Source: an optimization exercise on an open RTL-to-GDS flow (aim: small area). Production flows keep margins and buffers that such runs may drop. Where RTL was checked, it was by simulation tests only, not by an equivalence proof against the original. Not every run is shown, and edits may drop behaviour that the tests do not exercise. No functional check of the RTL was part of runs 5 to 8.

### flow/config.mk
export PLATFORM = sky130hd
export DESIGN_NAME = ParkingController
export DESIGN_NICKNAME = ParkingController
export VERILOG_FILES = /design/flow/design.v
export SDC_FILE = /design/flow/constraint.sdc
export NUM_CORES = 4
export LEC_CHECK = 0
export CAP_MARGIN = 20
export CORE_MARGIN = 2
export CORE_UTILIZATION = 40
export SLEW_MARGIN = 20
### flow/design.v
module ParkingController (
    input clk,
    input rst,
    input car_entered,
    input is_uni_car_entered,
    input car_exited,
    input is_uni_car_exited,
    output reg [9:0] uni_parked_cars,
    output reg [9:0] parked_cars,
    output reg [9:0] uni_vacated_space,
    output reg [9:0] vacated_space,
    output uni_is_vacated_space,
    output is_vacated_space
);
integer second;
integer total_others_space;
assign uni_is_vacated_space = (uni_vacated_space > 0);
assign is_vacated_space = (vacated_space > 0);
always @(posedge clk) begin
    if (rst) begin
        second  = 8 * 3600;
        uni_parked_cars = 0;
        parked_cars = 0;
        uni_vacated_space = 500;
        vacated_space = 200;
        total_others_space = 200;
    end
    else begin
    if (second % 3600 == 0)
        if (second == (24 + 8) * 3600) begin
            second  = 8 * 3600;
            total_others_space = 200;
            uni_vacated_space = 700 - total_others_space - uni_parked_cars;
            parked_cars = (parked_cars > total_others_space) ? total_others_space : parked_cars;
            vacated_space = total_others_space - parked_cars;            
        end
        else if (second == 13 * 3600 || second == 14 * 3600 || second == 15 * 3600)
            total_others_space = total_others_space + 50;
        else if (second == 16 * 3600)
            total_others_space = total_others_space + 150;
        uni_parked_cars = (uni_parked_cars > 700 - total_others_space) ? (700 - total_others_space) : uni_parked_cars;
        uni_vacated_space = 700 - total_others_space - uni_parked_cars;
        vacated_space = total_others_space - parked_cars;
    second = second + 1;
    if (car_entered) begin
        if (is_uni_car_entered && uni_vacated_space > 0) begin
            uni_parked_cars = uni_parked_cars + 1;
            uni_vacated_space = uni_vacated_space - 1;
        end
        else if (~is_uni_car_entered && vacated_space > 0) begin
            parked_cars = parked_cars + 1;
            vacated_space = vacated_space - 1;
        end
    end
    if (car_exited) begin
        if (is_uni_car_exited && uni_parked_cars > 0) begin
            uni_parked_cars = uni_parked_cars - 1;
            uni_vacated_space = uni_vacated_space + 1;
        end
        else if (~is_uni_car_exited && parked_cars > 0) begin
            parked_cars = parked_cars - 1;
            vacated_space = vacated_space + 1;
        end
    end
    end
end
endmodule
### flow/constraint.sdc
create_clock -name core_clock -period 35.0 [get_ports {clk}]
set_input_delay 7.0000 -clock core_clock [delete_from_list [all_inputs] [get_ports {clk}]]
set_output_delay 7.0000 -clock core_clock [all_outputs]
set_load 0.01 [all_outputs]
### flow/run.sh
#!/bin/bash
# synth_recipe.tcl (not shown) runs the flow's synth.tcl, then flattens the netlist and writes it again
# the make line also repeats each setting of config.mk as NAME=value (left out here)
make -C /OpenROAD-flow-scripts/flow DESIGN_CONFIG=/design/flow/config.mk WORK_HOME=/design/flow/orfs CLKGATE_MAP_FILE= SYNTH_SCRIPT=/design/flow/synth_recipe.tcl finish
**Run 1: logic cells by family**

Drawn at 2 px/um.
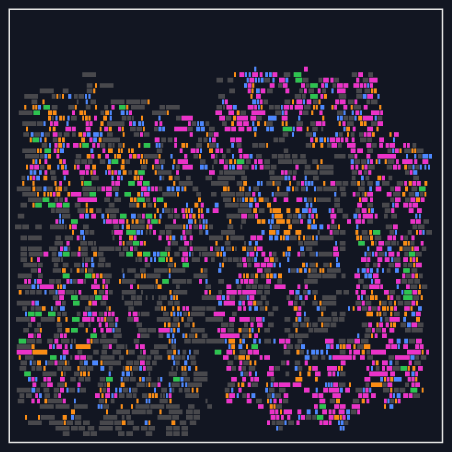
[magenta] inverting AOI/OAI gates | cells: 625 | most used: a21oi_1 | where: widely spread
[orange] NOR gates | cells: 480 | most used: nor2_1
[green] multiplexers | cells: 68 | most used: mux2i_1
[blue] NAND gates | cells: 420 | most used: nand2_1 | where: widely spread

**Run 1: M1 wires**

Drawn at 2 px/um. Supply wires on this layer in gray.
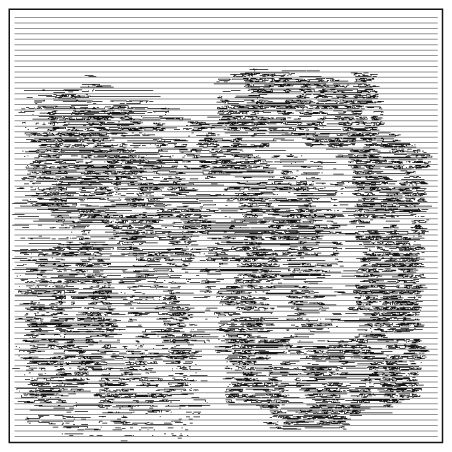
longest straight run: 51.1 um
main direction: horizontal
nets with wire on the layer: 2462
wire length on this layer: 26.1 mm
share of all routed wire: 45%
routed vias: 20036
met1 GRT Util: 31.51%
total wire length: 57.91 mm

**Run 1: zoomed window**

Region (95, 139) to (120, 164) um. Cells in gray, sequential cells in the stronger gray; small squares are vias.
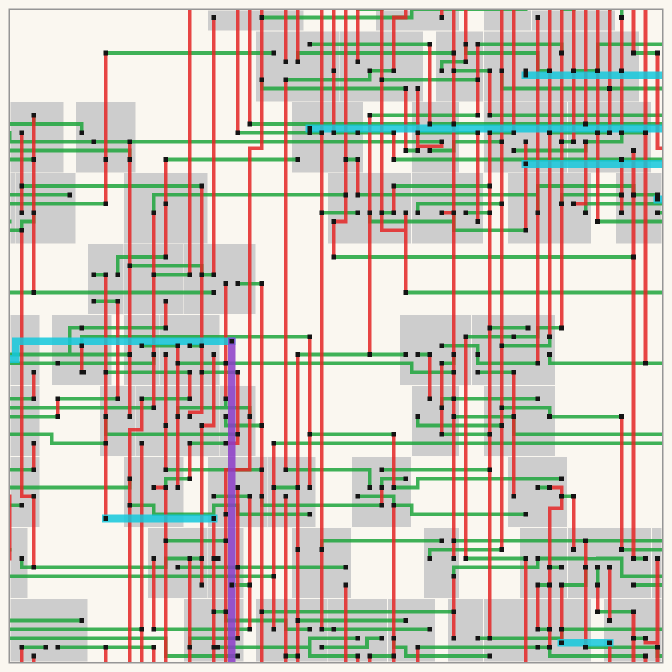
[cyan] metal 3
[purple] metal 4
[red] metal 2
[green] metal 1
sequential cells in the window: 0
most frequent: nand2_1 (4), a31oi_1 (4)
cells with their middle in the window: 49

## run 1: critical path: cells and delay by family, from the launching register on
family	cells	cell delay, ns
flops	1	0.46
simple gates	27	10.21
mux	6	3.34
compound gates	41	13.07
fa+ha+maj	4	0.97
xor+xnor	1	0.28
buf+inv	6	1.06
## run 1: registers in the layout, summed over array words and instances (netlist names)
name,flops
total_others_space,32
parked_cars,10
uni_parked_cars,10
vacated_space,10
uni_vacated_space,10
second,32
## run 1: kinds of logic (layout without fill, tap and decap cells)
kind of cell	after synthesis	in the layout	share of synthesized area [%]
AO/OA/AOI/OAI	793	793	33.00
XOR/XNOR	242	242	11.96
adder cells (fa/ha/maj)	51	51	3.441
buffers and inverters	203	151	4.841
flip-flops	104	104	11.59
multiplexers	68	68	3.943
AND/OR/NAND/NOR	1111	1111	31.23
## run 1: cell usage in the layout, fill, tap and decap left out, types with 14 or more instances in the layout
cell and n:
maj3_1 14, and3_1 44, a211oi_1 31, nand2b_1 17
a211o_1 17, or2_2 24, mux2i_1 52, o21a_1 20
o31ai_1 17, ha_1 35, a21o_1 29, dfxtp_1 104
o2111ai_1 15, nor2b_1 14, or4_1 27, nand4_1 50
nand2_1 233, nor3_1 102, xnor2_1 164, or3_1 43
a21oi_1 151, o31a_1 14, and2_1 33, buf_4 16
nor2_1 295, nor4_1 50, clkdlybuf4s50_1 46, o21ai_1 26
and4_1 15, inv_1 71, nand3_1 108, o21ai_0 112
a31oi_1 49, o211ai_1 32, xor2_1 75
## run 1: final timing paths
kind                                   endpoint  slack (ns)  depth (start not counted)             startpoint
hold / removal            second[30]$_SDFF_PP0_        0.56                          2  second[30]$_SDFF_PP0_
hold reg to reg           second[30]$_SDFF_PP0_        0.56                          2  second[30]$_SDFF_PP0_
setup reg to reg  uni_parked_cars[1]$_SDFF_PP0_        5.49                         85   second[3]$_SDFF_PP0_
setup / recovery  uni_parked_cars[1]$_SDFF_PP0_        5.49                         85   second[3]$_SDFF_PP0_
## run 1: final cells by class
type | instances | area (um^2)
clock buffers | 10 | 239.0
clock inverters | 6 | 73.82
fillers | 4533 | 25290
inverters | 72 | 270.3
multi-input cells | 2265 | 15040
flip-flops and latches | 104 | 2082
well taps | 592 | 740.7
repair buffers | 63 | 585.6
==> summary.md, run 1 <==
| Metric | Value |
|---|---|
| Syn Inst Count | roughly 2600 |
| Period utilization | 84.32% |
| Mapped Area | 17960 um^2 |
| Initial antenna violation count | 0 |
| Count leader, synth | nor2_1 |
| IO Pins | 48 |
| Setup violators final | 0 |
| Status | complete, no violations |
| Grt met2 use | 41.85% |
| Syn_area_per_cell | between 6 and 7 um^2 |
| Worst-Margin Slew | between 1 and 1.5 ns |
| Clk_skew | between 0.01 and 0.015 ns |
| Hpwl dp | about 45 mm |
| F_max | roughly 34 MHz |
| Post-CTS setup buffer count | 0 |
| DR WL met3 | about 3.1 mm |
| Core ar. | about 44000 um^2 |
| RSZ-0062 raised after global routing | false |
| Global routing usage on met3 | under 10% |
| Sink Count | 104 |
| CP Launch Type | flop |
| Clk pin slew, worst setup/hold paths | 0.08 ns |
| Met2 WL | between 20 and 30 mm |
| Slew Viols, Final | 0 |
| Die width | around 220 um |
| Area growth, synth to finish | 5.928% |
| CP required | ~35 ns |
| Post-Route M1 WL | roughly 26 mm |
| Core Rows | between 70 and 80 |
| Hold-fix buffers at CTS | 0 |
| Register area share after synthesis | approximately 12% |
| Post-DR wirelength/cell | 18.61 um |
| Synth top area share | 11.59% |
| ANT nets after route | 0 |
| Num CTS Buffers | 9 |
| Final setup margin | approximately 5.5 ns |
| GRT Residual Overflow | 0 |
| H-tree depth | 3 |
| Layout cells sized above 1 | 6.429% |
| Antenna diodes | 0 |
| Crit path max fanout | 30 |
| Setup total negative slack | 0 ns |
| Largest cells by area after synthesis | dfxtp_1 (12%), xnor2_1 (8.0%), nor2_1 (6.2%) |
| Prevailing post-synth register cell | dfxtp_1 |
| Top cell by count, worst path | or4_1 |
| DR vias/cell | approximately 6.4 |
| Data arrival, critical path | between 20 and 30 ns |
| Final core utilization | about 43% |
| Synth area leader | dfxtp_1 |
| Most instantiated cells after synthesis | nor2_1 (295), nand2_1 (233), xnor2_1 (164) |
| Slowest cell delay on critical path | 0.77 ns |
| Crit path kind | reg -> reg |
| 1st-iter DRT viols | about 1900 |
| CTS max path bufs | 2 |
| Cell Count, Final, Fillers Out | roughly 3100 |
| Worst-Skew Late Latency | ~0.37 ns |
| Share of synthesized registers carrying an async set or reset | 0% |
| Busiest metal layer after global routing | met2 |
| Port Buffer Count | 47 |
| Vias in the first global route | around 19000 |
| Placed cells | between 3000 and 4000 |
| Clock Tree Root | clkbuf_16 |
| DR top layer | met4 |
| Seq cells post-synth | 104 |
| Total GRT Usage | between 20% and 30% |
| Maxcap violations | 0 |
| Hold/Removal Path Class | reg -> reg |
| Placed cell area | 18700 um^2 |
| Max-slew headroom | between 20% and 30% |
| First-pass iteration count of the detailed router | 8 |
| First-pass GRT wire length | 95.05 mm |
| CP max-delay cell | mux2i_1 |
| Largest net degree at the start of global routing | 80 |
| TritonCTS clock tree | built |
| Starting Density | roughly 40% |
| Synth unique cells | between 100 and 150 |
| Die height | 215.9 um |
| PostCTS Resize Cnt | 0 |
| Final Hold Fails | 0 |
| Die ar. | about 47000 um^2 |
| Worst-case hold slack | roughly 0.56 ns |
| Number of flops mapped to enable cells by yosys | 0 |
| Setup crit end kind | flop |
| Number of nets in the layout | ~2600 |
| DR DRC count | 0 |
| YS warnings | 1 |
| Final GP Congestion | slightly above 0.9 |
| Pre-CTS setup slack | about 5.7 ns |
| Fin area | between 15000 and 20000 um^2 |
| Post-route minimum period | 29.51 ns |
## Run 2: what changed since run 1
==> flow/design.v (replaced) <==
module ParkingController (
    input clk,
    input rst,
    input car_entered,
    input is_uni_car_entered,
    input car_exited,
    input is_uni_car_exited,
    output [9:0] uni_parked_cars,
    output [9:0] parked_cars,
    output [9:0] uni_vacated_space,
    output [9:0] vacated_space,
    output uni_is_vacated_space,
    output is_vacated_space
);
reg [11:0] s;
reg [4:0]  g;
reg [8:0]  q, p;
function [8:0] rsub;
    input [8:0] k, x;
    integer i;
    reg b;
    begin
        b = 1'b0;
        for (i = 0; i < 9; i = i + 1) begin
            rsub[i] = k[i] ^ x[i] ^ b;
            b = (~k[i] & (x[i] | b)) | (x[i] & b);
        end
    end
endfunction
function [8:0] rud;
    input [8:0] x;
    input up, dn;
    integer i;
    reg c;
    begin
        c = up;
        for (i = 0; i < 9; i = i + 1) begin
            rud[i] = x[i] ^ dn ^ c;
            c = (x[i] & dn) | (x[i] & c) | (dn & c);
        end
    end
endfunction
function lt;
    input [8:0] x, k;
    integer i;
    reg eq;
    begin
        lt = 1'b0;
        eq = 1'b1;
        for (i = 8; i >= 0; i = i - 1) begin
            lt = lt | (eq & k[i] & ~x[i]);
            eq = eq & ~(k[i] ^ x[i]);
        end
    end
endfunction
function [11:0] inc12;
    input [11:0] x;
    integer i;
    reg c;
    begin
        c = 1'b1;
        for (i = 0; i < 12; i = i + 1) begin
            inc12[i] = x[i] ^ c;
            c = x[i] & c;
        end
    end
endfunction
wire swrap = &{s[11:9], s[3:0]};    
wire h12 = ~g[4] & (g[3:0] == 4'd12);
wire h13 = ~g[4] & (g[3:0] == 4'd13);
wire h14 = ~g[4] & (g[3:0] == 4'd14);
wire h15 = ~g[4] & (g[3:0] == 4'd15);
wire [8:0] c_d = g[4] ? 9'd500 : h13 ? 9'd250 : h14 ? 9'd300 : h15 ? 9'd350 : 9'd200;
wire [8:0] u_d = g[4] ? 9'd200 : h13 ? 9'd450 : h14 ? 9'd400 : h15 ? 9'd350 : 9'd500;
wire [8:0] fu = rsub(u_d, q);
wire [8:0] fo = rsub(c_d, p);
wire nzu = |fu;
wire nzo = |fo;
wire tu50  = swrap & (h12 | h13 | h14);
wire tu150 = swrap & h15;
wire tu300 = swrap & (&g);
wire [8:0] un = h12 ? 9'd450 : h13 ? 9'd400 : h14 ? 9'd350 : 9'd200;
wire eu = car_entered & is_uni_car_entered;
wire eo = car_entered & ~is_uni_car_entered;
wire xu = car_exited & is_uni_car_exited;
wire xo = car_exited & ~is_uni_car_exited;
wire u_clamp = (tu50 & lt(fu, 9'd50)) | (tu150 & lt(fu, 9'd150));
wire u_ok = tu50 ? ~lt(fu, 9'd51) : tu150 ? ~lt(fu, 9'd151) : (nzu | tu300);
wire u_inc = eu & u_ok;
wire u_up = u_inc & ~xu;
wire u_dn = ~u_inc & xu & (|q);
wire o_clamp = tu300 & lt(fo, 9'd300);
wire o_ok = tu300 ? ~lt(fo, 9'd301) : (nzo | swrap & (h12 | h13 | h14 | h15));
wire o_inc = eo & o_ok;
wire o_up = o_inc & ~xo;
wire o_dn = ~o_inc & xo & (|p);
wire [8:0] un_x = un - {8'd0, xu};
always @(posedge clk) begin
    if (rst) begin
        s <= 12'd3599;
        g <= 5'd7;
        q <= 9'd0;
        p <= 9'd0;
    end else begin
        s <= swrap ? 12'd0 : inc12(s);
        if (swrap) g <= (g + 5'd1) | {1'b0, &g, 3'b0};
        q <= u_clamp ? un_x : rud(q, u_up, u_dn);
        p <= o_clamp ? (xo ? 9'd199 : 9'd200) : rud(p, o_up, o_dn);
    end
end
assign uni_parked_cars = {1'b0, q};
assign parked_cars = {1'b0, p};
assign uni_vacated_space = {1'b0, fu};
assign vacated_space = {1'b0, fo};
assign uni_is_vacated_space = nzu;
assign is_vacated_space = nzo;
endmodule
==> flow/flow/run.sh (new file) <==
#!/bin/bash
bash standard.sh > standard.log 2>&1
==> flow/standard.sh (new file) <==
#!/bin/bash
# synth_recipe.tcl (not shown) runs the flow's synth.tcl, then flattens the netlist and writes it again
# the make line also repeats each setting of config.mk as NAME=value (left out here)
make -C /OpenROAD-flow-scripts/flow DESIGN_CONFIG=/design/flow/config.mk WORK_HOME=/design/flow/orfs CLKGATE_MAP_FILE= SYNTH_SCRIPT=/design/flow/synth_recipe.tcl "${@:-finish}"
--- a/flow/config.mk
+++ b/flow/config.mk
@@ -5,6 +5,7 @@
 export SDC_FILE = /design/flow/constraint.sdc
 export NUM_CORES = 4
 export LEC_CHECK = 0
+export ABC_AREA = 1
 export CAP_MARGIN = 20
 export CORE_MARGIN = 2
 export CORE_UTILIZATION = 40
removed: flow/run.sh
**Run 2: logic cells by family**

Drawn at 6 px/um.
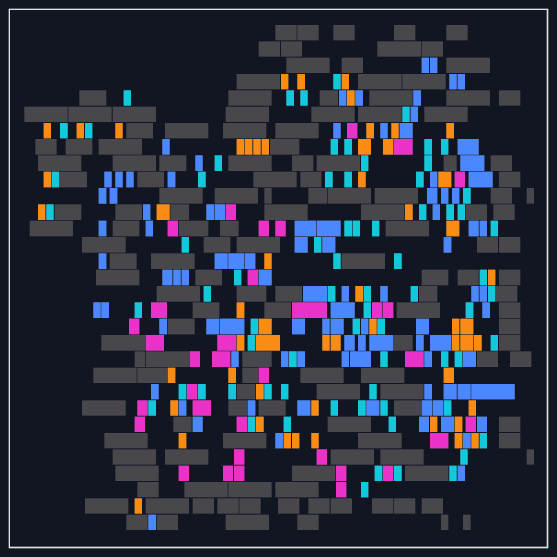
[orange] NOR gates | cells: 55 | most used: nor2_1
[magenta] inverting AOI/OAI gates | cells: 34 | most used: o21ai_0
[cyan] inverters | cells: 71 | most used: inv_1
[blue] NAND gates | cells: 95 | most used: nand2_1

**Run 2: top view of the die**

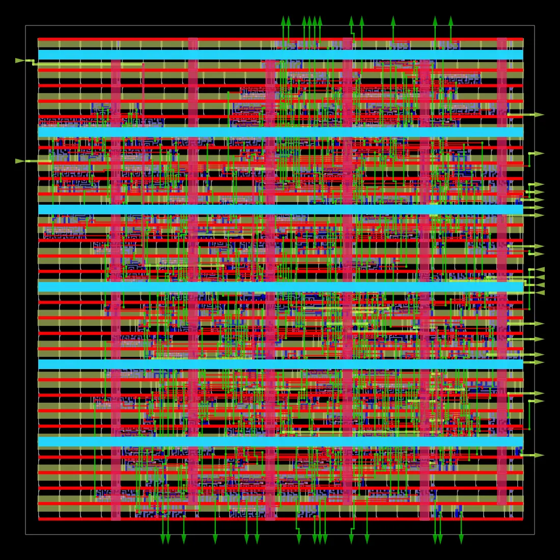
die height: 89.46 um
Core Rows: 31
die width: 89.46 um
total wire length: 6.246 mm

**Run 2: zoomed window**

Region (32, 50) to (57, 75) um. Cells in gray, sequential cells in the stronger gray; small squares are vias.
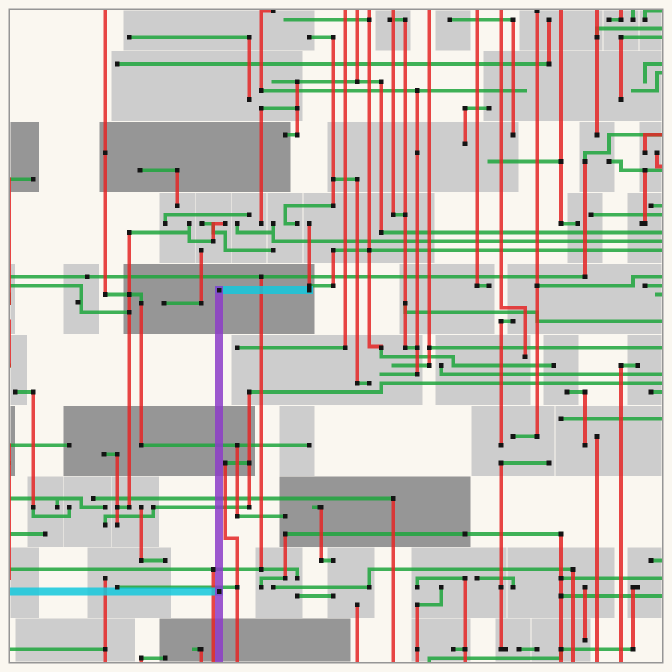
[cyan] metal 3
[green] metal 1
[purple] metal 4
[red] metal 2
most frequent: inv_1 (9), fa_1 (7)
sequential cells in the window: 5
cells with their middle in the window: 45
netlist names of flops here include: g (3), p (2)

**Run 2: M1 wires**

Drawn at 6 px/um. Supply wires on this layer in gray.
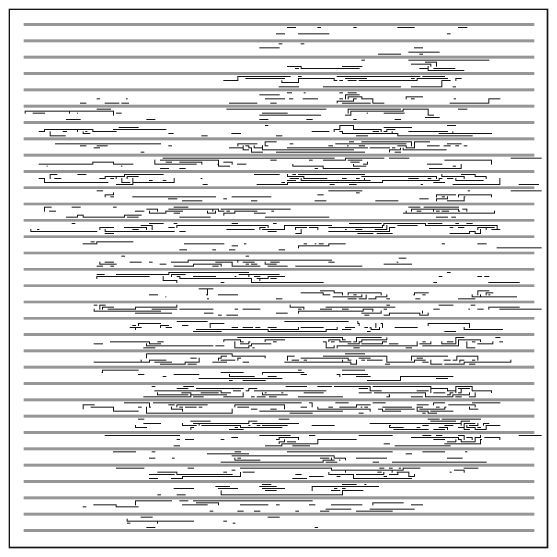
longest straight run: 28.5 um
main direction: horizontal
nets with wire on the layer: 415
share of all routed wire: 47%
wire length on this layer: 2930 um

==> run 2 against run 1 <==
  * Clock skew down 0.0021 ns
  * Critical endpoint is now is_vacated_space
  * Still clean on timing, DRC and antenna
  * Clock-buffer cell count decreased by 4
  * Cell area shrank 82%
==> summary.md, run 2 <==
| Metric | Value |
|---|---|
| Synth Area in Compound Gates | 7.195% (was 33.00%) |
| Crit path max fanout | 5 (was 30) |
| Prevailing post-synth register cell | dfxtp_1 (unchanged) |
| Most frequent cells in the layout | inv_1 (67), nand2_1 (56), nor2_1 (44) (was nor2_1 (295), nand2_1 (233), xnor2_1 (164)) |
| DR DRC count | 0 (unchanged) |
| RSZ-0062 raised after global routing | false (unchanged) |
| Max reg flops | 12 |
| Post-synthesis simple-gate area fraction | 25.57% (was 31.23%) |
| Share of synthesized registers carrying an async set or reset | 0% (unchanged) |
| Multiplexer share of the synthesized area | 0% (was 3.943%) |
| Syn_area_per_cell | 8.093 um^2 (was 6.984 um^2) |
| Clk pin slew, worst setup/hold paths | 0.07 ns (was 0.08 ns) |
| Routed vias | 2312 (was 20036) |
| Most instantiated cells after synthesis | inv_1 (67), nand2_1 (56), nor2_1 (44) (was nor2_1 (295), nand2_1 (233), xnor2_1 (164)) |
| YS warnings | 1 (unchanged) |
| Status | complete, no violations (unchanged) |
| Placed cell area | 3411 um^2 (was 18700 um^2) |
| Antenna diodes | 0 (unchanged) |
| Initial antenna violation count | 0 (unchanged) |
| Reg with most FFs | s |
| Hold-fix buffers at CTS | 0 (unchanged) |
| Vias in the first global route | 2381 (was 18700) |
| First-pass iteration count of the detailed router | 4 (was 8) |
| Register-to-register path setup slack | 26.11 ns (was 5.49 ns) |
| Sink Count | 35 (was 104) |
| Hold/Removal Path Class | reg -> reg (unchanged) |
| Filler cells | 725 (was 4533) |
| DR vias/cell | 4.596 (was 6.438) |
| Worst-Margin Slew | 0.9447 ns (was 1.067 ns) |
| Total GRT Usage | 17.67% (was 23.85%) |
| CTS max path bufs | 2 (unchanged) |
| Setup total negative slack | 0 ns (unchanged) |
| R2R cell count | 40 (was 85) |
| Fin area | 3496 um^2 (was 19030 um^2) |
| Data arrival, critical path | 5.54 ns (was 29.81 ns) |
| CP max-delay cell | clkdlybuf4s50_1 (was mux2i_1) |
| 1st-iter DRT viols | 90 (was 1860) |
| Pre-CTS setup slack | 22.82 ns (was 5.718 ns) |
| PostCTS Resize Cnt | 0 (unchanged) |
| Reg-to-Reg End | q[8]$_SDFF_PP0_ (was uni_parked_cars[1]$_SDFF_PP0_) |
| Post-DR wirelength/cell | 12.42 um (was 18.61 um) |
| Worst-Skew Late Latency | 0.29 ns (was 0.37 ns) |
| Post-route minimum period | 12.54 ns (was 29.51 ns) |
| TritonCTS clock tree | built (unchanged) |
| Hpwl dp | 5.158 mm (was 44.62 mm) |
| Count leader, synth | inv_1 (was nor2_1) |
| H-tree depth | 2 (was 3) |
| Period utilization | 35.82% (was 84.32%) |
| Crit path kind | reg -> out (was reg -> reg) |
| First-pass GRT wire length | 10.90 mm (was 95.05 mm) |
| Final setup margin | 22.46 ns (was 5.487 ns) |
| Slowest cell delay on critical path | 0.48 ns (was 0.77 ns) |
| Die ar. | 8003 um^2 (was 46620 um^2) |
| Final Hold Fails | 0 (unchanged) |
| Final GP Congestion | 0.8480 (was 0.9217) |
| Worst-case hold slack | 0.4994 ns (was 0.5555 ns) |
| Xor/xnor share of the synthesized area | 2.698% (was 11.96%) |
| Register area share after synthesis | 23.98% (was 11.59%) |
| Layout cells sized above 1 | 10.64% (was 6.429%) |
| Worst Setup EP | is_vacated_space (was uni_parked_cars[1]$_SDFF_PP0_) |
| Clock Tree Root | clkbuf_8 (was clkbuf_16) |
| Area growth, synth to finish | 19.66% (was 5.928%) |
==> run 2: cells by family after synthesis <==
logic type / Yosys count
xor gates and xnor gates: 9
DFF: 35
buffers and inverters: 82
AOI/OAI and AO/OA: 34
adders and majority gates: 49
other: 1
and+or+nand+nor: 151
==> run 2: area by class of cell <==
type	instances	area, um^2	share of cell area, %
Clock buffer	6	72.57	2.076
Multi-Input combinational cell	247	1889	54.04
Sequential cell	35	700.7	20.04
Inverter	71	266.5	7.623
Tap cell	99	123.9	3.543
Clock inverter	2	12.51	0.3579
Timing Repair Buffer	43	430.4	12.31
==> run 2: worst max-delay path, delay by kind of cell, from the launching register on <==
kind	cells	cell delay, ns
buffers and inverters	8	0.99
adder cells (fa/ha/maj)	9	2.60
flip-flops	1	0.40
AND/OR/NAND/NOR	6	0.93
AO/OA/AOI/OAI	1	0.34
==> run 2: per-layer routing <==
layer	track usage [%]	wire (um)	vias to the layer above
met4	4.885	102	0
li1	-	-	1179
met3	3.324	251	10
met2	29.63	2960	51
met5	0	0	-
met1	23.37	2932	1072
==> run 2: worst min path at each step <==
| stage | depth (start not counted) | end | startpoint | slack, ns |
|---|---|---|---|---|
| after global placement | 1 | s[0]$_SDFF_PP1_ | s[0]$_SDFF_PP1_ | 0.45 |
| after detailed placement | 1 | s[0]$_SDFF_PP1_ | s[0]$_SDFF_PP1_ | 0.50 |
| after floorplan | 1 | s[0]$_SDFF_PP1_ | s[0]$_SDFF_PP1_ | 0.43 |
| after CTS | 1 | s[0]$_SDFF_PP1_ | s[0]$_SDFF_PP1_ | 0.51 |
| final | 1 | s[0]$_SDFF_PP1_ | s[0]$_SDFF_PP1_ | 0.50 |
| after global routing | 1 | s[0]$_SDFF_PP1_ | s[0]$_SDFF_PP1_ | 0.56 |
## Run 3: what changed since run 2
==> flow/run.sh (new file) <==
#!/bin/bash
# synth_recipe.tcl (not shown) runs the flow's synth.tcl, then flattens the netlist and writes it again
# the make line also repeats each setting of config.mk as NAME=value (left out here)
make -C /OpenROAD-flow-scripts/flow DESIGN_CONFIG=/design/flow/config.mk WORK_HOME=/design/flow/orfs CLKGATE_MAP_FILE= SYNTH_SCRIPT=/design/flow/synth_recipe.tcl finish
removed: flow/flow/run.sh
removed: flow/standard.sh
**Run 3: where the registers sit**

Drawn at 8 px/um. Other sequential cells in the stronger gray, the rest of the logic in the fainter gray.
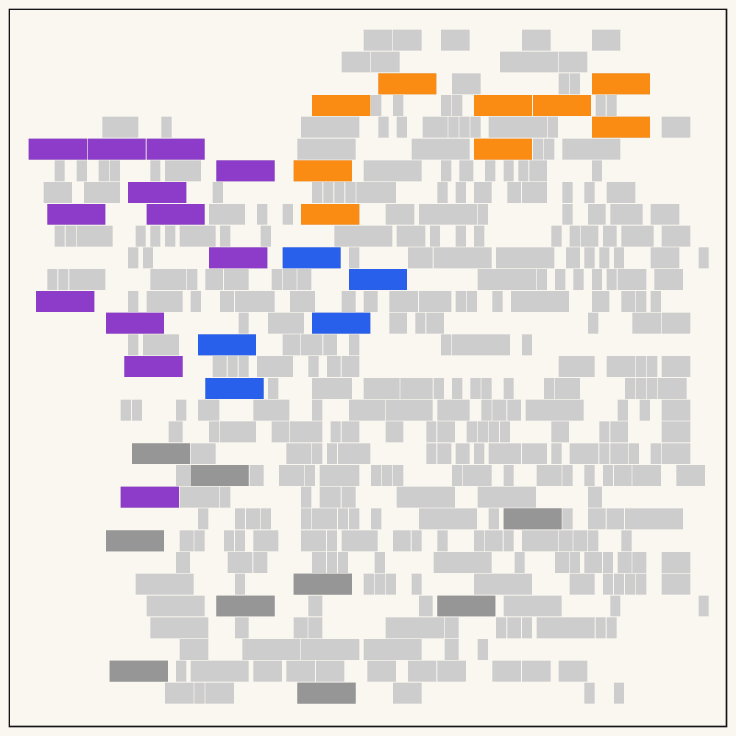
[blue] g | sequential cells: 5 | where: center
[orange] p | sequential cells: 9
[purple] s | sequential cells: 12
final core utilization: 48.72%
register area: 700.7 um^2
sequential cell area share: 20.04%

==> run 3 against run 2 <==
  * Still clean
  * Sequential cell count unchanged
  * Clock skew unchanged
  * Via count unchanged
  * Largest cell class unchanged
==> summary.md, run 3 <==
| Metric | Value |
|---|---|
| Clock Tree Root | clkbuf_8 (unchanged) |
| Period utilization | 35.82% (unchanged) |
| DR WL met3 | 251 um (unchanged) |
| Synth top area share | 23.98% (unchanged) |
| Prevailing post-synth register cell | dfxtp_1 (unchanged) |
| Status | complete, no violations (unchanged) |
| Clk_skew | 0.009420 ns (unchanged) |
| Hold Crit Depth | 1 (unchanged) |
| Num CTS Buffers | 5 (unchanged) |
| DR vias/cell | 4.596 (unchanged) |
| Most instantiated cells after synthesis | inv_1 (67), nand2_1 (56), nor2_1 (44) (unchanged) |
| Synth Area in Compound Gates | 7.195% (unchanged) |
| Seq cells post-synth | 35 (unchanged) |
| Hpwl dp | 5.158 mm (unchanged) |
| Syn_area_per_cell | 8.093 um^2 (unchanged) |
| Starting Density | 40.71% (unchanged) |
| ANT nets after route | 0 (unchanged) |
| Most frequent cells in the layout | inv_1 (67), nand2_1 (56), nor2_1 (44) (unchanged) |
| Number of nets in the layout | 458 (unchanged) |
| Reg with most FFs | s (unchanged) |
| Post-DR wirelength/cell | 12.42 um (unchanged) |
| Routed vias | 2312 (unchanged) |
| Initial antenna violation count | 0 (unchanged) |
| F_max | 79.77 MHz (unchanged) |
| Met1 GRT Util | 23.37% (unchanged) |
| Post-Route M1 WL | 2.932 mm (unchanged) |
| Largest net degree at the start of global routing | 24 (unchanged) |
| Setup crit end kind | output port (unchanged) |
| Core ar. | 7176 um^2 (unchanged) |
| Antenna diodes | 0 (unchanged) |
| R2R cell count | 40 (unchanged) |
| YS warnings | 1 (unchanged) |
| Data arrival, critical path | 5.54 ns (about the same) |
| Max-slew headroom | 36.79% (unchanged) |
| Global routing usage on met3 | 3.324% (unchanged) |
| Delay-heaviest family, CP | adder cells (unchanged) |
| CP Launch Type | flop (unchanged) |
| Synth area leader | dfxtp_1 (unchanged) |
| Final GP Congestion | 0.8480 (unchanged) |
| Crit path depth | 24 (unchanged) |
| Share of synthesized registers carrying an async set or reset | 0% (unchanged) |
| Count leader, synth | inv_1 (unchanged) |
| Synth unique cells | 35 (unchanged) |
| Number of flops mapped to enable cells by yosys | 0 (unchanged) |
| Sink Count | 35 (unchanged) |
| Post-synthesis simple-gate area fraction | 25.57% (unchanged) |
| Total GRT Usage | 17.67% (unchanged) |
| TritonCTS clock tree | built (unchanged) |
| Layout cells sized above 1 | 10.64% (unchanged) |
| First-pass GRT wire length | 10.90 mm (unchanged) |
| Crit path kind | reg -> out (unchanged) |
| Mapped Area | 2922 um^2 (unchanged) |
| Die ar. | 8003 um^2 (unchanged) |
| Largest cells by area after synthesis | dfxtp_1 (24%), fa_1 (21%), inv_1 (8.6%) (unchanged) |
| Xor/xnor share of the synthesized area | 2.698% (unchanged) |
| Syn Inst Count | 361 (unchanged) |
| PostCTS Resize Cnt | 0 (unchanged) |
| IO Pins | 48 (unchanged) |
| Met2 WL | 2.960 mm (unchanged) |
| Setup total negative slack | 0 ns (unchanged) |
| Grt met2 use | 29.63% (unchanged) |
| DR DRC count | 0 (unchanged) |
| CTS max path bufs | 2 (unchanged) |
| Post-CTS setup buffer count | 0 (unchanged) |
| Die height | 89.46 um (unchanged) |
| Cell Count, Final, Fillers Out | 503 (unchanged) |
| First-pass iteration count of the detailed router | 4 (unchanged) |
| Multiplexer share of the synthesized area | 0% (unchanged) |
| Setup violators final | 0 (unchanged) |
| Die width | 89.46 um (unchanged) |
| Maxcap violations | 0 (unchanged) |
| Worst-Skew Late Latency | 0.29 ns (about the same) |
| CP required | 28.00 ns (about the same) |
| Slew Viols, Final | 0 (unchanged) |
| GRT Residual Overflow | 0 (unchanged) |
| CP max-delay cell | clkdlybuf4s50_1 (unchanged) |
| Vias in the first global route | 2381 (unchanged) |
| Total wire length | 6.246 mm (unchanged) |
| Worst-Margin Slew | 0.9447 ns (unchanged) |
| Hold/Removal Path Class | reg -> reg (unchanged) |
==> run 3: worst register-to-register path, delay by kind of cell (launching register included) <==
kind | cells | cell delay [ns]
XOR/XNOR | 1 | 0.24
AO/OA/AOI/OAI | 1 | 0.34
buffers and inverters | 8 | 0.76
flip-flops | 1 | 0.40
adder cells (fa/ha/maj) | 17 | 5.72
AND/OR/NAND/NOR | 13 | 1.36
==> run 3: final timing paths <==
check	end	startpoint	slack, ns
hold / removal	s[0]$_SDFF_PP1_	s[0]$_SDFF_PP1_	0.50
hold reg to reg	s[0]$_SDFF_PP1_	s[0]$_SDFF_PP1_	0.50
setup reg to reg	q[8]$_SDFF_PP0_	g[0]$_SDFFE_PP1P_	26.11
setup / recovery	is_vacated_space	g[0]$_SDFFE_PP1P_	22.46
==> run 3: through the flow <==
step / instance area, um^2 / util, % / setup WS, ns / hold WS, ns
2_1_floorplan: 2933 / - / 23.55 / 0.4303
3_3_place_gp: 3411 / 47.53 / 23.00 / 0.4513
3_5_place_dp: 3411 / 47.53 / 22.82 / 0.4975
4_1_cts: 3496 / 48.72 / 22.47 / 0.5095
5_1_grt: 3496 / 48.72 / 21.95 / 0.5645
6_report: 3496 / 48.72 / 22.46 / 0.4994
==> run 3: logic make-up (layout without fill, tap and decap cells) <==
| group | Yosys count | in the layout |
|---|---|---|
| compound gates | 34 | 34 |
| xor+xnor | 9 | 9 |
| fa+ha+maj | 49 | 49 |
| buf+inv | 82 | 122 |
| flops | 35 | 35 |
| other cells | 1 | 4 |
| simple gates | 151 | 151 |
==> run 3: cell type report <==
| cell class | instances | area, um^2 | area share, % |
|---|---|---|---|
| Clock inverter | 2 | 12.51 | 0.3579 |
| Clock buffer | 6 | 72.57 | 2.076 |
| Multi-Input combinational cell | 247 | 1889 | 54.04 |
| Inverter | 71 | 266.5 | 7.623 |
| Timing Repair Buffer | 43 | 430.4 | 12.31 |
| Sequential cell | 35 | 700.7 | 20.04 |
| Tap cell | 99 | 123.9 | 3.543 |
## Run 4: what changed since run 3
==> flow/flow/run.sh (new file) <==
#!/bin/bash
# Standard ORFS layout with two changes: synthesis maps the logic with an
# area-oriented ABC script (flow/area.abc, no full-adder extraction), and the
# port buffers are buf_1 cells.
set -euo pipefail
W=$PWD
bash standard.sh SYNTH_SCRIPT=$W/flow/synth_wrap.tcl ADDER_MAP_FILE= \
  "BUFFER_PORTS_ARGS=-buffer_cell sky130_fd_sc_hd__buf_1" finish > $W/standard.log 2>&1
==> flow/flow/area.abc (new file) <==
strash
dc2
&get -n
&deepsyn -T 15
&put
dch -f
amap
==> flow/flow/synth_wrap.tcl (new file) <==
# The standard flow's synthesis script, with ABC's mapping script replaced by flow/area.abc
set my_flow_dir [file dirname [file normalize [info script]]]
proc abc {args} {
  global my_flow_dir
  set i [lsearch -exact $args -script]
  if { $i >= 0 } { lset args [expr {$i + 1}] $my_flow_dir/area.abc }
  yosys abc {*}$args
}
source [file join $my_flow_dir .. synth_recipe.tcl]
==> flow/standard.sh (new file) <==
#!/bin/bash
# synth_recipe.tcl (not shown) runs the flow's synth.tcl, then flattens the netlist and writes it again
# the make line also repeats each setting of config.mk as NAME=value (left out here)
make -C /OpenROAD-flow-scripts/flow DESIGN_CONFIG=/design/flow/config.mk WORK_HOME=/design/flow/orfs CLKGATE_MAP_FILE= SYNTH_SCRIPT=/design/flow/synth_recipe.tcl "${@:-finish}"
removed: flow/run.sh
**Run 4: top view of the die**

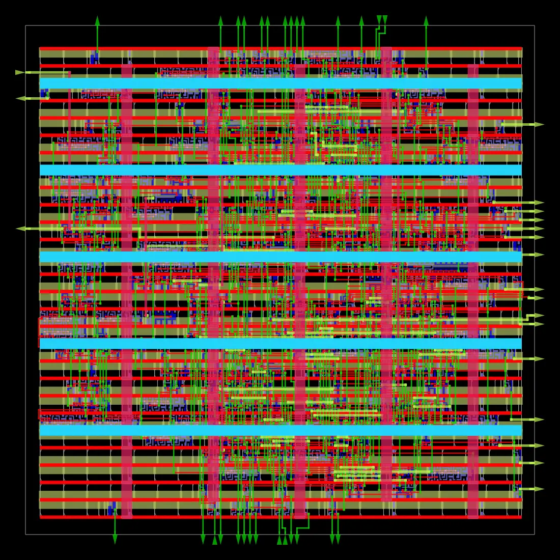
fin area: 2621 um^2
Die ar.: 6365 um^2
die height: 79.78 um
IO Pins: 48
die width: 79.78 um

**Run 4: zoomed window**

Region (27, 43) to (52, 68) um. Cells in gray, sequential cells in the stronger gray; small squares are vias.
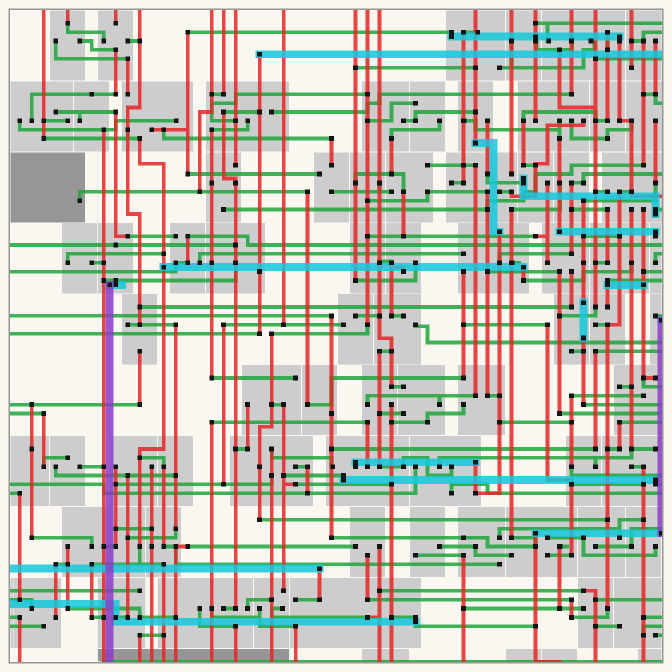
[purple] metal 4
[cyan] metal 3
[red] metal 2
[green] metal 1
cells with their middle in the window: 68
sequential cells in the window: 0
most frequent: nor2_1 (14), clkinv_1 (11), nand2_1 (8)

**Run 4: M1 wires**

Drawn at 6 px/um. Supply wires on this layer in gray.
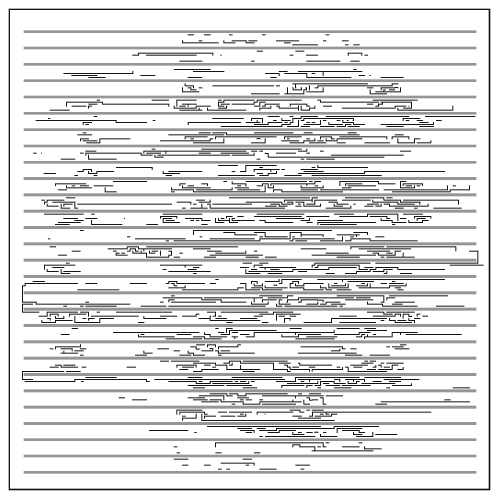
longest straight run: 23.0 um
main direction: horizontal
wire length on this layer: 3120 um
share of all routed wire: 47%

**Run 4: where the registers sit**

Drawn at 10 px/um. Other sequential cells in the stronger gray, the rest of the logic in the fainter gray.
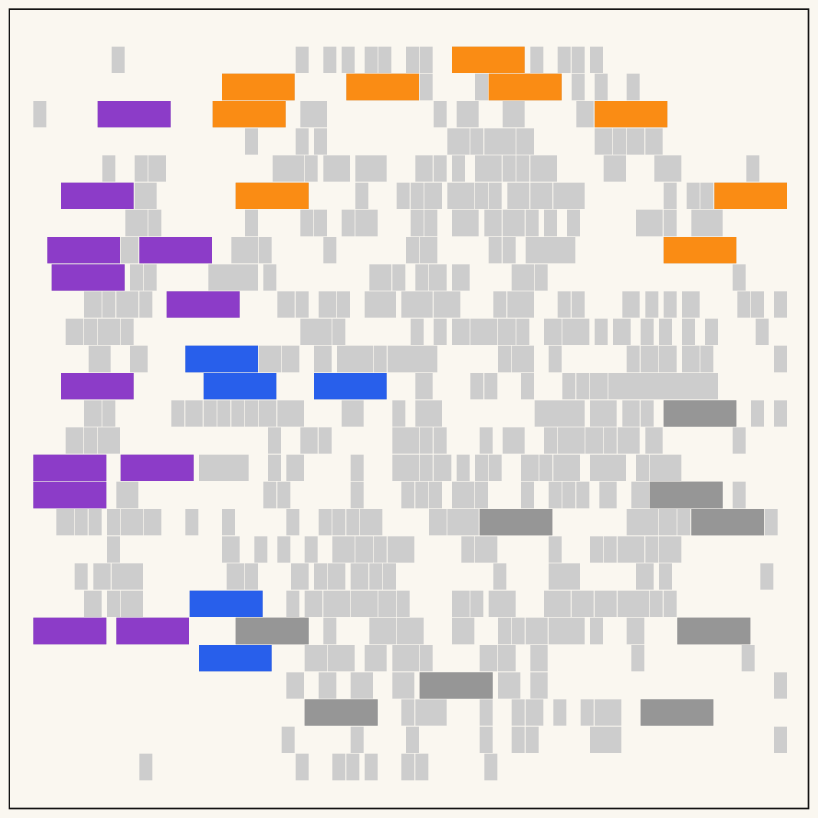
[blue] g | sequential cells: 5 | where: west
[purple] s | sequential cells: 12
[orange] p | sequential cells: 9

==> run 4 against run 3 <==
  * Synthesized cell count is 3.0% lower
  * Still clean on timing, DRC and antenna
  * Highest routed layer unchanged
==> summary.md, run 4 <==
| Metric | Value |
|---|---|
| Hold Crit Depth | 1 (unchanged) |
| Layout cells sized above 1 | 1.763% (was 10.64%) |
| 1st-iter DRT viols | 348 (was 90) |
| Final setup margin | 22.50 ns (was 22.46 ns) |
| Clock Tree Root | clkbuf_8 (unchanged) |
| Most instantiated cells after synthesis | nor2_1 (61), clkinv_1 (49), nand2_1 (43) (was inv_1 (67), nand2_1 (56), nor2_1 (44)) |
| Count leader, synth | nor2_1 (was inv_1) |
| CP Launch Type | flop (unchanged) |
| Pre-CTS setup slack | 22.90 ns (was 22.82 ns) |
| Seq cells post-synth | 35 (unchanged) |
| Final GP Congestion | 0.9224 (was 0.8480) |
| CP required | 28.00 ns (about the same) |
| Register area share after synthesis | 30.50% (was 23.98%) |
| Final Hold Fails | 0 (unchanged) |
| CTS max path bufs | 2 (unchanged) |
| Num CTS Buffers | 5 (unchanged) |
| First-pass GRT wire length | 10.64 mm (was 10.90 mm) |
| Total wire length | 6.583 mm (was 6.246 mm) |
| DR vias/cell | 5.480 (was 4.596) |
| Post-route minimum period | 12.50 ns (was 12.54 ns) |
| Sink Count | 35 (unchanged) |
| Hpwl dp | 5.153 mm (was 5.158 mm) |
| Post-CTS setup buffer count | 0 (unchanged) |
| Crit path kind | reg -> out (unchanged) |
| Synth area leader | dfxtp_1 (unchanged) |
| RSZ-0062 raised after global routing | false (unchanged) |
| Period utilization | 35.72% (was 35.82%) |
| Antenna diodes | 0 (unchanged) |
| Most common cell after layout, fill and taps aside | nor2_1 (was inv_1) |
| PostCTS Resize Cnt | 0 (unchanged) |
| Core ar. | 5540 um^2 (was 7176 um^2) |
| Post-DR wirelength/cell | 14.04 um (was 12.42 um) |
| Slew Viols, Final | 0 (unchanged) |
| Data arrival, critical path | 5.50 ns (was 5.54 ns) |
| CP max-delay cell | nor2_1 (was clkdlybuf4s50_1) |
| Vias in the first global route | 2206 (was 2381) |
| Number of nets in the layout | 403 (was 458) |
| TritonCTS clock tree | built (unchanged) |
| Final core utilization | 47.31% (was 48.72%) |
| DR DRC count | 0 (unchanged) |
| Number of flops mapped to enable cells by yosys | 0 (unchanged) |
| Synth unique cells | 38 (was 35) |
| Setup crit end kind | output port (unchanged) |
| Synth top area share | 30.50% (was 23.98%) |
| YS warnings | 1 (unchanged) |
| Cell Count, Final, Fillers Out | 469 (was 503) |
| Top cell by count, worst path | nand2_1 |
| Largest net degree at the start of global routing | 18 (was 24) |
| H-tree depth | 2 (unchanged) |
| Syn_area_per_cell | 6.563 um^2 (was 8.093 um^2) |
| Clk pin slew, worst setup/hold paths | 0.08 ns (was 0.07 ns) |
| Placed cells | 462 (was 495) |
| Register area | 700.7 um^2 (unchanged) |
| Crit path max fanout | 8 (was 5) |
| Largest cells by area after synthesis | dfxtp_1 (31%), nor2_1 (10%), o21ai_0 (8.7%) (was dfxtp_1 (24%), fa_1 (21%), inv_1 (8.6%)) |
| Placed cell area | 2515 um^2 (was 3411 um^2) |
| Setup total negative slack | 0 ns (unchanged) |
| Maxcap violations | 0 (unchanged) |
| Syn Inst Count | 350 (was 361) |
| Setup violators final | 0 (unchanged) |
| Starting Density | 41.46% (was 40.71%) |
| Core Rows | 27 (was 31) |
| Worst-Skew Late Latency | 0.29 ns (about the same) |
| Max reg flops | 12 (unchanged) |
| ANT nets after route | 0 (unchanged) |
| R2R cell count | 39 (was 40) |
| Hold/Removal Path Class | reg -> reg (unchanged) |
| Worst-case hold slack | 0.4060 ns (was 0.4994 ns) |
| Worst-Margin Slew | 0.5003 ns (was 0.9447 ns) |
| First-pass iteration count of the detailed router | 5 (was 4) |
| Port Buffer Count | 43 (unchanged) |
| Prevailing post-synth register cell | dfxtp_1 (unchanged) |
| GRT Residual Overflow | 0 (unchanged) |
| Routed vias | 2570 (was 2312) |
| Share of synthesized registers carrying an async set or reset | 0% (unchanged) |
| Most frequent cells in the layout | nor2_1 (61), clkinv_1 (49), nand2_1 (43), buf_1 (43), o21ai_0 (40) (was inv_1 (67), nand2_1 (56), nor2_1 (44)) |
| Slowest cell delay on critical path | 0.43 ns (was 0.48 ns) |
| Initial antenna violation count | 0 (unchanged) |
| Hold-fix buffers at CTS | 0 (unchanged) |
| F_max | 79.98 MHz (was 79.77 MHz) |
| Mapped Area | 2297 um^2 (was 2922 um^2) |
| Max-slew headroom | 66.52% (was 36.79%) |
| Filler cells | 604 (was 725) |
| Reg with most FFs | s (unchanged) |
| Area growth, synth to finish | 14.11% (was 19.66%) |
| Total GRT Usage | 21.31% (was 17.67%) |
| Status | complete, no violations (unchanged) |
| Multi-input logic area | 1379 um^2 (was 1889 um^2) |
| Clk_skew | 0.005126 ns (was 0.009420 ns) |
-- run 4: logic make-up after synthesis --
kind of cell	after synthesis	synth area share [%]
compound gates	111	30.99
buf+inv	55	9.967
flops	35	30.50
other cells	1	0.1632
simple gates	148	28.38
-- run 4: area by class of cell --
type                            instances  share of cell area (%)
Tap cell                               72                   3.437
Clock inverter                          2                   1.432
Clock buffer                            5                   2.625
Sequential cell                        35                   26.73
Inverter                               49                   7.017
Timing Repair Buffer                   43                   6.158
Multi-Input combinational cell        263                   52.60
-- run 4: worst paths after layout --
| check | start | end | slack, ns |
|---|---|---|---|
| max | g[4]$_SDFFE_PP0P_ | uni_is_vacated_space | 22.50 |
| min | s[0]$_SDFF_PP1_ | s[0]$_SDFF_PP1_ | 0.41 |
| max reg2reg | g[4]$_SDFFE_PP0P_ | q[7]$_SDFF_PP0_ | 27.89 |
| min reg2reg | s[0]$_SDFF_PP1_ | s[0]$_SDFF_PP1_ | 0.41 |
-- run 4: critical path, delay by kind of cell, from the launching register on --
family	cells	cell delay (ns)
AOI/OAI and AO/OA	8	0.96
buffers and inverters	5	0.77
DFF	1	0.37
and+or+nand+nor	17	3.08
-- run 4: metal layers --
layer	global-route usage (%)	vias up	share of wire, %
li1	-	1322	-
met1	29.81	1116	47
met2	32.52	119	43
met3	4.186	13	7.0
met4	7.627	0	2.1
met5	0	-	0
## Run 5: what changed since run 4
==> flow/design.v (replaced) <==
module ParkingController (
    input clk,
    input rst,
    input car_entered,
    input is_uni_car_entered,
    input car_exited,
    input is_uni_car_exited,
    output [9:0] uni_parked_cars,
    output [9:0] parked_cars,
    output [9:0] uni_vacated_space,
    output [9:0] vacated_space,
    output uni_is_vacated_space,
    output is_vacated_space
);
reg [11:0] s;
reg [4:0]  g;
reg [8:0]  q, p;    
function [8:0] rsub;
    input [8:0] k, x;
    integer i;
    reg b;
    begin
        b = 1'b0;
        for (i = 0; i < 9; i = i + 1) begin
            rsub[i] = k[i] ^ x[i] ^ b;
            b = (~k[i] & (x[i] | b)) | (x[i] & b);
        end
    end
endfunction
function [8:0] rud;
    input [8:0] x;
    input up, dn;
    integer i;
    reg c;
    begin
        c = up;
        for (i = 0; i < 9; i = i + 1) begin
            rud[i] = x[i] ^ dn ^ c;
            c = (x[i] & dn) | (x[i] & c) | (dn & c);
        end
    end
endfunction
function le;
    input [8:0] x, k;
    integer i;
    reg eq;
    begin
        le = 1'b0;
        eq = 1'b1;
        for (i = 8; i >= 0; i = i - 1) begin
            le = le | (eq & k[i] & ~x[i]);
            eq = eq & ~(k[i] ^ x[i]);
        end
        le = le | eq;
    end
endfunction
wire swrap = (s & 12'd1919) == (12'd2989 & 12'd1919);
wire h12 = ~g[4] & g[2] & ~g[1] & ~g[0];
wire h13 = ~g[4] & g[2] & ~g[1] & g[0];
wire h14 = ~g[4] & g[2] & g[1] & ~g[0];
wire h15 = ~g[4] & g[3] & g[2] & g[1] & g[0];
wire [8:0] c_d = g[4] ? 9'd500 : h13 ? 9'd250 : h14 ? 9'd300 : h15 ? 9'd350 : 9'd200;
wire [8:0] u_d = g[4] ? 9'd200 : h13 ? 9'd450 : h14 ? 9'd400 : h15 ? 9'd350 : 9'd500;
wire [8:0] fu = rsub(u_d, q);
wire [8:0] fo = rsub(c_d, p);
wire nzu = |fu;
wire nzo = |fo;
wire tday = swrap & (h12 | h13 | h14 | h15);   
wire tnew = swrap & (&g);                        
wire [8:0] un = h12 ? 9'd450 : h13 ? 9'd400 : h14 ? 9'd350 : 9'd200;
wire eu = car_entered & is_uni_car_entered;
wire eo = car_entered & ~is_uni_car_entered;
wire xu = car_exited & is_uni_car_exited;
wire xo = car_exited & ~is_uni_car_exited;
wire u_sel = tday & (h15 ? le(fu, 9'd150) : le(fu, 9'd50));
wire u_inc = eu & (nzu | tnew);
wire u_up = u_inc & ~xu;
wire u_dn = ~u_inc & xu & (|q);
wire o_sel = tnew & le(fo, 9'd300);
wire o_inc = eo & (nzo | tday);
wire o_up = o_inc & ~xo;
wire o_dn = ~o_inc & xo & (|p);
always @(posedge clk) begin
    if (rst) begin
        s <= 12'd2989;
        g <= 5'd7;
        q <= 9'd0;
        p <= 9'd0;
    end else begin
        s <= {s[10:0], s[11] ^ s[5] ^ s[2] ^ s[0] ^ swrap};
        if (swrap) g <= (g + 5'd1) | {1'b0, &g, 3'b0};
        q <= u_sel ? un - {8'd0, xu} : rud(q, u_up, u_dn);
        p <= o_sel ? 9'd200 - {8'd0, xo} : rud(p, o_up, o_dn);
    end
end
assign uni_parked_cars = {1'b0, q};
assign parked_cars = {1'b0, p};
assign uni_vacated_space = {1'b0, fu};
assign vacated_space = {1'b0, fo};
assign uni_is_vacated_space = nzu;
assign is_vacated_space = nzo;
endmodule
==> flow/flow/run.sh (replaced) <==
#!/bin/bash
# Standard ORFS layout with these changes: synthesis maps the logic with an
# area-oriented ABC script (flow/area.abc, no full-adder extraction), the port
# buffers are buf_1 cells, and clock tree synthesis uses small buffers and no
# dummy loads.
set -euo pipefail
W=$PWD
bash standard.sh SYNTH_SCRIPT=$W/flow/synth_wrap.tcl ADDER_MAP_FILE= \
  "BUFFER_PORTS_ARGS=-buffer_cell sky130_fd_sc_hd__buf_1" \
  "CTS_ARGS=-sink_clustering_enable -repair_clock_nets -dont_use_dummy_load -buf_list sky130_fd_sc_hd__clkbuf_4" \
  finish > $W/standard.log 2>&1
**Run 5: logic cells by family**

Drawn at 6 px/um.
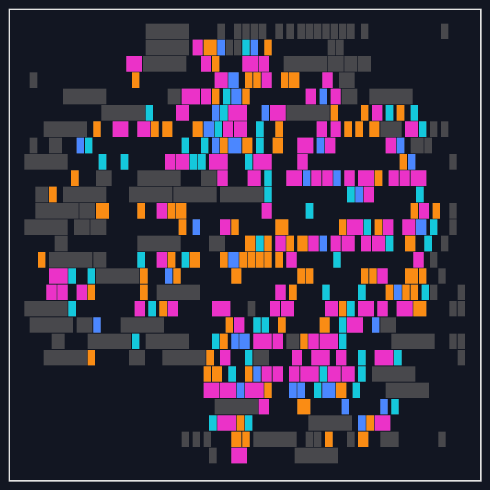
[magenta] inverting AOI/OAI gates | cells: 97 | most used: o21ai_0
[orange] NOR gates | cells: 90 | most used: nor2_1
[cyan] inverters | cells: 56 | most used: clkinv_1
[blue] NAND gates | cells: 35 | most used: nand2_1
fraction of area in multi-input gates: 51.34%
most common cell after layout, fill and taps aside: nor2_1
Cell Count, Final, Fillers Out: 457

**Run 5: top view of the die**

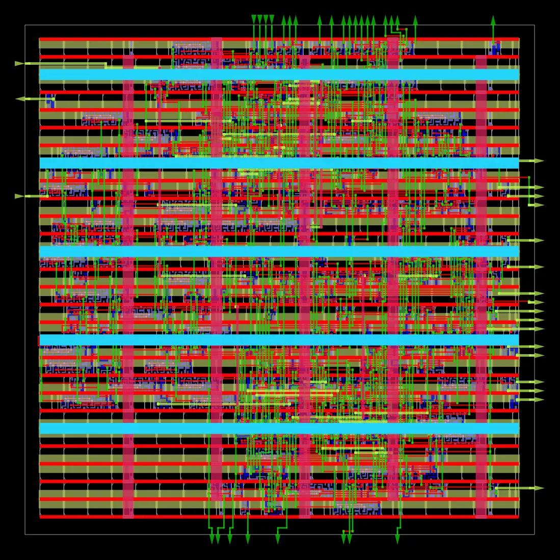
die width: 78.35 um
final core utilization: 45.63%
fin area: 2466 um^2
total wire length: 6.065 mm

**Run 5: zoomed window**

Region (27, 42) to (52, 67) um. Cells in gray, sequential cells in the stronger gray; small squares are vias.
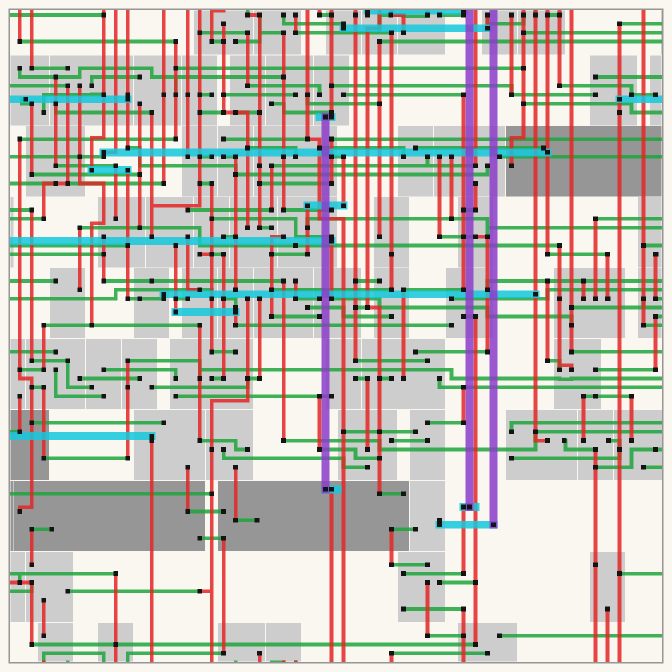
[red] metal 2
[cyan] metal 3
[purple] metal 4
[green] metal 1
netlist names of flops here include: p (2), g (1)
cells with their middle in the window: 65
most frequent: clkinv_1 (13), nor2_1 (9), nand2_1 (6)
sequential cells in the window: 3

**Run 5: where the registers sit**

Drawn at 10 px/um. Other sequential cells in the stronger gray, the rest of the logic in the fainter gray.
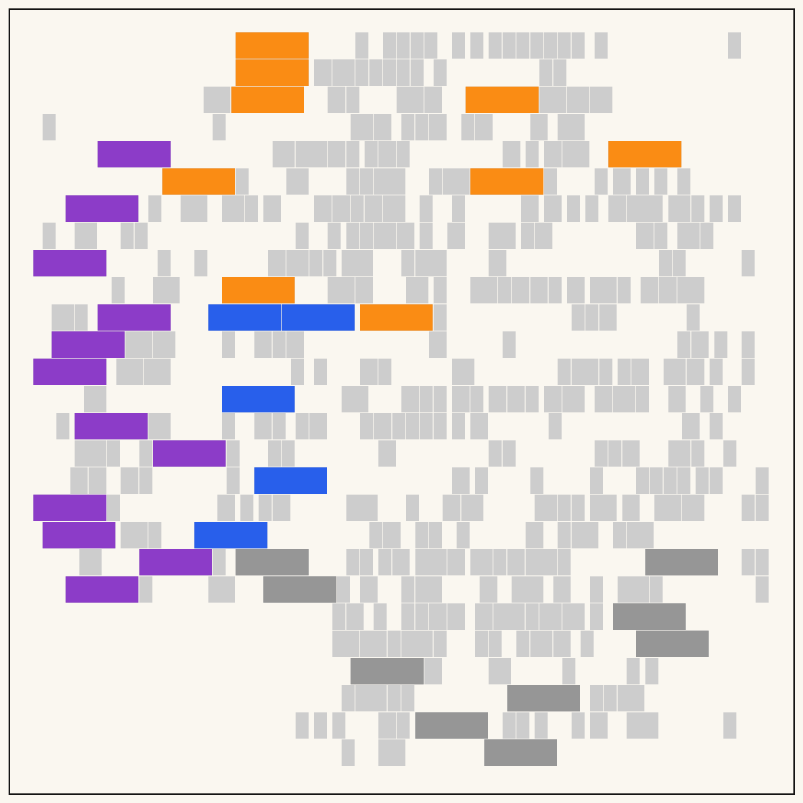
[blue] g | sequential cells: 5
[purple] s | sequential cells: 12 | where: west
[orange] p | sequential cells: 9

==> run 5 against run 4 <==
  * Setup slack improved by 0.50 ns
  * Synthesized cell count fell by 2.9%
  * Worst hold slack improved by 0.018 ns
  * Die area fell by 3.6%
  * Core utilization fell by 1.7 points
  * Clock skew rose by 0.024 ns
  * Routed wire length fell by 7.9%
  * Largest cell class unchanged
  * Critical path type unchanged
  * Cell count fell by 2.6%
  * Clock-buffer cell count did not move
  * Critical endpoint unchanged
==> summary.md, run 5 <==
| Metric | Value |
|---|---|
| First-pass GRT wire length | 9.991 mm (was 10.64 mm) |
| Final Hold Fails | 0 (unchanged) |
| Crit path max fanout | 6 (was 8) |
| CP required | 28.00 ns (about the same) |
| Top cell by count, worst path | nor2_1 (was nand2_1) |
| Max reg flops | 12 (unchanged) |
| Starting Density | 40.90% (was 41.46%) |
| Count leader, synth | nor2_1 (unchanged) |
| Number of flops mapped to enable cells by yosys | 0 (unchanged) |
| Setup total negative slack | 0 ns (unchanged) |
| Die ar. | 6138 um^2 (was 6365 um^2) |
| TritonCTS clock tree | built (unchanged) |
| Clk pin slew, worst setup/hold paths | 0.12 ns (was 0.08 ns) |
| Hpwl dp | 4.831 mm (was 5.153 mm) |
| CTS max path bufs | 2 (unchanged) |
| Final setup margin | 22.99 ns (was 22.50 ns) |
| Vias in the first global route | 2089 (was 2206) |
| Syn Inst Count | 340 (was 350) |
| Clk_skew | 0.02896 ns (was 0.005126 ns) |
| Maxcap violations | 0 (unchanged) |
| Antenna diodes | 0 (unchanged) |
| Pre-CTS setup slack | 23.43 ns (was 22.90 ns) |
| Data arrival, critical path | 5.01 ns (was 5.50 ns) |
| Placed cell area | 2429 um^2 (was 2515 um^2) |
| Synth area leader | dfxtp_1 (unchanged) |
| Prevailing post-synth register cell | dfxtp_1 (unchanged) |
| First-pass iteration count of the detailed router | 4 (was 5) |
| Max-slew headroom | 52.94% (was 66.52%) |
| PostCTS Resize Cnt | 0 (unchanged) |
| Final GP Congestion | 0.9030 (was 0.9224) |
| Mapped Area | 2211 um^2 (was 2297 um^2) |
| Share of synthesized registers carrying an async set or reset | 0% (unchanged) |
| CP max-delay cell | o21ai_0 (was nor2_1) |
| Post-DR wirelength/cell | 13.27 um (was 14.04 um) |
| Synth top area share | 31.69% (was 30.50%) |
| Core ar. | 5405 um^2 (was 5540 um^2) |
| Setup crit end kind | output port (unchanged) |
| Core Rows | 27 (unchanged) |
| Most instantiated cells after synthesis | nor2_1 (67), clkinv_1 (56), dfxtp_1 (35) (was nor2_1 (61), clkinv_1 (49), nand2_1 (43)) |
| Largest cells by area after synthesis | dfxtp_1 (32%), nor2_1 (11%), clkinv_1 (9.5%) (was dfxtp_1 (31%), nor2_1 (10%), o21ai_0 (8.7%)) |
| Clock Tree Root | clkbuf_4 (was clkbuf_8) |
| Post-CTS setup buffer count | 0 (unchanged) |
| RSZ-0062 raised after global routing | false (unchanged) |
| Period utilization | 34.31% (was 35.72%) |
| IO Pins | 48 (unchanged) |
| ANT nets after route | 0 (unchanged) |
| YS warnings | 1 (unchanged) |
| Area growth, synth to finish | 11.55% (was 14.11%) |
| Reg with most FFs | s (unchanged) |
| GRT Residual Overflow | 0 (unchanged) |
| Register area share after synthesis | 31.69% (was 30.50%) |
| H-tree depth | 2 (unchanged) |
| Slew Viols, Final | 0 (unchanged) |
| DR vias/cell | 5.387 (was 5.480) |
| F_max | 83.28 MHz (was 79.98 MHz) |
| Most frequent cells in the layout | nor2_1 (67), clkinv_1 (56), buf_1 (43) (was nor2_1 (61), clkinv_1 (49), nand2_1 (43), buf_1 (43), o21ai_0 (40)) |
| Status | complete, no violations (unchanged) |
| Syn_area_per_cell | 6.503 um^2 (was 6.563 um^2) |
| Post-route minimum period | 12.01 ns (was 12.50 ns) |
| Worst-Margin Slew | 0.7059 ns (was 0.5003 ns) |
| Number of nets in the layout | 393 (was 403) |
| Hold Crit Depth | 2 (was 1) |
| Num CTS Buffers | 5 (unchanged) |
| Initial antenna violation count | 0 (unchanged) |
| Hold/Removal Path Class | reg -> reg (unchanged) |
| Largest net degree at the start of global routing | 19 (was 18) |
| Slowest cell delay on critical path | 0.42 ns (was 0.43 ns) |
| Crit path kind | reg -> out (unchanged) |
| Worst-case hold slack | 0.4243 ns (was 0.4060 ns) |
| Port Buffer Count | 43 (unchanged) |
| 1st-iter DRT viols | 149 (was 348) |
| Synth unique cells | 31 (was 38) |
| Sink Count | 35 (unchanged) |
| Total GRT Usage | 20.57% (was 21.31%) |
| Layout cells sized above 1 | 1.299% (was 1.763%) |
| Setup violators final | 0 (unchanged) |
| Seq cells post-synth | 35 (unchanged) |
| Hold-fix buffers at CTS | 0 (unchanged) |
| Routed vias | 2462 (was 2570) |
| CP Launch Type | flop (unchanged) |
| R2R cell count | 34 (was 39) |
| DR DRC count | 0 (unchanged) |
| Worst-Skew Late Latency | 0.34 ns (was 0.29 ns) |
[run 5: changes by cell type in the layout (fill, tap and decap cells not counted), sizes merged, moves of 4 or more]
cell | previous run | this run
nand2 | 43 | 27
a21oi | 14 | 26
o21ai | 40 | 28
nor3 | 9 | 17
clkinv | 49 | 56
nor2 | 61 | 67
and3 | 5 | 1
o21a | 7 | 3
o22ai | 8 | 12
[run 5: cells by family (layout without fill, tap and decap cells)]
logic type | Yosys count | after routing | synth area share [%]
AO/OA/AOI/OAI | 102 | 102 | 28.64
flip-flops | 35 | 35 | 31.69
AND/OR/NAND/NOR | 140 | 140 | 27.96
other | 1 | 4 | 0.1696
buffers and inverters | 62 | 104 | 11.54
[run 5: cell type report]
class	instances	area, um^2
flip-flops and latches	35	700.7
multi-input cells	246	1266
clock buffers	5	37.54
repair buffers	43	161.4
well taps	72	90.09
inverters	56	210.2
fillers	590	2939
[run 5: worst max-delay path: cells and delay by family (launching register included)]
family | cells | cell delay (ns)
simple gates | 12 | 1.60
compound gates | 8 | 1.59
buf+inv | 8 | 1.16
flops | 1 | 0.36
[run 5: final timing paths]
path	from	to	slack, ns
max	g[0]$_SDFFE_PP1N_	uni_is_vacated_space	22.99
min	s[5]$_SDFF_PP1_	s[6]$_SDFF_PP0_	0.42
max reg2reg	g[0]$_SDFFE_PP1N_	q[8]$_SDFF_PP0_	28.65
min reg2reg	s[5]$_SDFF_PP1_	s[6]$_SDFF_PP0_	0.42
[run 5: through the flow]
| stage | utilization, % | cells |
|---|---|---|
| 2_1_floorplan | - | 343 |
| 3_3_place_gp | 44.93 | 452 |
| 3_5_place_dp | 44.93 | 452 |
| 4_1_cts | 45.63 | 457 |
| 5_1_grt | 45.63 | 457 |
| 6_report | 45.63 | 457 |
[run 5: routing by layer]
| metal | global-route usage [%] | routed length [um] | vias up |
|---|---|---|---|
| met2 | 32.41 | 2720 | 76 |
| met5 | 0 | 0 | - |
| met3 | 3.563 | 316 | 12 |
| met4 | 8.070 | 126 | 0 |
| li1 | - | - | 1290 |
| met1 | 28.01 | 2902 | 1084 |
## Run 6: what changed since run 5
--- a/flow/flow/run.sh
+++ b/flow/flow/run.sh
@@ -7,5 +7,5 @@
 W=$PWD
 bash standard.sh SYNTH_SCRIPT=$W/flow/synth_wrap.tcl ADDER_MAP_FILE= \
   "BUFFER_PORTS_ARGS=-buffer_cell sky130_fd_sc_hd__buf_1" \
-  "CTS_ARGS=-sink_clustering_enable -repair_clock_nets -dont_use_dummy_load -buf_list sky130_fd_sc_hd__clkbuf_4" \
+  "CTS_ARGS=-sink_clustering_enable -repair_clock_nets -dont_use_dummy_load -buf_list sky130_fd_sc_hd__clkbuf_4 -sink_clustering_size 12 -sink_clustering_max_diameter 200" \
   finish > $W/standard.log 2>&1
**Run 6: M1 wires**

Drawn at 6 px/um. Supply wires on this layer in gray.
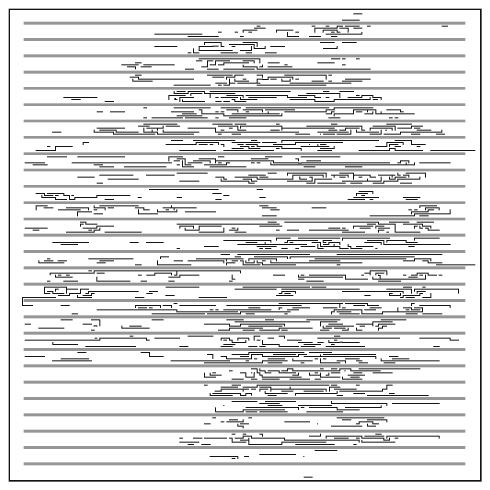
wire length on this layer: 2900 um
share of all routed wire: 48%
longest straight run: 24.4 um
nets with wire on the layer: 360
routed vias: 2462
met1 GRT Util: 28.01%

==> run 6 against run 5 <==
  * Setup slack unchanged
  * Still clean
  * Die area is the same
  * Largest cell class unchanged
  * Synthesized cell count is the same
==> summary.md, run 6 <==
| Metric | Value |
|---|---|
| Hold Crit Depth | 2 (unchanged) |
| First-pass GRT wire length | 9.991 mm (unchanged) |
| PostCTS Resize Cnt | 0 (unchanged) |
| Delay-heaviest family, CP | simple AND/OR/NAND/NOR gates (unchanged) |
| Antenna diodes | 0 (unchanged) |
| Data arrival, critical path | 5.01 ns (about the same) |
| IO Pins | 48 (unchanged) |
| R2R cell count | 34 (unchanged) |
| Clock Tree Root | clkbuf_4 (unchanged) |
| DR vias/cell | 5.387 (unchanged) |
| Num CTS Buffers | 5 (unchanged) |
| Sink Count | 35 (unchanged) |
| Final GP Congestion | 0.9030 (unchanged) |
| TritonCTS clock tree | built (unchanged) |
| Setup crit end kind | output port (unchanged) |
| Max reg flops | 12 (unchanged) |
| CP required | 28.00 ns (about the same) |
| Die height | 78.35 um (unchanged) |
| Worst-Skew Late Latency | 0.34 ns (about the same) |
| Post-route minimum period | 12.01 ns (unchanged) |
| Core ar. | 5405 um^2 (unchanged) |
| Count leader, synth | nor2_1 (unchanged) |
| Max-slew headroom | 52.94% (unchanged) |
| Top cell by count, worst path | nor2_1 (unchanged) |
| Hold/Removal Path Class | reg -> reg (unchanged) |
| Port Buffer Count | 43 (unchanged) |
| Crit path max fanout | 6 (unchanged) |
| Number of nets in the layout | 393 (unchanged) |
| Slew Viols, Final | 0 (unchanged) |
| Most instantiated cells after synthesis | nor2_1 (67), clkinv_1 (56), dfxtp_1 (35) (unchanged) |
| Worst-Margin Slew | 0.7059 ns (unchanged) |
| Clk_skew | 0.02896 ns (unchanged) |
| RSZ-0062 raised after global routing | false (unchanged) |
| Prevailing post-synth register cell | dfxtp_1 (unchanged) |
| Status | complete, no violations (unchanged) |
| Vias in the first global route | 2089 (unchanged) |
| CP max-delay cell | o21ai_0 (unchanged) |
| CP bufs+invs | 8 (unchanged) |
| Reg with most FFs | s (unchanged) |
| 1st-iter DRT viols | 149 (unchanged) |
| Most frequent cells in the layout | nor2_1 (67), clkinv_1 (56), buf_1 (43) (unchanged) |
| Clk pin slew, worst setup/hold paths | 0.12 ns (about the same) |
| Die width | 78.35 um (unchanged) |
| GRT Residual Overflow | 0 (unchanged) |
| Syn_area_per_cell | 6.503 um^2 (unchanged) |
| Slowest cell delay on critical path | 0.42 ns (about the same) |
| Final core utilization | 45.63% (unchanged) |
| First-pass iteration count of the detailed router | 4 (unchanged) |
| Post-CTS setup buffer count | 0 (unchanged) |
| Starting Density | 40.90% (unchanged) |
| Total wire length | 6.065 mm (unchanged) |
| Cell Count, Final, Fillers Out | 457 (unchanged) |
| Synth top area share | 31.69% (unchanged) |
| ANT nets after route | 0 (unchanged) |
| F_max | 83.28 MHz (unchanged) |
| Seq cells post-synth | 35 (unchanged) |
| Mapped Area | 2211 um^2 (unchanged) |
| CP Launch Type | flop (unchanged) |
| Largest net degree at the start of global routing | 19 (unchanged) |
| Setup violators final | 0 (unchanged) |
| Die ar. | 6138 um^2 (unchanged) |
| Syn Inst Count | 340 (unchanged) |
| Synth unique cells | 31 (unchanged) |
| Most common cell after layout, fill and taps aside | nor2_1 (unchanged) |
| Core Rows | 27 (unchanged) |
| YS warnings | 1 (unchanged) |
| Initial antenna violation count | 0 (unchanged) |
| Crit path kind | reg -> out (unchanged) |
| Post-DR wirelength/cell | 13.27 um (unchanged) |
| Share of synthesized registers carrying an async set or reset | 0% (unchanged) |
| H-tree depth | 2 (unchanged) |
| Largest cells by area after synthesis | dfxtp_1 (32%), nor2_1 (11%), clkinv_1 (9.5%) (unchanged) |
| Hold-fix buffers at CTS | 0 (unchanged) |
| Total GRT Usage | 20.57% (unchanged) |
| Period utilization | 34.31% (unchanged) |
| Area growth, synth to finish | 11.55% (unchanged) |
| Placed cells | 452 (unchanged) |
| Synth area leader | dfxtp_1 (unchanged) |
| Layout cells sized above 1 | 1.299% (unchanged) |
| Final Hold Fails | 0 (unchanged) |
| CTS max path bufs | 2 (unchanged) |
| Hpwl dp | 4.831 mm (unchanged) |
| Number of flops mapped to enable cells by yosys | 0 (unchanged) |
| Setup total negative slack | 0 ns (unchanged) |
| DR DRC count | 0 (unchanged) |
| Register area share after synthesis | 31.69% (unchanged) |
| Maxcap violations | 0 (unchanged) |
| Crit path depth | 28 (unchanged) |
[run 6: cell counts in the layout (fill, tap and decap cells not counted)]
Identical to the previous run, type by type.
[run 6: worst reg2reg max path: cells and delay by family (launching register included)]
kind / cells / cell delay [ns]
AO/OA/AOI/OAI: 12 / 2.79
AND/OR/NAND/NOR: 16 / 2.27
buffers and inverters: 6 / 0.82
flip-flops: 1 / 0.36
[run 6: path summary, 6_finish.rpt]
kind,start,end,slack (ns)
min reg2reg,s[5]$_SDFF_PP1_,s[6]$_SDFF_PP0_,0.42
max,g[0]$_SDFFE_PP1N_,uni_is_vacated_space,22.99
min,s[5]$_SDFF_PP1_,s[6]$_SDFF_PP0_,0.42
max reg2reg,g[0]$_SDFFE_PP1N_,q[8]$_SDFF_PP0_,28.65
[run 6: cells by family (layout without fill, tap and decap cells)]
kind of cell,Yosys count,count (layout),share of synthesized area [%]
buf+inv,62,104,11.54
other cells,1,4,0.1696
compound gates,102,102,28.64
simple gates,140,140,27.96
flops,35,35,31.69
[run 6: metrics by stage]
step | cell area, um^2 | hold WS, ns | setup WS, ns
finish | 2466 | 0.4243 | 22.99
global route | 2466 | 0.4460 | 22.26
CTS | 2466 | 0.4250 | 23.05
detailed placement | 2429 | 0.4042 | 23.43
global placement | 2429 | 0.4032 | 23.45
floorplan | 2222 | 0.3909 | 24.19
[run 6: per-layer routing]
layer | wire length [um] | GRT usage, % | up-vias
li1 | - | - | 1290
met1 | 2902 | 28.01 | 1084
met2 | 2720 | 32.41 | 76
met3 | 316 | 3.563 | 12
met4 | 126 | 8.070 | 0
met5 | 0 | 0 | -
[run 6: layout make-up]
cell class / instances / area (um^2)
timing repair buffer: 43 / 161.4
multi-input combinational: 246 / 1266
inverter: 56 / 210.2
fill: 590 / 2939
sequential: 35 / 700.7
tap: 72 / 90.09
clock buffer: 5 / 37.54
## Run 7: what changed since run 6
--- a/flow/flow/run.sh
+++ b/flow/flow/run.sh
@@ -7,5 +7,5 @@
 W=$PWD
 bash standard.sh SYNTH_SCRIPT=$W/flow/synth_wrap.tcl ADDER_MAP_FILE= \
   "BUFFER_PORTS_ARGS=-buffer_cell sky130_fd_sc_hd__buf_1" \
-  "CTS_ARGS=-sink_clustering_enable -repair_clock_nets -dont_use_dummy_load -buf_list sky130_fd_sc_hd__clkbuf_4 -sink_clustering_size 12 -sink_clustering_max_diameter 200" \
+  "CTS_ARGS=-sink_clustering_enable -repair_clock_nets -dont_use_dummy_load -buf_list sky130_fd_sc_hd__clkbuf_8 -sink_clustering_size 20 -sink_clustering_max_diameter 200" \
   finish > $W/standard.log 2>&1
**Run 7: logic cells by family**

Drawn at 6 px/um.
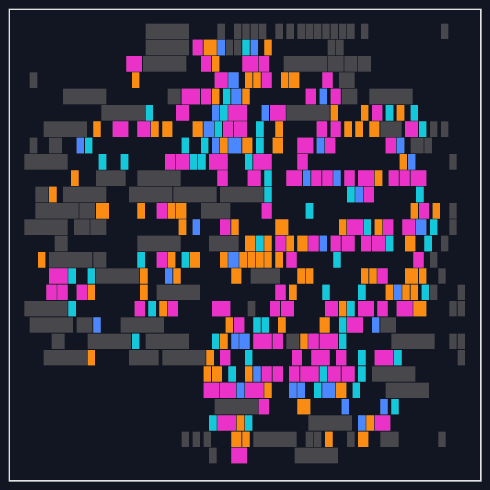
[magenta] inverting AOI/OAI gates | cells: 97 | most used: o21ai_0
[blue] NAND gates | cells: 35 | most used: nand2_1
[orange] NOR gates | cells: 90 | most used: nor2_1
[cyan] inverters | cells: 56 | most used: clkinv_1
fraction of area in multi-input gates: 50.70%

**Run 7: where the registers sit**

Drawn at 10 px/um. Other sequential cells in the stronger gray, the rest of the logic in the fainter gray.
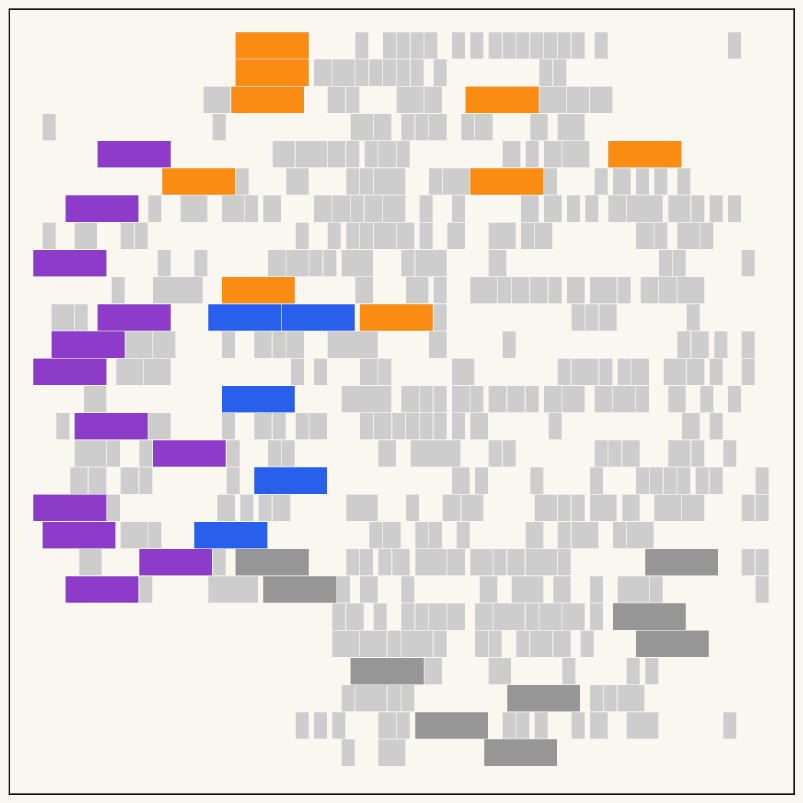
[orange] p | sequential cells: 9
[purple] s | sequential cells: 12 | where: west
[blue] g | sequential cells: 5
not colored: 9
sequential cell area share: 28.06%
final core utilization: 46.20%

**Run 7: top view of the die**

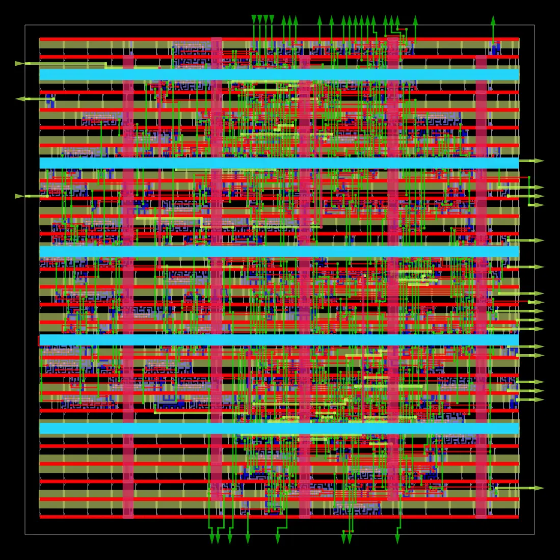
Die ar.: 6138 um^2
Core Rows: 27
total wire length: 6.125 mm
die height: 78.35 um
fin area: 2497 um^2

**Run 7: zoomed window**

Region (27, 42) to (52, 67) um. Cells in gray, sequential cells in the stronger gray; small squares are vias.
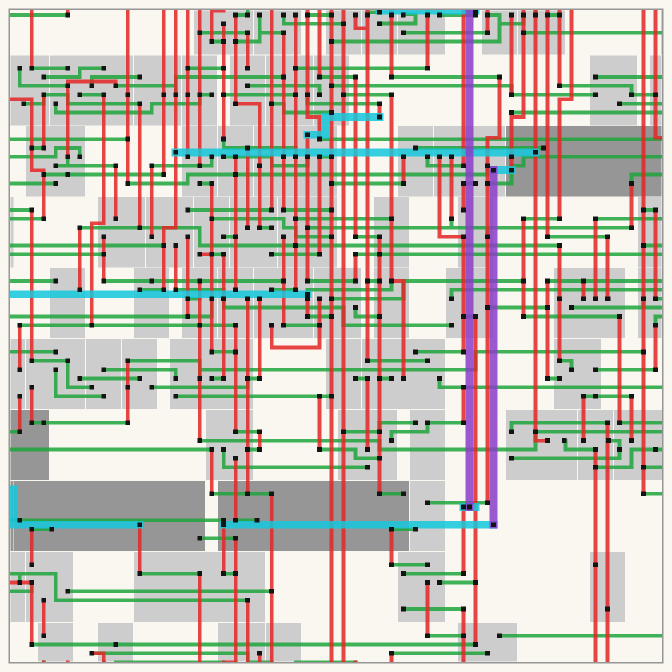
[red] metal 2
[cyan] metal 3
[purple] metal 4
[green] metal 1
cells with their middle in the window: 65
netlist names of flops here include: p (2), g (1)
sequential cells in the window: 3
most frequent: clkinv_1 (13), nor2_1 (9), nand2_1 (6)

==> run 7 against run 6 <==
  * Via count increased by 0.12%
  * Core utilization increased by 0.58 points
  * Sequential cell count unchanged
  * Highest routed layer unchanged
  * Clock-buffer cell count unchanged
  * Routed wire length grew 0.99%
  * Synthesized cell count stayed put
  * Die area is the same
  * Register-to-register slack is essentially flat
  * Synthesized area did not move
  * Global-route usage is 0.12 points higher
  * Cell area increased by 1.3%
==> summary.md, run 7 <==
| Metric | Value |
|---|---|
| Status | complete, no violations (unchanged) |
| RSZ-0062 raised after global routing | false (unchanged) |
| DR vias/cell | 5.394 (was 5.387) |
| Starting Density | 40.90% (unchanged) |
| Synth unique cells | 31 (unchanged) |
| Max reg flops | 12 (unchanged) |
| Multi-input logic area | 1266 um^2 (unchanged) |
| Number of flops mapped to enable cells by yosys | 0 (unchanged) |
| 1st-iter DRT viols | 156 (was 149) |
| Area growth, synth to finish | 12.96% (was 11.55%) |
| Worst-case hold slack | 0.4226 ns (was 0.4243 ns) |
| H-tree depth | 2 (unchanged) |
| GRT Residual Overflow | 0 (unchanged) |
| Slew Viols, Final | 0 (unchanged) |
| Syn Inst Count | 340 (unchanged) |
| Core ar. | 5405 um^2 (unchanged) |
| Hpwl dp | 4.831 mm (unchanged) |
| CP Launch Type | flop (unchanged) |
| DR DRC count | 0 (unchanged) |
| Synth area leader | dfxtp_1 (unchanged) |
| Final Hold Fails | 0 (unchanged) |
| CP required | 28.00 ns (about the same) |
| Final GP Congestion | 0.9030 (unchanged) |
| Layout cells sized above 1 | 1.299% (unchanged) |
| First-pass iteration count of the detailed router | 4 (unchanged) |
| Synth top area share | 31.69% (unchanged) |
| Post-CTS setup buffer count | 0 (unchanged) |
| Reg-to-Reg End | q[8]$_SDFF_PP0_ (unchanged) |
| Max-slew headroom | 53.66% (was 52.94%) |
| Number of nets in the layout | 393 (unchanged) |
| Post-route minimum period | 11.94 ns (was 12.01 ns) |
| F_max | 83.72 MHz (was 83.28 MHz) |
| PostCTS Resize Cnt | 0 (unchanged) |
| YS warnings | 1 (unchanged) |
| CTS max path bufs | 2 (unchanged) |
| Register-to-register path setup slack | 28.65 ns (about the same) |
| FF-to-FF Start | g[0]$_SDFFE_PP1N_ (unchanged) |
| Most instantiated cells after synthesis | nor2_1 (67), clkinv_1 (56), dfxtp_1 (35) (unchanged) |
| Die width | 78.35 um (unchanged) |
| TritonCTS clock tree | built (unchanged) |
| Filler cells | 590 (unchanged) |
| Top cell by count, worst path | nor2_1 (unchanged) |
| Most frequent cells in the layout | nor2_1 (67), clkinv_1 (56), buf_1 (43) (unchanged) |
| Worst-Skew Late Latency | 0.28 ns (was 0.34 ns) |
| First-pass GRT wire length | 10.02 mm (was 9.991 mm) |
| Prevailing post-synth register cell | dfxtp_1 (unchanged) |
| Seq cells post-synth | 35 (unchanged) |
| Post-DR wirelength/cell | 13.40 um (was 13.27 um) |
| Routed vias | 2465 (was 2462) |
| Data arrival, critical path | 4.94 ns (was 5.01 ns) |
| Register area | 700.7 um^2 (unchanged) |
| Register area share after synthesis | 31.69% (unchanged) |
| Crit path kind | reg -> out (unchanged) |
| Setup violators final | 0 (unchanged) |
| R2R cell count | 34 (unchanged) |
| Total GRT Usage | 20.69% (was 20.57%) |
| Worst Setup EP | uni_is_vacated_space (unchanged) |
| Slowest cell delay on critical path | 0.42 ns (about the same) |
| Placed cell area | 2429 um^2 (unchanged) |
| Count leader, synth | nor2_1 (unchanged) |
| Num CTS Buffers | 5 (unchanged) |
| Worst setup path startpoint | g[0]$_SDFFE_PP1N_ (unchanged) |
| Largest net degree at the start of global routing | 19 (unchanged) |
| Maxcap violations | 0 (unchanged) |
| Clk pin slew, worst setup/hold paths | 0.07 ns (was 0.12 ns) |
| Antenna diodes | 0 (unchanged) |
| Setup total negative slack | 0 ns (unchanged) |
| Hold-fix buffers at CTS | 0 (unchanged) |
| Largest cells by area after synthesis | dfxtp_1 (32%), nor2_1 (11%), clkinv_1 (9.5%) (unchanged) |
| Port Buffer Count | 43 (unchanged) |
| Clock Tree Root | clkbuf_8 (was clkbuf_4) |
| Syn_area_per_cell | 6.503 um^2 (unchanged) |
| Initial antenna violation count | 0 (unchanged) |
| Hold/Removal Path Class | reg -> reg (unchanged) |
| Share of synthesized registers carrying an async set or reset | 0% (unchanged) |
| CP max-delay cell | o21ai_0 (unchanged) |
| Setup crit end kind | output port (unchanged) |
| Vias in the first global route | 2114 (was 2089) |
| Most common cell after layout, fill and taps aside | nor2_1 (unchanged) |
| ANT nets after route | 0 (unchanged) |
| Sink Count | 35 (unchanged) |
| Clk_skew | 0.01758 ns (was 0.02896 ns) |
| Worst-Margin Slew | 0.6951 ns (was 0.7059 ns) |
| Mapped Area | 2211 um^2 (unchanged) |
[run 7: cell counts after synthesis]
No cell type changed its count.
[run 7: cell families (layout without fill, tap and decap cells)]
kind of cell | count (synthesis) | count (layout) | share of synthesized area [%]
flops | 35 | 35 | 31.69
simple gates | 140 | 140 | 27.96
other cells | 1 | 4 | 0.1696
compound gates | 102 | 102 | 28.64
buf+inv | 62 | 104 | 11.54
[run 7: through the flow]
| stage | std cells | setup WS, ns |
|---|---|---|
| 6_report | 457 | 23.06 |
| 2_1_floorplan | 343 | 24.19 |
| 3_3_place_gp | 452 | 23.45 |
| 4_1_cts | 457 | 23.11 |
| 5_1_grt | 457 | 22.33 |
| 3_5_place_dp | 452 | 23.43 |
[run 7: area by class of cell]
type | count | share of cell area [%]
inverters | 56 | 8.417
repair buffers | 43 | 6.463
clock buffers | 5 | 2.756
flip-flops and latches | 35 | 28.06
well taps | 72 | 3.607
multi-input cells | 246 | 50.70
[run 7: worst min-delay path by stage]
| stage | slack, ns | from | cells past startpoint | endpoint |
|---|---|---|---|---|
| after floorplan | 0.39 | s[7]$_SDFF_PP1_ | 1 | s[8]$_SDFF_PP1_ |
| after global routing | 0.46 | s[5]$_SDFF_PP1_ | 2 | s[6]$_SDFF_PP0_ |
| final | 0.42 | s[7]$_SDFF_PP1_ | 1 | s[8]$_SDFF_PP1_ |
| after CTS | 0.43 | s[3]$_SDFF_PP1_ | 2 | s[4]$_SDFF_PP0_ |
| after global placement | 0.40 | s[7]$_SDFF_PP1_ | 1 | s[8]$_SDFF_PP1_ |
| after detailed placement | 0.40 | s[7]$_SDFF_PP1_ | 1 | s[8]$_SDFF_PP1_ |
[run 7: per-layer routing]
| layer | vias up | wire length (um) | track usage, % |
|---|---|---|---|
| met5 | - | 0 | 0 |
| met4 | 0 | 100 | 8.070 |
| met1 | 1096 | 2905 | 27.66 |
| met3 | 10 | 317 | 4.253 |
| li1 | 1281 | - | - |
| met2 | 78 | 2802 | 32.76 |
[run 7: worst max-delay path: cells and delay by family (launching register included)]
kind / cells / cell delay (ns)
AOI/OAI and AO/OA: 8 / 1.59
buffers and inverters: 8 / 1.13
DFF: 1 / 0.35
and+or+nand+nor: 12 / 1.59
## Run 8: what changed since run 7
--- a/flow/flow/run.sh
+++ b/flow/flow/run.sh
@@ -7,5 +7,5 @@
 W=$PWD
 bash standard.sh SYNTH_SCRIPT=$W/flow/synth_wrap.tcl ADDER_MAP_FILE= \
   "BUFFER_PORTS_ARGS=-buffer_cell sky130_fd_sc_hd__buf_1" \
-  "CTS_ARGS=-sink_clustering_enable -repair_clock_nets -dont_use_dummy_load -buf_list sky130_fd_sc_hd__clkbuf_8 -sink_clustering_size 20 -sink_clustering_max_diameter 200" \
+  "CTS_ARGS=-sink_clustering_enable -repair_clock_nets -dont_use_dummy_load -buf_list sky130_fd_sc_hd__clkbuf_16 -sink_clustering_size 40 -sink_clustering_max_diameter 500" \
   finish > $W/standard.log 2>&1
**Run 8: logic cells by family**

Drawn at 6 px/um.
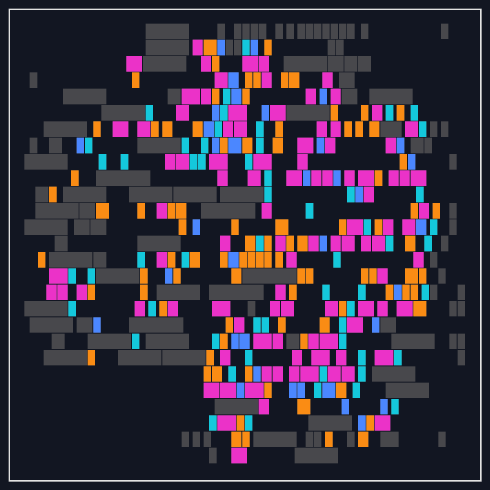
[orange] NOR gates | cells: 90 | most used: nor2_1
[blue] NAND gates | cells: 35 | most used: nand2_1
[magenta] inverting AOI/OAI gates | cells: 97 | most used: o21ai_0
[cyan] inverters | cells: 56 | most used: clkinv_1
fraction of area in multi-input gates: 49.58%

**Run 8: where the registers sit**

Drawn at 10 px/um. Other sequential cells in the stronger gray, the rest of the logic in the fainter gray.
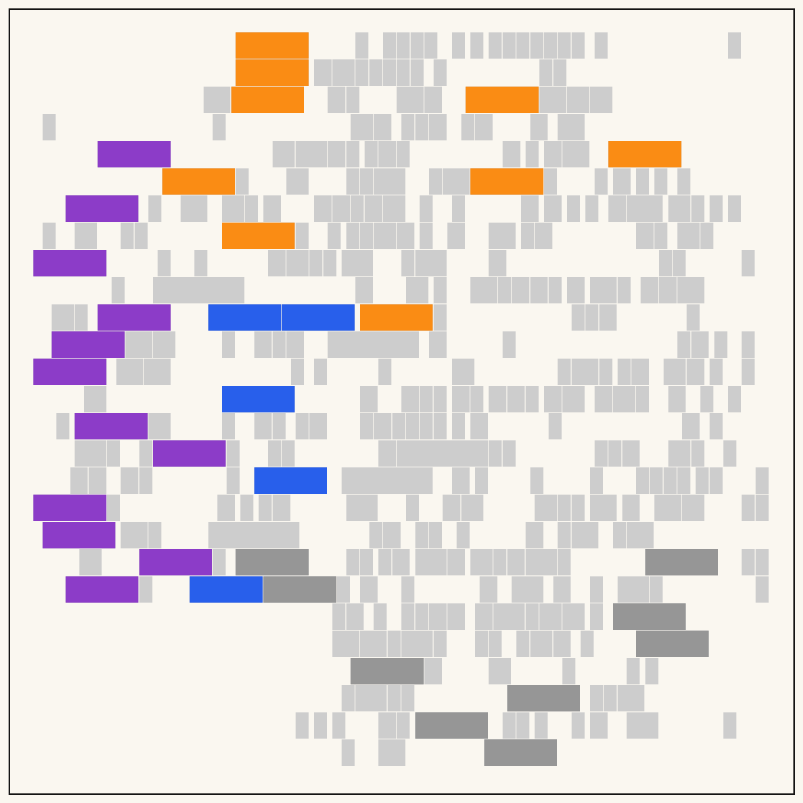
[purple] s | sequential cells: 12 | where: west
[orange] p | sequential cells: 9
[blue] g | sequential cells: 5
not colored: 9
final core utilization: 47.25%
sequential cell area share: 27.44%

**Run 8: M1 wires**

Drawn at 6 px/um. Supply wires on this layer in gray.
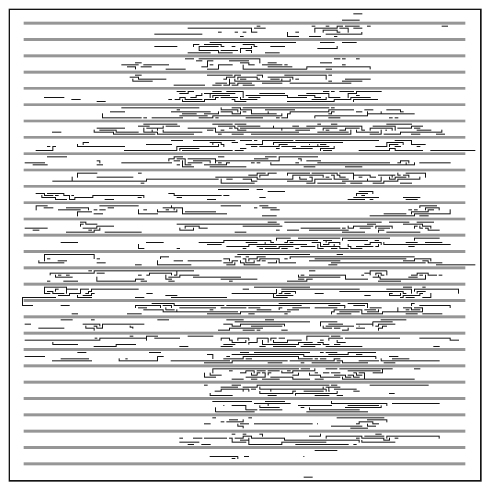
nets with wire on the layer: 360
share of all routed wire: 48%

**Run 8: top view of the die**

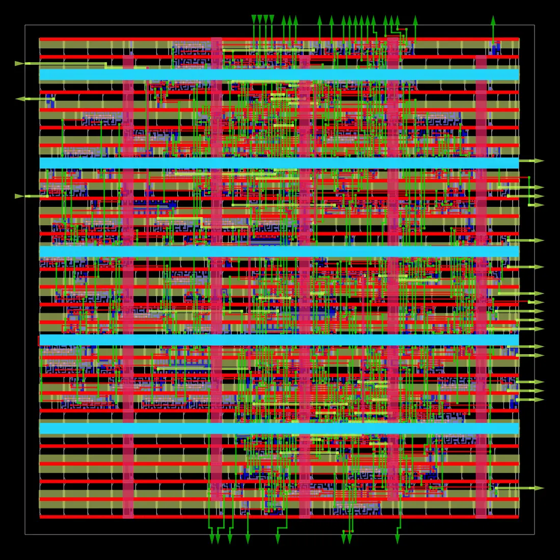
fin area: 2554 um^2
total wire length: 6.136 mm

==> run 8 against run 7 <==
  * Non-clock buffer count stayed put
  * Still clean on timing, DRC and antenna
  * Highest routed layer unchanged
  * Die area stayed put
  * Via count is 0.28% higher
  * Sequential share of layout area is 0.62 points lower
  * Cell area is 2.3% higher
  * Critical path depth stayed put
==> summary.md, run 8 <==
| Metric | Value |
|---|---|
| CP max-delay cell | o21ai_0 (unchanged) |
| Core ar. | 5405 um^2 (unchanged) |
| DR DRC count | 0 (unchanged) |
| RSZ-0062 raised after global routing | false (unchanged) |
| Die width | 78.35 um (unchanged) |
| Multiplexer share of the synthesized area | 0% (unchanged) |
| Seq cells post-synth | 35 (unchanged) |
| PostCTS Resize Cnt | 0 (unchanged) |
| Final GP Congestion | 0.9030 (unchanged) |
| Post-CTS setup buffer count | 0 (unchanged) |
| Placed cells | 452 (unchanged) |
| CP bufs+invs | 8 (unchanged) |
| Worst-Margin Slew | 0.7223 ns (was 0.6951 ns) |
| Largest cells by area after synthesis | dfxtp_1 (32%), nor2_1 (11%), clkinv_1 (9.5%) (unchanged) |
| IO Pins | 48 (unchanged) |
| Number of nets in the layout | 393 (unchanged) |
| Synth area leader | dfxtp_1 (unchanged) |
| Count leader, synth | nor2_1 (unchanged) |
| Maxcap violations | 0 (unchanged) |
| Synth unique cells | 31 (unchanged) |
| Crit path kind | reg -> out (unchanged) |
| Port Buffer Count | 43 (unchanged) |
| Post-DR wirelength/cell | 13.43 um (was 13.40 um) |
| TritonCTS clock tree | built (unchanged) |
| Initial antenna violation count | 0 (unchanged) |
| Die height | 78.35 um (unchanged) |
| Register area share after synthesis | 31.69% (unchanged) |
| Register-to-register path setup slack | 28.62 ns (was 28.65 ns) |
| CTS max path bufs | 2 (unchanged) |
| Number of flops mapped to enable cells by yosys | 0 (unchanged) |
| First-pass iteration count of the detailed router | 5 (was 4) |
| Largest net degree at the start of global routing | 19 (unchanged) |
| Syn Inst Count | 340 (unchanged) |
| Data arrival, critical path | 4.94 ns (about the same) |
| Delay-heaviest family, CP | simple AND/OR/NAND/NOR gates (unchanged) |
| Xor/xnor share of the synthesized area | 0% (unchanged) |
| Cell Count, Final, Fillers Out | 457 (unchanged) |
| Layout cells sized above 1 | 1.299% (unchanged) |
| Slew Viols, Final | 0 (unchanged) |
| Core Rows | 27 (unchanged) |
| H-tree depth | 2 (unchanged) |
| Num CTS Buffers | 5 (unchanged) |
| Share of synthesized registers carrying an async set or reset | 0% (unchanged) |
| Hpwl dp | 4.831 mm (unchanged) |
| Most common cell after layout, fill and taps aside | nor2_1 (unchanged) |
| Slowest cell delay on critical path | 0.42 ns (about the same) |
| Syn_area_per_cell | 6.503 um^2 (unchanged) |
| Worst-Skew Late Latency | 0.28 ns (about the same) |
| Setup total negative slack | 0 ns (unchanged) |
| Clk_skew | 0.01327 ns (was 0.01758 ns) |
| Hold-fix buffers at CTS | 0 (unchanged) |
| Crit path max fanout | 6 (unchanged) |
| Main combinational cell family by area after synthesis | compound AO/OA/AOI/OAI gates (unchanged) |
| Final Hold Fails | 0 (unchanged) |
| Die ar. | 6138 um^2 (unchanged) |
| First-pass GRT wire length | 10.06 mm (was 10.02 mm) |
| Post-synthesis simple-gate area fraction | 27.96% (unchanged) |
| Area growth, synth to finish | 15.51% (was 12.96%) |
| CP Launch Type | flop (unchanged) |
| Synth Area in Compound Gates | 28.64% (unchanged) |
| Starting Density | 40.90% (unchanged) |
| DR vias/cell | 5.409 (was 5.394) |
| Total GRT Usage | 20.74% (was 20.69%) |
| ANT nets after route | 0 (unchanged) |
| Reg with most FFs | s (unchanged) |
| F_max | 83.76 MHz (was 83.72 MHz) |
| 1st-iter DRT viols | 123 (was 156) |
| Sink Count | 35 (unchanged) |
| Setup violators final | 0 (unchanged) |
| Routed vias | 2472 (was 2465) |
| Clock Tree Root | clkbuf_16 (was clkbuf_8) |
| Antenna diodes | 0 (unchanged) |
| GRT Residual Overflow | 0 (unchanged) |
| Post-route minimum period | 11.94 ns (about the same) |
| Post-Synth Adder-Cell Area | 0% (unchanged) |
| Clk pin slew, worst setup/hold paths | 0.06 ns (was 0.07 ns) |
| YS warnings | 1 (unchanged) |
| Synth top area share | 31.69% (unchanged) |
| Prevailing post-synth register cell | dfxtp_1 (unchanged) |
| Period utilization | 34.11% (was 34.13%) |
| Status | complete, no violations (unchanged) |
| Mapped Area | 2211 um^2 (unchanged) |
| Top cell by count, worst path | nor2_1 (unchanged) |
| Vias in the first global route | 2098 (was 2114) |
| CP required | 28.00 ns (about the same) |
| Hold/Removal Path Class | reg -> reg (unchanged) |
| Worst-case hold slack | 0.4183 ns (was 0.4226 ns) |
| Most frequent cells in the layout | nor2_1 (67), clkinv_1 (56), buf_1 (43) (unchanged) |
| Setup crit end kind | output port (unchanged) |
| Most instantiated cells after synthesis | nor2_1 (67), clkinv_1 (56), dfxtp_1 (35) (unchanged) |
| Max-slew headroom | 51.84% (was 53.66%) |
| Max reg flops | 12 (unchanged) |
==> run 8: cell counts after synthesis <==
No cell type changed its count.
==> run 8: worst paths after layout <==
path,startpoint,to,cells after the start
worst max register to register,g[0]$_SDFFE_PP1N_,q[8]$_SDFF_PP0_,34
worst min-delay path,s[7]$_SDFF_PP1_,s[8]$_SDFF_PP1_,1
worst min register to register,s[7]$_SDFF_PP1_,s[8]$_SDFF_PP1_,1
worst max-delay path,g[0]$_SDFFE_PP1N_,uni_is_vacated_space,28
==> run 8: area by class of cell <==
cell class / instances / area [um^2]
inverters: 56 / 210.2
clock buffers: 5 / 125.1
well taps: 72 / 90.09
fillers: 583 / 2851
flip-flops and latches: 35 / 700.7
multi-input cells: 246 / 1266
repair buffers: 43 / 161.4
==> run 8: metal layers <==
metal  share of wire (%)  up-vias  global-route usage, %
met1                  48     1099                  27.87
met2                  45       80                  32.93
li1                    -     1284                      -
met3                 5.0        9                  3.908
met5                   0        -                      0
met4                 1.7        0                  8.070
==> run 8: logic make-up (layout without fill, tap and decap cells) <==
kind of cell | count (synthesis) | in the layout
AO/OA/AOI/OAI | 102 | 102
AND/OR/NAND/NOR | 140 | 140
flip-flops | 35 | 35
other | 1 | 4
buffers and inverters | 62 | 104
==> run 8: per-stage QoR <==
| step | worst slack (ns) | cell area (um^2) |
|---|---|---|
| after floorplan | 24.19 | 2222 |
| after global placement | 23.45 | 2429 |
| after detailed placement | 23.43 | 2429 |
| after CTS | 23.11 | 2554 |
| after global routing | 22.36 | 2554 |
| final | 23.06 | 2554 |
## Run 9: what changed since run 8
--- a/flow/design.v
+++ b/flow/design.v
@@ -38,6 +38,7 @@
             rud[i] = x[i] ^ dn ^ c;
             c = (x[i] & dn) | (x[i] & c) | (dn & c);
         end
+        if (dn & ~c) rud = 9'd0;
     end
 endfunction
 function le;
@@ -54,7 +55,7 @@
         le = le | eq;
     end
 endfunction
-wire swrap = (s & 12'd1919) == (12'd2989 & 12'd1919);
+wire swrap = (s & 12'd1919) == (12'd263 & 12'd1919);
 wire h12 = ~g[4] & g[2] & ~g[1] & ~g[0];
 wire h13 = ~g[4] & g[2] & ~g[1] & g[0];
 wire h14 = ~g[4] & g[2] & g[1] & ~g[0];
@@ -75,19 +76,19 @@
 wire u_sel = tday & (h15 ? le(fu, 9'd150) : le(fu, 9'd50));
 wire u_inc = eu & (nzu | tnew);
 wire u_up = u_inc & ~xu;
-wire u_dn = ~u_inc & xu & (|q);
+wire u_dn = ~u_inc & xu;
 wire o_sel = tnew & le(fo, 9'd300);
 wire o_inc = eo & (nzo | tday);
 wire o_up = o_inc & ~xo;
-wire o_dn = ~o_inc & xo & (|p);
+wire o_dn = ~o_inc & xo;
 always @(posedge clk) begin
     if (rst) begin
-        s <= 12'd2989;
+        s <= 12'd263;
         g <= 5'd7;
         q <= 9'd0;
         p <= 9'd0;
     end else begin
-        s <= {s[10:0], s[11] ^ s[5] ^ s[2] ^ s[0] ^ swrap};
+        s <= {~s[10:0], s[11] ^ s[5] ^ s[2] ^ s[0] ^ swrap};
         if (swrap) g <= (g + 5'd1) | {1'b0, &g, 3'b0};
         q <= u_sel ? un - {8'd0, xu} : rud(q, u_up, u_dn);
         p <= o_sel ? 9'd200 - {8'd0, xo} : rud(p, o_up, o_dn);
--- a/flow/flow/run.sh
+++ b/flow/flow/run.sh
@@ -7,5 +7,5 @@
 W=$PWD
 bash standard.sh SYNTH_SCRIPT=$W/flow/synth_wrap.tcl ADDER_MAP_FILE= \
   "BUFFER_PORTS_ARGS=-buffer_cell sky130_fd_sc_hd__buf_1" \
-  "CTS_ARGS=-sink_clustering_enable -repair_clock_nets -dont_use_dummy_load -buf_list sky130_fd_sc_hd__clkbuf_16 -sink_clustering_size 40 -sink_clustering_max_diameter 500" \
+  "CTS_ARGS=-sink_clustering_enable -repair_clock_nets -dont_use_dummy_load -buf_list sky130_fd_sc_hd__clkbuf_4" \
   finish > $W/standard.log 2>&1
**Run 9: zoomed window**

Region (26, 41) to (51, 66) um. Cells in gray, sequential cells in the stronger gray; small squares are vias.
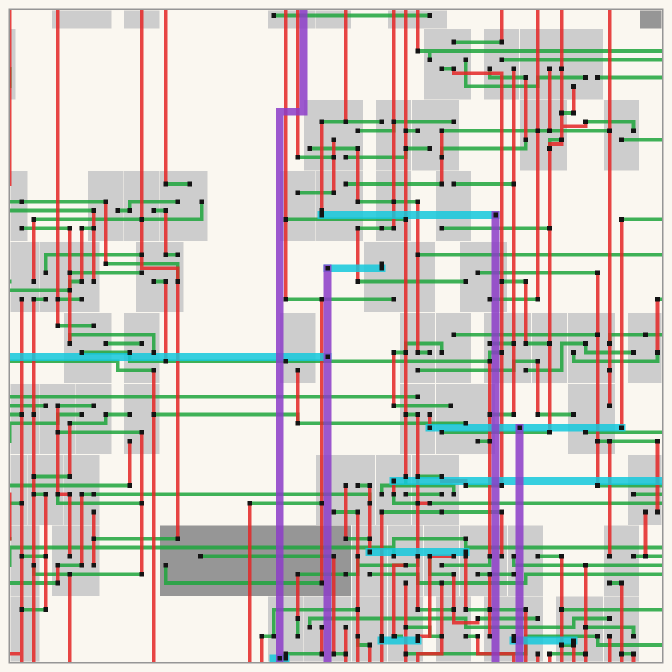
[purple] metal 4
[green] metal 1
[cyan] metal 3
[red] metal 2
sequential cells in the window: 1
cells with their middle in the window: 59
netlist names of flops here include: g (1)
most frequent: nor2_1 (14), clkinv_1 (11), o21ai_0 (11)

**Run 9: where the registers sit**

Drawn at 10 px/um. Other sequential cells in the stronger gray, the rest of the logic in the fainter gray.
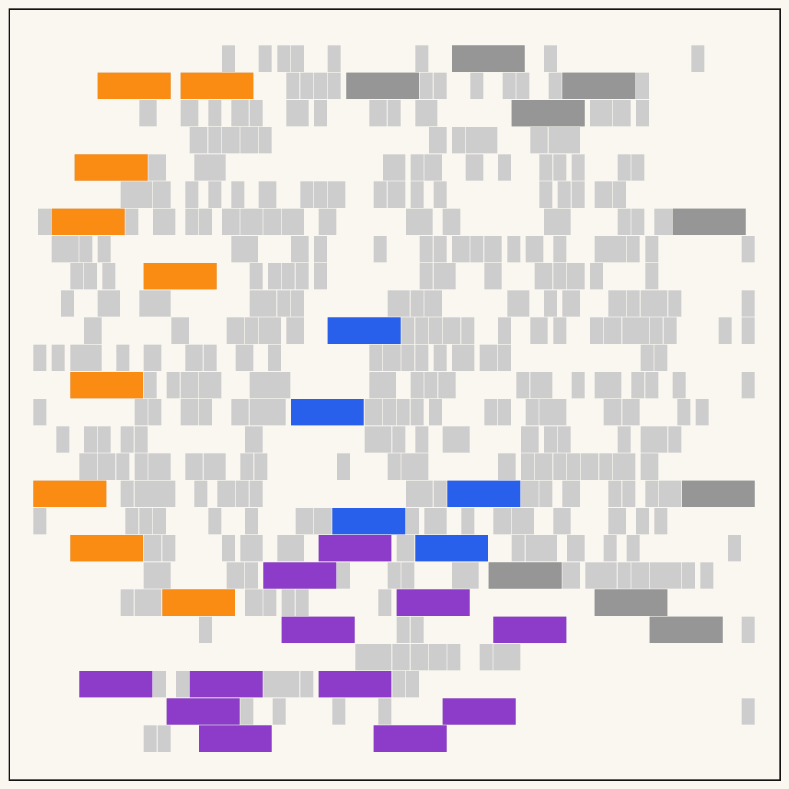
[orange] p | sequential cells: 9
[purple] s | sequential cells: 12
[blue] g | sequential cells: 5

**Run 9: top view of the die**

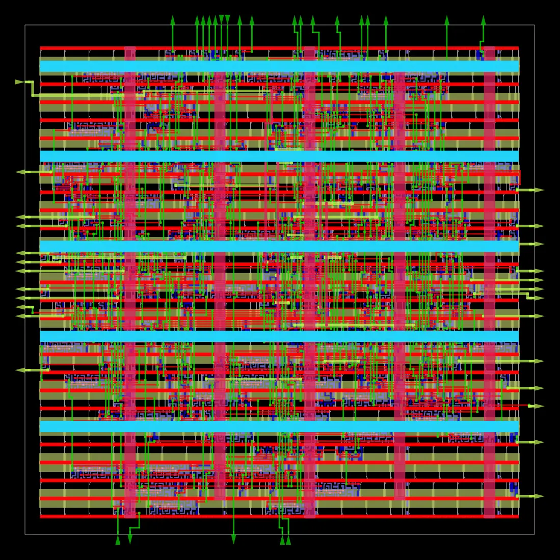
final core utilization: 46.77%
die width: 76.95 um
total wire length: 5.651 mm

**Run 9: logic cells by family**

Drawn at 6 px/um.
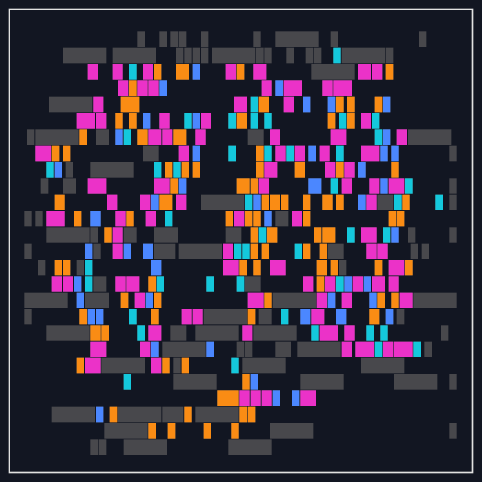
[magenta] inverting AOI/OAI gates | cells: 94 | most used: o21ai_0
[orange] NOR gates | cells: 91 | most used: nor2_1 | where: widely spread
[blue] NAND gates | cells: 47 | most used: nand2_1
[cyan] inverters | cells: 46 | most used: clkinv_1
fraction of area in multi-input gates: 51.13%
Cell Count, Final, Fillers Out: 448

==> run 9 against run 8 <==
  * Register-to-register slack got worse by 0.49 ns
  * Critical path depth decreased by 8
  * Synthesized area down 3.7%
  * Global-route usage shrank 0.97 points
  * Sequential share of layout area up 1.9 points
  * First-iteration DRC count is 38% lower
  * Clock-buffer cell count unchanged
==> summary.md, run 9 <==
| Metric | Value |
|---|---|
| Status | complete, no violations (unchanged) |
| Clock Tree Root | clkbuf_4 (was clkbuf_16) |
| FF-to-FF Start | g[1]$_SDFFE_PP1N_ (was g[0]$_SDFFE_PP1N_) |
| Data arrival, critical path | 5.11 ns (was 4.94 ns) |
| Starting Density | 41.67% (was 40.90%) |
| Share of synthesized registers carrying an async set or reset | 0% (unchanged) |
| CP required | 28.00 ns (about the same) |
| ANT nets after route | 0 (unchanged) |
| PostCTS Resize Cnt | 0 (unchanged) |
| Maxcap violations | 0 (unchanged) |
| Largest cells by area after synthesis | dfxtp_1 (33%), nor2_1 (13%), o21ai_0 (9.6%) (was dfxtp_1 (32%), nor2_1 (11%), clkinv_1 (9.5%)) |
| Met1 GRT Util | 25.51% (was 27.87%) |
| Clk_skew | 0.02150 ns (was 0.01327 ns) |
| CP Launch Type | flop (unchanged) |
| Hpwl dp | 4.465 mm (was 4.831 mm) |
| Die ar. | 5921 um^2 (was 6138 um^2) |
| CP cell instances | clkinv_1 -> nor2_1 -> clkinv_1 -> nor2_1 -> nor3_1 -> nand2_1 -> nand2_1 -> nor2_1 -> clkinv_1 -> o21ai_0 -> clkinv_1 -> nor4_1 -> a211oi_1 -> a21oi_1 -> a21oi_1 -> o22ai_1 -> o21ai_0 -> or3_1 -> or4b_1 -> buf_1 |
| Worst setup path startpoint | g[1]$_SDFFE_PP1N_ (was g[0]$_SDFFE_PP1N_) |
| Max-slew headroom | 57.89% (was 51.84%) |
| Routed vias | 2278 (was 2472) |
| Antenna diodes | 0 (unchanged) |
| Prevailing post-synth register cell | dfxtp_1 (unchanged) |
| Sink Count | 35 (unchanged) |
| Max reg flops | 12 (unchanged) |
| Num CTS Buffers | 5 (unchanged) |
| RSZ-0062 raised after global routing | false (unchanged) |
| Slowest cell delay on critical path | 0.56 ns (was 0.42 ns) |
| Synth unique cells | 32 (was 31) |
| Worst Hold Launch | s[7]$_SDFF_PP0_ (was s[7]$_SDFF_PP1_) |
| Most common cell after layout, fill and taps aside | nor2_1 (unchanged) |
| Post-DR wirelength/cell | 12.61 um (was 13.43 um) |
| Reg with most FFs | s (unchanged) |
| Top cell by count, worst path | clkinv_1 (was nor2_1) |
| Core ar. | 5107 um^2 (was 5405 um^2) |
| Period utilization | 34.59% (was 34.11%) |
| Seq cells post-synth | 35 (unchanged) |
| Port Buffer Count | 43 (unchanged) |
| Slew Viols, Final | 0 (unchanged) |
| DR vias/cell | 5.085 (was 5.409) |
| Delay-heaviest family, CP | simple AND/OR/NAND/NOR gates (unchanged) |
| Crit path max fanout | 5 (was 6) |
| Initial antenna violation count | 0 (unchanged) |
| 1st-iter DRT viols | 76 (was 123) |
| Most instantiated cells after synthesis | nor2_1 (73), clkinv_1 (46), nand2_1 (41), o21ai_0 (41), dfxtp_1 (35) (was nor2_1 (67), clkinv_1 (56), dfxtp_1 (35)) |
| Total GRT Usage | 19.77% (was 20.74%) |
| Setup total negative slack | 0 ns (unchanged) |
| Busiest metal layer after global routing | met2 (unchanged) |
| Synth area leader | dfxtp_1 (unchanged) |
| Most frequent cells in the layout | nor2_1 (73), clkinv_1 (46), buf_1 (43) (was nor2_1 (67), clkinv_1 (56), buf_1 (43)) |
| First-pass GRT wire length | 9.439 mm (was 10.06 mm) |
| CTS max path bufs | 2 (unchanged) |
| F_max | 82.61 MHz (was 83.76 MHz) |
| Setup violators final | 0 (unchanged) |
| H-tree depth | 2 (unchanged) |
| GRT Residual Overflow | 0 (unchanged) |
| Post-CTS setup buffer count | 0 (unchanged) |
| Mapped Area | 2128 um^2 (was 2211 um^2) |
| TritonCTS clock tree | built (unchanged) |
| Core Rows | 26 (was 27) |
| Setup crit end kind | output port (unchanged) |
| Synth top area share | 32.92% (was 31.69%) |
| CP max-delay cell | or4b_1 (was o21ai_0) |
| Grt met2 use | 31.84% (was 32.93%) |
| CP bufs+invs | 5 (was 8) |
| Final GP Congestion | 0.9622 (was 0.9030) |
| Area growth, synth to finish | 12.23% (was 15.51%) |
| YS warnings | 1 (unchanged) |
| Number of flops mapped to enable cells by yosys | 0 (unchanged) |
| Hold/Removal Path Class | reg -> reg (unchanged) |
| First-pass iteration count of the detailed router | 4 (was 5) |
| Number of nets in the layout | 386 (was 393) |
| Worst-Skew Late Latency | 0.34 ns (was 0.28 ns) |
| Worst-Margin Slew | 0.6258 ns (was 0.7223 ns) |
| Filler cells | 559 (was 583) |
| Count leader, synth | nor2_1 (unchanged) |
| IO Pins | 48 (unchanged) |
| DR DRC count | 0 (unchanged) |
| Hold-fix buffers at CTS | 0 (unchanged) |
| Layout cells sized above 1 | 1.587% (was 1.299%) |
| Post-route minimum period | 12.11 ns (was 11.94 ns) |
| Syn_area_per_cell | 6.411 um^2 (was 6.503 um^2) |
| Final Hold Fails | 0 (unchanged) |
| Clk pin slew, worst setup/hold paths | 0.12 ns (was 0.06 ns) |
| Largest net degree at the start of global routing | 15 (was 19) |
| Vias in the first global route | 2051 (was 2098) |
| Syn Inst Count | 332 (was 340) |
| Crit path kind | reg -> out (unchanged) |
| Register area share after synthesis | 32.92% (was 31.69%) |
| Global routing usage on met3 | 4.706% (was 3.908%) |
==> run 9: kinds of logic (layout without fill, tap and decap cells) <==
| kind of cell | count (synthesis) | after routing | share of synthesized area, % |
|---|---|---|---|
| flops | 35 | 35 | 32.92 |
| simple gates | 147 | 147 | 29.57 |
| other cells | 1 | 4 | 0.1762 |
| buf+inv | 52 | 95 | 10.23 |
| compound gates | 97 | 97 | 27.10 |
==> run 9: layer usage <==
layer / up-vias / part of all wire (%)
li1: 1240 / -
met1: 976 / 48
met2: 52 / 45
met3: 10 / 5.0
met4: 0 / 1.8
met5: - / 0
==> run 9: final cells by class <==
class / instances / area, um^2 / area share [%]
Timing Repair Buffer: 44 / 168.9 / 7.072
Inverter: 46 / 172.7 / 7.229
Multi-Input combinational cell: 248 / 1221 / 51.13
Clock buffer: 5 / 37.54 / 1.572
Sequential cell: 35 / 700.7 / 29.33
Tap cell: 70 / 87.58 / 3.667
==> run 9: through the flow <==
stage	std cells	hold WS (ns)	util, %	setup slack [ns]	cell area (um^2)
floorplan	335	0.3434	-	23.93	2140
global placement	443	0.3467	46.03	23.36	2351
detailed placement	443	0.3501	46.03	23.30	2351
CTS	448	0.3799	46.77	22.92	2389
global route	448	0.3934	46.77	22.32	2389
finish	448	0.3786	46.77	22.89	2389
==> run 9: worst paths after layout <==
path,endpoint,cells past startpoint,slack [ns]
setup / recovery,is_vacated_space,20,22.89
hold / removal,s[8]$_SDFF_PP1_,1,0.38
setup reg to reg,p[0]$_SDFF_PP0_,29,28.13
hold reg to reg,s[8]$_SDFF_PP1_,1,0.38
## Run 10: what changed since run 9
--- a/flow/design.v
+++ b/flow/design.v
@@ -82,16 +82,14 @@
 wire o_up = o_inc & ~xo;
 wire o_dn = ~o_inc & xo;
 always @(posedge clk) begin
+    q <= (u_sel | rst) ? (un - {8'd0, xu}) & {9{~rst}} : rud(q, u_up, u_dn);
+    p <= (o_sel | rst) ? (9'd200 - {8'd0, xo}) & {9{~rst}} : rud(p, o_up, o_dn);
     if (rst) begin
         s <= 12'd263;
         g <= 5'd7;
-        q <= 9'd0;
-        p <= 9'd0;
     end else begin
         s <= {~s[10:0], s[11] ^ s[5] ^ s[2] ^ s[0] ^ swrap};
         if (swrap) g <= (g + 5'd1) | {1'b0, &g, 3'b0};
-        q <= u_sel ? un - {8'd0, xu} : rud(q, u_up, u_dn);
-        p <= o_sel ? 9'd200 - {8'd0, xo} : rud(p, o_up, o_dn);
     end
 end
 assign uni_parked_cars = {1'b0, q};
--- a/flow/flow/run.sh
+++ b/flow/flow/run.sh
@@ -7,5 +7,5 @@
 W=$PWD
 bash standard.sh SYNTH_SCRIPT=$W/flow/synth_wrap.tcl ADDER_MAP_FILE= \
   "BUFFER_PORTS_ARGS=-buffer_cell sky130_fd_sc_hd__buf_1" \
-  "CTS_ARGS=-sink_clustering_enable -repair_clock_nets -dont_use_dummy_load -buf_list sky130_fd_sc_hd__clkbuf_4" \
+  "CTS_ARGS=-sink_clustering_enable -repair_clock_nets -dont_use_dummy_load -buf_list sky130_fd_sc_hd__clkbuf_4 -sink_clustering_levels 1" \
   finish > $W/standard.log 2>&1
**Run 10: zoomed window**

Region (26, 42) to (51, 67) um. Cells in gray, sequential cells in the stronger gray; small squares are vias.
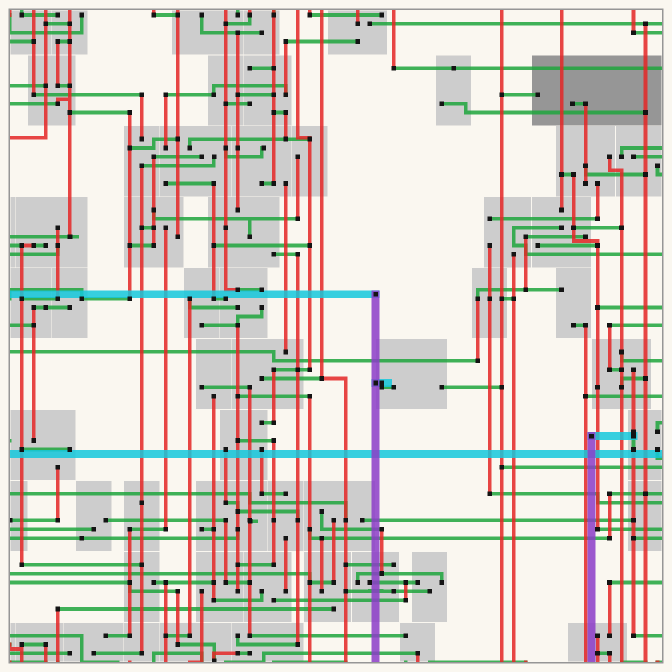
[cyan] metal 3
[red] metal 2
[purple] metal 4
[green] metal 1
most frequent: o21ai_0 (10), clkinv_1 (9), o22ai_1 (7)
sequential cells in the window: 1
cells with their middle in the window: 52
netlist names of flops here include: q (1)

**Run 10: top view of the die**

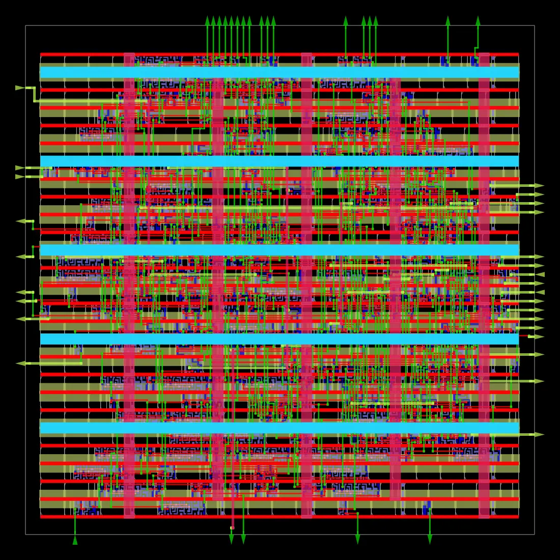
Cell Count, Final, Fillers Out: 445
die width: 77.88 um
die height: 77.88 um
total wire length: 5.637 mm

**Run 10: M1 wires**

Drawn at 6 px/um. Supply wires on this layer in gray.
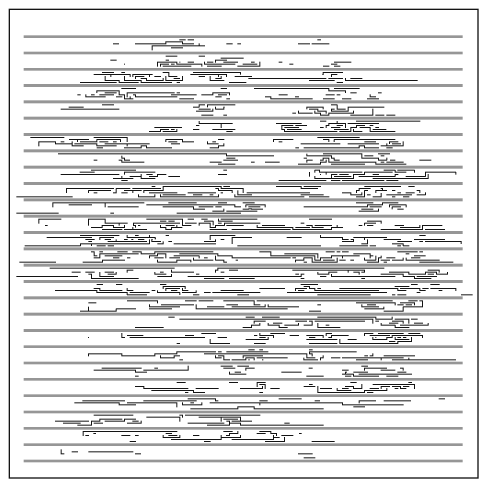
wire length on this layer: 2750 um
share of all routed wire: 49%

**Run 10: where the registers sit**

Drawn at 10 px/um. Other sequential cells in the stronger gray, the rest of the logic in the fainter gray.
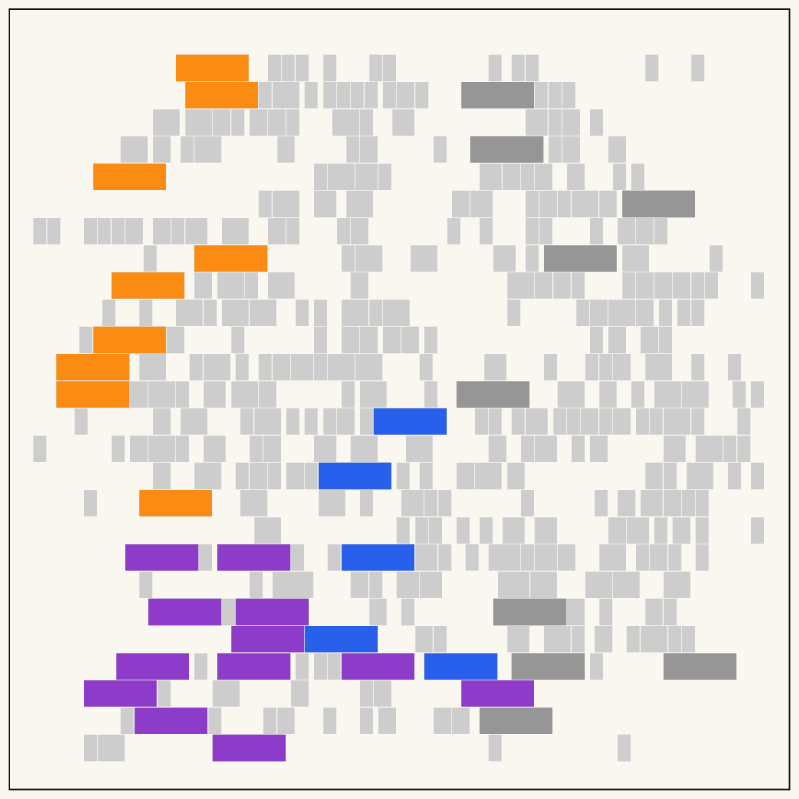
[purple] s | sequential cells: 12
[blue] g | sequential cells: 5
[orange] p | sequential cells: 9
not colored: 9
sequential cell area share: 28.59%
final core utilization: 47.39%

==> run 10 against run 9 <==
  * Via count rose by 2.5%
  * Die area rose by 2.4%
  * Setup slack improved by 0.29 ns
  * First-iteration DRC count rose by 76%
==> summary.md, run 10 <==
| Metric | Value |
|---|---|
| Reg with most FFs | s (unchanged) |
| Clock Tree Root | clkbuf_4 (unchanged) |
| Prevailing post-synth register cell | dfxtp_1 (unchanged) |
| H-tree depth | 2 (unchanged) |
| Register area share after synthesis | 32.09% (was 32.92%) |
| Comb_multi_in | 246 (was 248) |
| Largest net degree at the start of global routing | 15 (unchanged) |
| PostCTS Resize Cnt | 0 (unchanged) |
| Synth area leader | dfxtp_1 (unchanged) |
| Clk_skew | 0.04010 ns (was 0.02150 ns) |
| Starting Density | 42.21% (was 41.67%) |
| DR WL met3 | 305 um (was 285 um) |
| Layout sequential cell count | 35 (unchanged) |
| Die ar. | 6065 um^2 (was 5921 um^2) |
| Worst-Skew Late Latency | 0.34 ns (about the same) |
| Fraction of area in multi-input gates | 52.37% (was 51.13%) |
| Synth unique cells | 27 (was 32) |
| Area growth, synth to finish | 12.26% (was 12.23%) |
| Hold-fix buffers at CTS | 0 (unchanged) |
| Busiest metal layer after global routing | met2 (unchanged) |
| CP Launch Type | flop (unchanged) |
| Max reg flops | 12 (unchanged) |
| First-pass iteration count of the detailed router | 4 (unchanged) |
| Final GP Congestion | 0.9142 (was 0.9622) |
| GRT Residual Overflow | 0 (unchanged) |
| Clock buf count | 5 (unchanged) |
| Global routing usage on met3 | 3.488% (was 4.706%) |
| Crit path max fanout | 7 (was 5) |
| CTS max path bufs | 2 (unchanged) |
| Layout cells sized above 1 | 1.867% (was 1.587%) |
| Maxcap violations | 0 (unchanged) |
| Hold/Removal Path Class | reg -> reg (unchanged) |
| Seq cells post-synth | 35 (unchanged) |
| Syn_area_per_cell | 6.657 um^2 (was 6.411 um^2) |
| Initial antenna violation count | 0 (unchanged) |
| Routed vias | 2334 (was 2278) |
| YS warnings | 1 (unchanged) |
| Clk pin slew, worst setup/hold paths | 0.12 ns (about the same) |
| First-pass GRT wire length | 9.860 mm (was 9.439 mm) |
| CP required | 28.00 ns (about the same) |
| Share of synthesized registers carrying an async set or reset | 0% (unchanged) |
| Status | complete, no violations (unchanged) |
| Most common cell after layout, fill and taps aside | o21ai_0 (was nor2_1) |
| ANT nets after route | 0 (unchanged) |
| Num CTS Buffers | 5 (unchanged) |
| F_max | 84.67 MHz (was 82.61 MHz) |
| Largest cell class by area | multi-input gates (unchanged) |
| TritonCTS clock tree | built (unchanged) |
| Met2 WL | 2.476 mm (was 2.551 mm) |
| Port Buffer Count | 43 (unchanged) |
| Worst-Margin Slew | 0.7114 ns (was 0.6258 ns) |
| Count leader, synth | o21ai_0 (was nor2_1) |
| Number of nets in the layout | 383 (was 386) |
| Grt met2 use | 31.81% (was 31.84%) |
| Mapped Area | 2183 um^2 (was 2128 um^2) |
| Syn Inst Count | 328 (was 332) |
| Post-Route M1 WL | 2.752 mm (was 2.713 mm) |
| Tapcells | 70 (unchanged) |
| Period utilization | 33.74% (was 34.59%) |
| Core ar. | 5172 um^2 (was 5107 um^2) |
| Sink Count | 35 (unchanged) |
| Max-slew headroom | 52.21% (was 57.89%) |
| Logic inverters | 44 (was 46) |
| Setup total negative slack | 0 ns (unchanged) |
| Slew Viols, Final | 0 (unchanged) |
| Most frequent cells in the layout | o21ai_0 (56), nor2_1 (51), clkinv_1 (44) (was nor2_1 (73), clkinv_1 (46), buf_1 (43)) |
| Multi-input logic area | 1284 um^2 (was 1221 um^2) |
| Signal buffers | 45 (was 44) |
| Post-route minimum period | 11.81 ns (was 12.11 ns) |
==> run 10: through the flow <==
| stage | util, % | instance area (um^2) | setup WS (ns) | std cells | hold slack, ns |
|---|---|---|---|---|---|
| 5_1_grt | 47.39 | 2451 | 22.55 | 445 | 0.4113 |
| 6_report | 47.39 | 2451 | 23.19 | 445 | 0.3852 |
| 4_1_cts | 47.39 | 2451 | 23.19 | 445 | 0.3850 |
| 2_1_floorplan | - | 2195 | 24.40 | 331 | 0.3517 |
| 3_5_place_dp | 46.66 | 2414 | 23.57 | 440 | 0.3554 |
| 3_3_place_gp | 46.66 | 2414 | 23.53 | 440 | 0.3528 |
==> run 10: critical path, stage by stage, from the launching register on <==
cell and delay, ns:
dfxtp_1 0.44, clkinv_1 0.23, nand2_1 0.14, nor2_1 0.08, nand2_1 0.19, clkinv_1 0.27
nor2_1 0.24, clkinv_1 0.15, nor2_1 0.20, clkinv_1 0.15, o22ai_1 0.17, clkinv_1 0.13
a22oi_1 0.19, nand2_1 0.09, o21ai_0 0.11, nand2_1 0.09, o21ai_0 0.11, nand2_1 0.09
o21ai_0 0.14, nand2_1 0.10, o21ai_0 0.10, o21ai_0 0.12, or2_0 0.23, or4_1 0.54
buf_1 0.16
==> run 10: final timing paths <==
kind / start / end / slack [ns] / cells past startpoint
hold / removal: s[7]$_SDFF_PP0_ / s[8]$_SDFF_PP1_ / 0.39 / 1
hold reg to reg: s[7]$_SDFF_PP0_ / s[8]$_SDFF_PP1_ / 0.39 / 1
setup reg to reg: g[4]$_SDFFE_PP0N_ / p[3]$_DFF_P_ / 27.28 / 43
setup / recovery: g[4]$_SDFFE_PP0N_ / is_vacated_space / 23.19 / 24
==> run 10: cells by family (layout without fill, tap and decap cells) <==
| logic type | Yosys count | after routing | share of synthesized area [%] |
|---|---|---|---|
| compound gates | 129 | 129 | 35.82 |
| simple gates | 113 | 113 | 22.29 |
| buf+inv | 50 | 94 | 9.627 |
| flops | 35 | 35 | 32.09 |
| other cells | 1 | 4 | 0.1718 |

port drivers added, routing unchanged:
The results above use ideal ports. As a check the final layouts listed here were re-extracted and re-timed, cells and wires unchanged. Step 1 (the two cells are an assumption about what drives the block):
set clk [get_ports {clk}]
set_driving_cell -lib_cell sky130_fd_sc_hd__clkbuf_16 $clk
set_driving_cell -lib_cell sky130_fd_sc_hd__buf_2 [delete_from_list [all_inputs] $clk]
Step 2 times the ports against the registers' clock, not the clock port: input delays grow and output delays shrink by t, the midpoint of the rising clock arrivals with the driver on. Slacks: no drivers / after step 1 / after step 2; pairs: no drivers / after step 1.
| run | shift t [ns] | slack for setup (ns) | hold slack, ns | worst setup path after step 2 | worst slew at a driven data input, ns |
|---|---|---|---|---|---|
| run 1 | 0.413 | 5.487 / 5.487 / 5.487 | 0.555 / 0.555 / 0.555 | register to register | 0.04 |
| run 2 | 0.314 | 22.465 / 22.436 / 22.749 | 0.499 / 0.499 / 0.499 | register to output | 0.04 |
| run 3 | 0.314 | 22.465 / 22.436 / 22.749 | 0.499 / 0.499 / 0.499 | register to output | 0.04 |
| run 4 | 0.314 | 22.497 / 22.469 / 22.782 | 0.406 / 0.406 / 0.406 | register to output | 0.03 |
| run 5 | 0.347 | 22.992 / 22.967 / 23.314 | 0.424 / 0.424 / 0.424 | register to output | 0.03 |
| run 6 | 0.347 | 22.992 / 22.967 / 23.314 | 0.424 / 0.424 / 0.424 | register to output | 0.03 |
| run 7 | 0.303 | 23.055 / 23.027 / 23.331 | 0.423 / 0.423 / 0.423 | register to output | 0.03 |
| run 8 | 0.302 | 23.061 / 23.027 / 23.330 | 0.418 / 0.418 / 0.418 | register to output | 0.03 |
| run 9 | 0.352 | 22.895 / 22.870 / 23.222 | 0.379 / 0.379 / 0.379 | register to output | 0.04 |
| run 10 | 0.348 | 23.189 / 23.164 / 23.512 | 0.385 / 0.385 / 0.385 | register to output | 0.03 |
After both steps setup and hold are still met in every run listed.
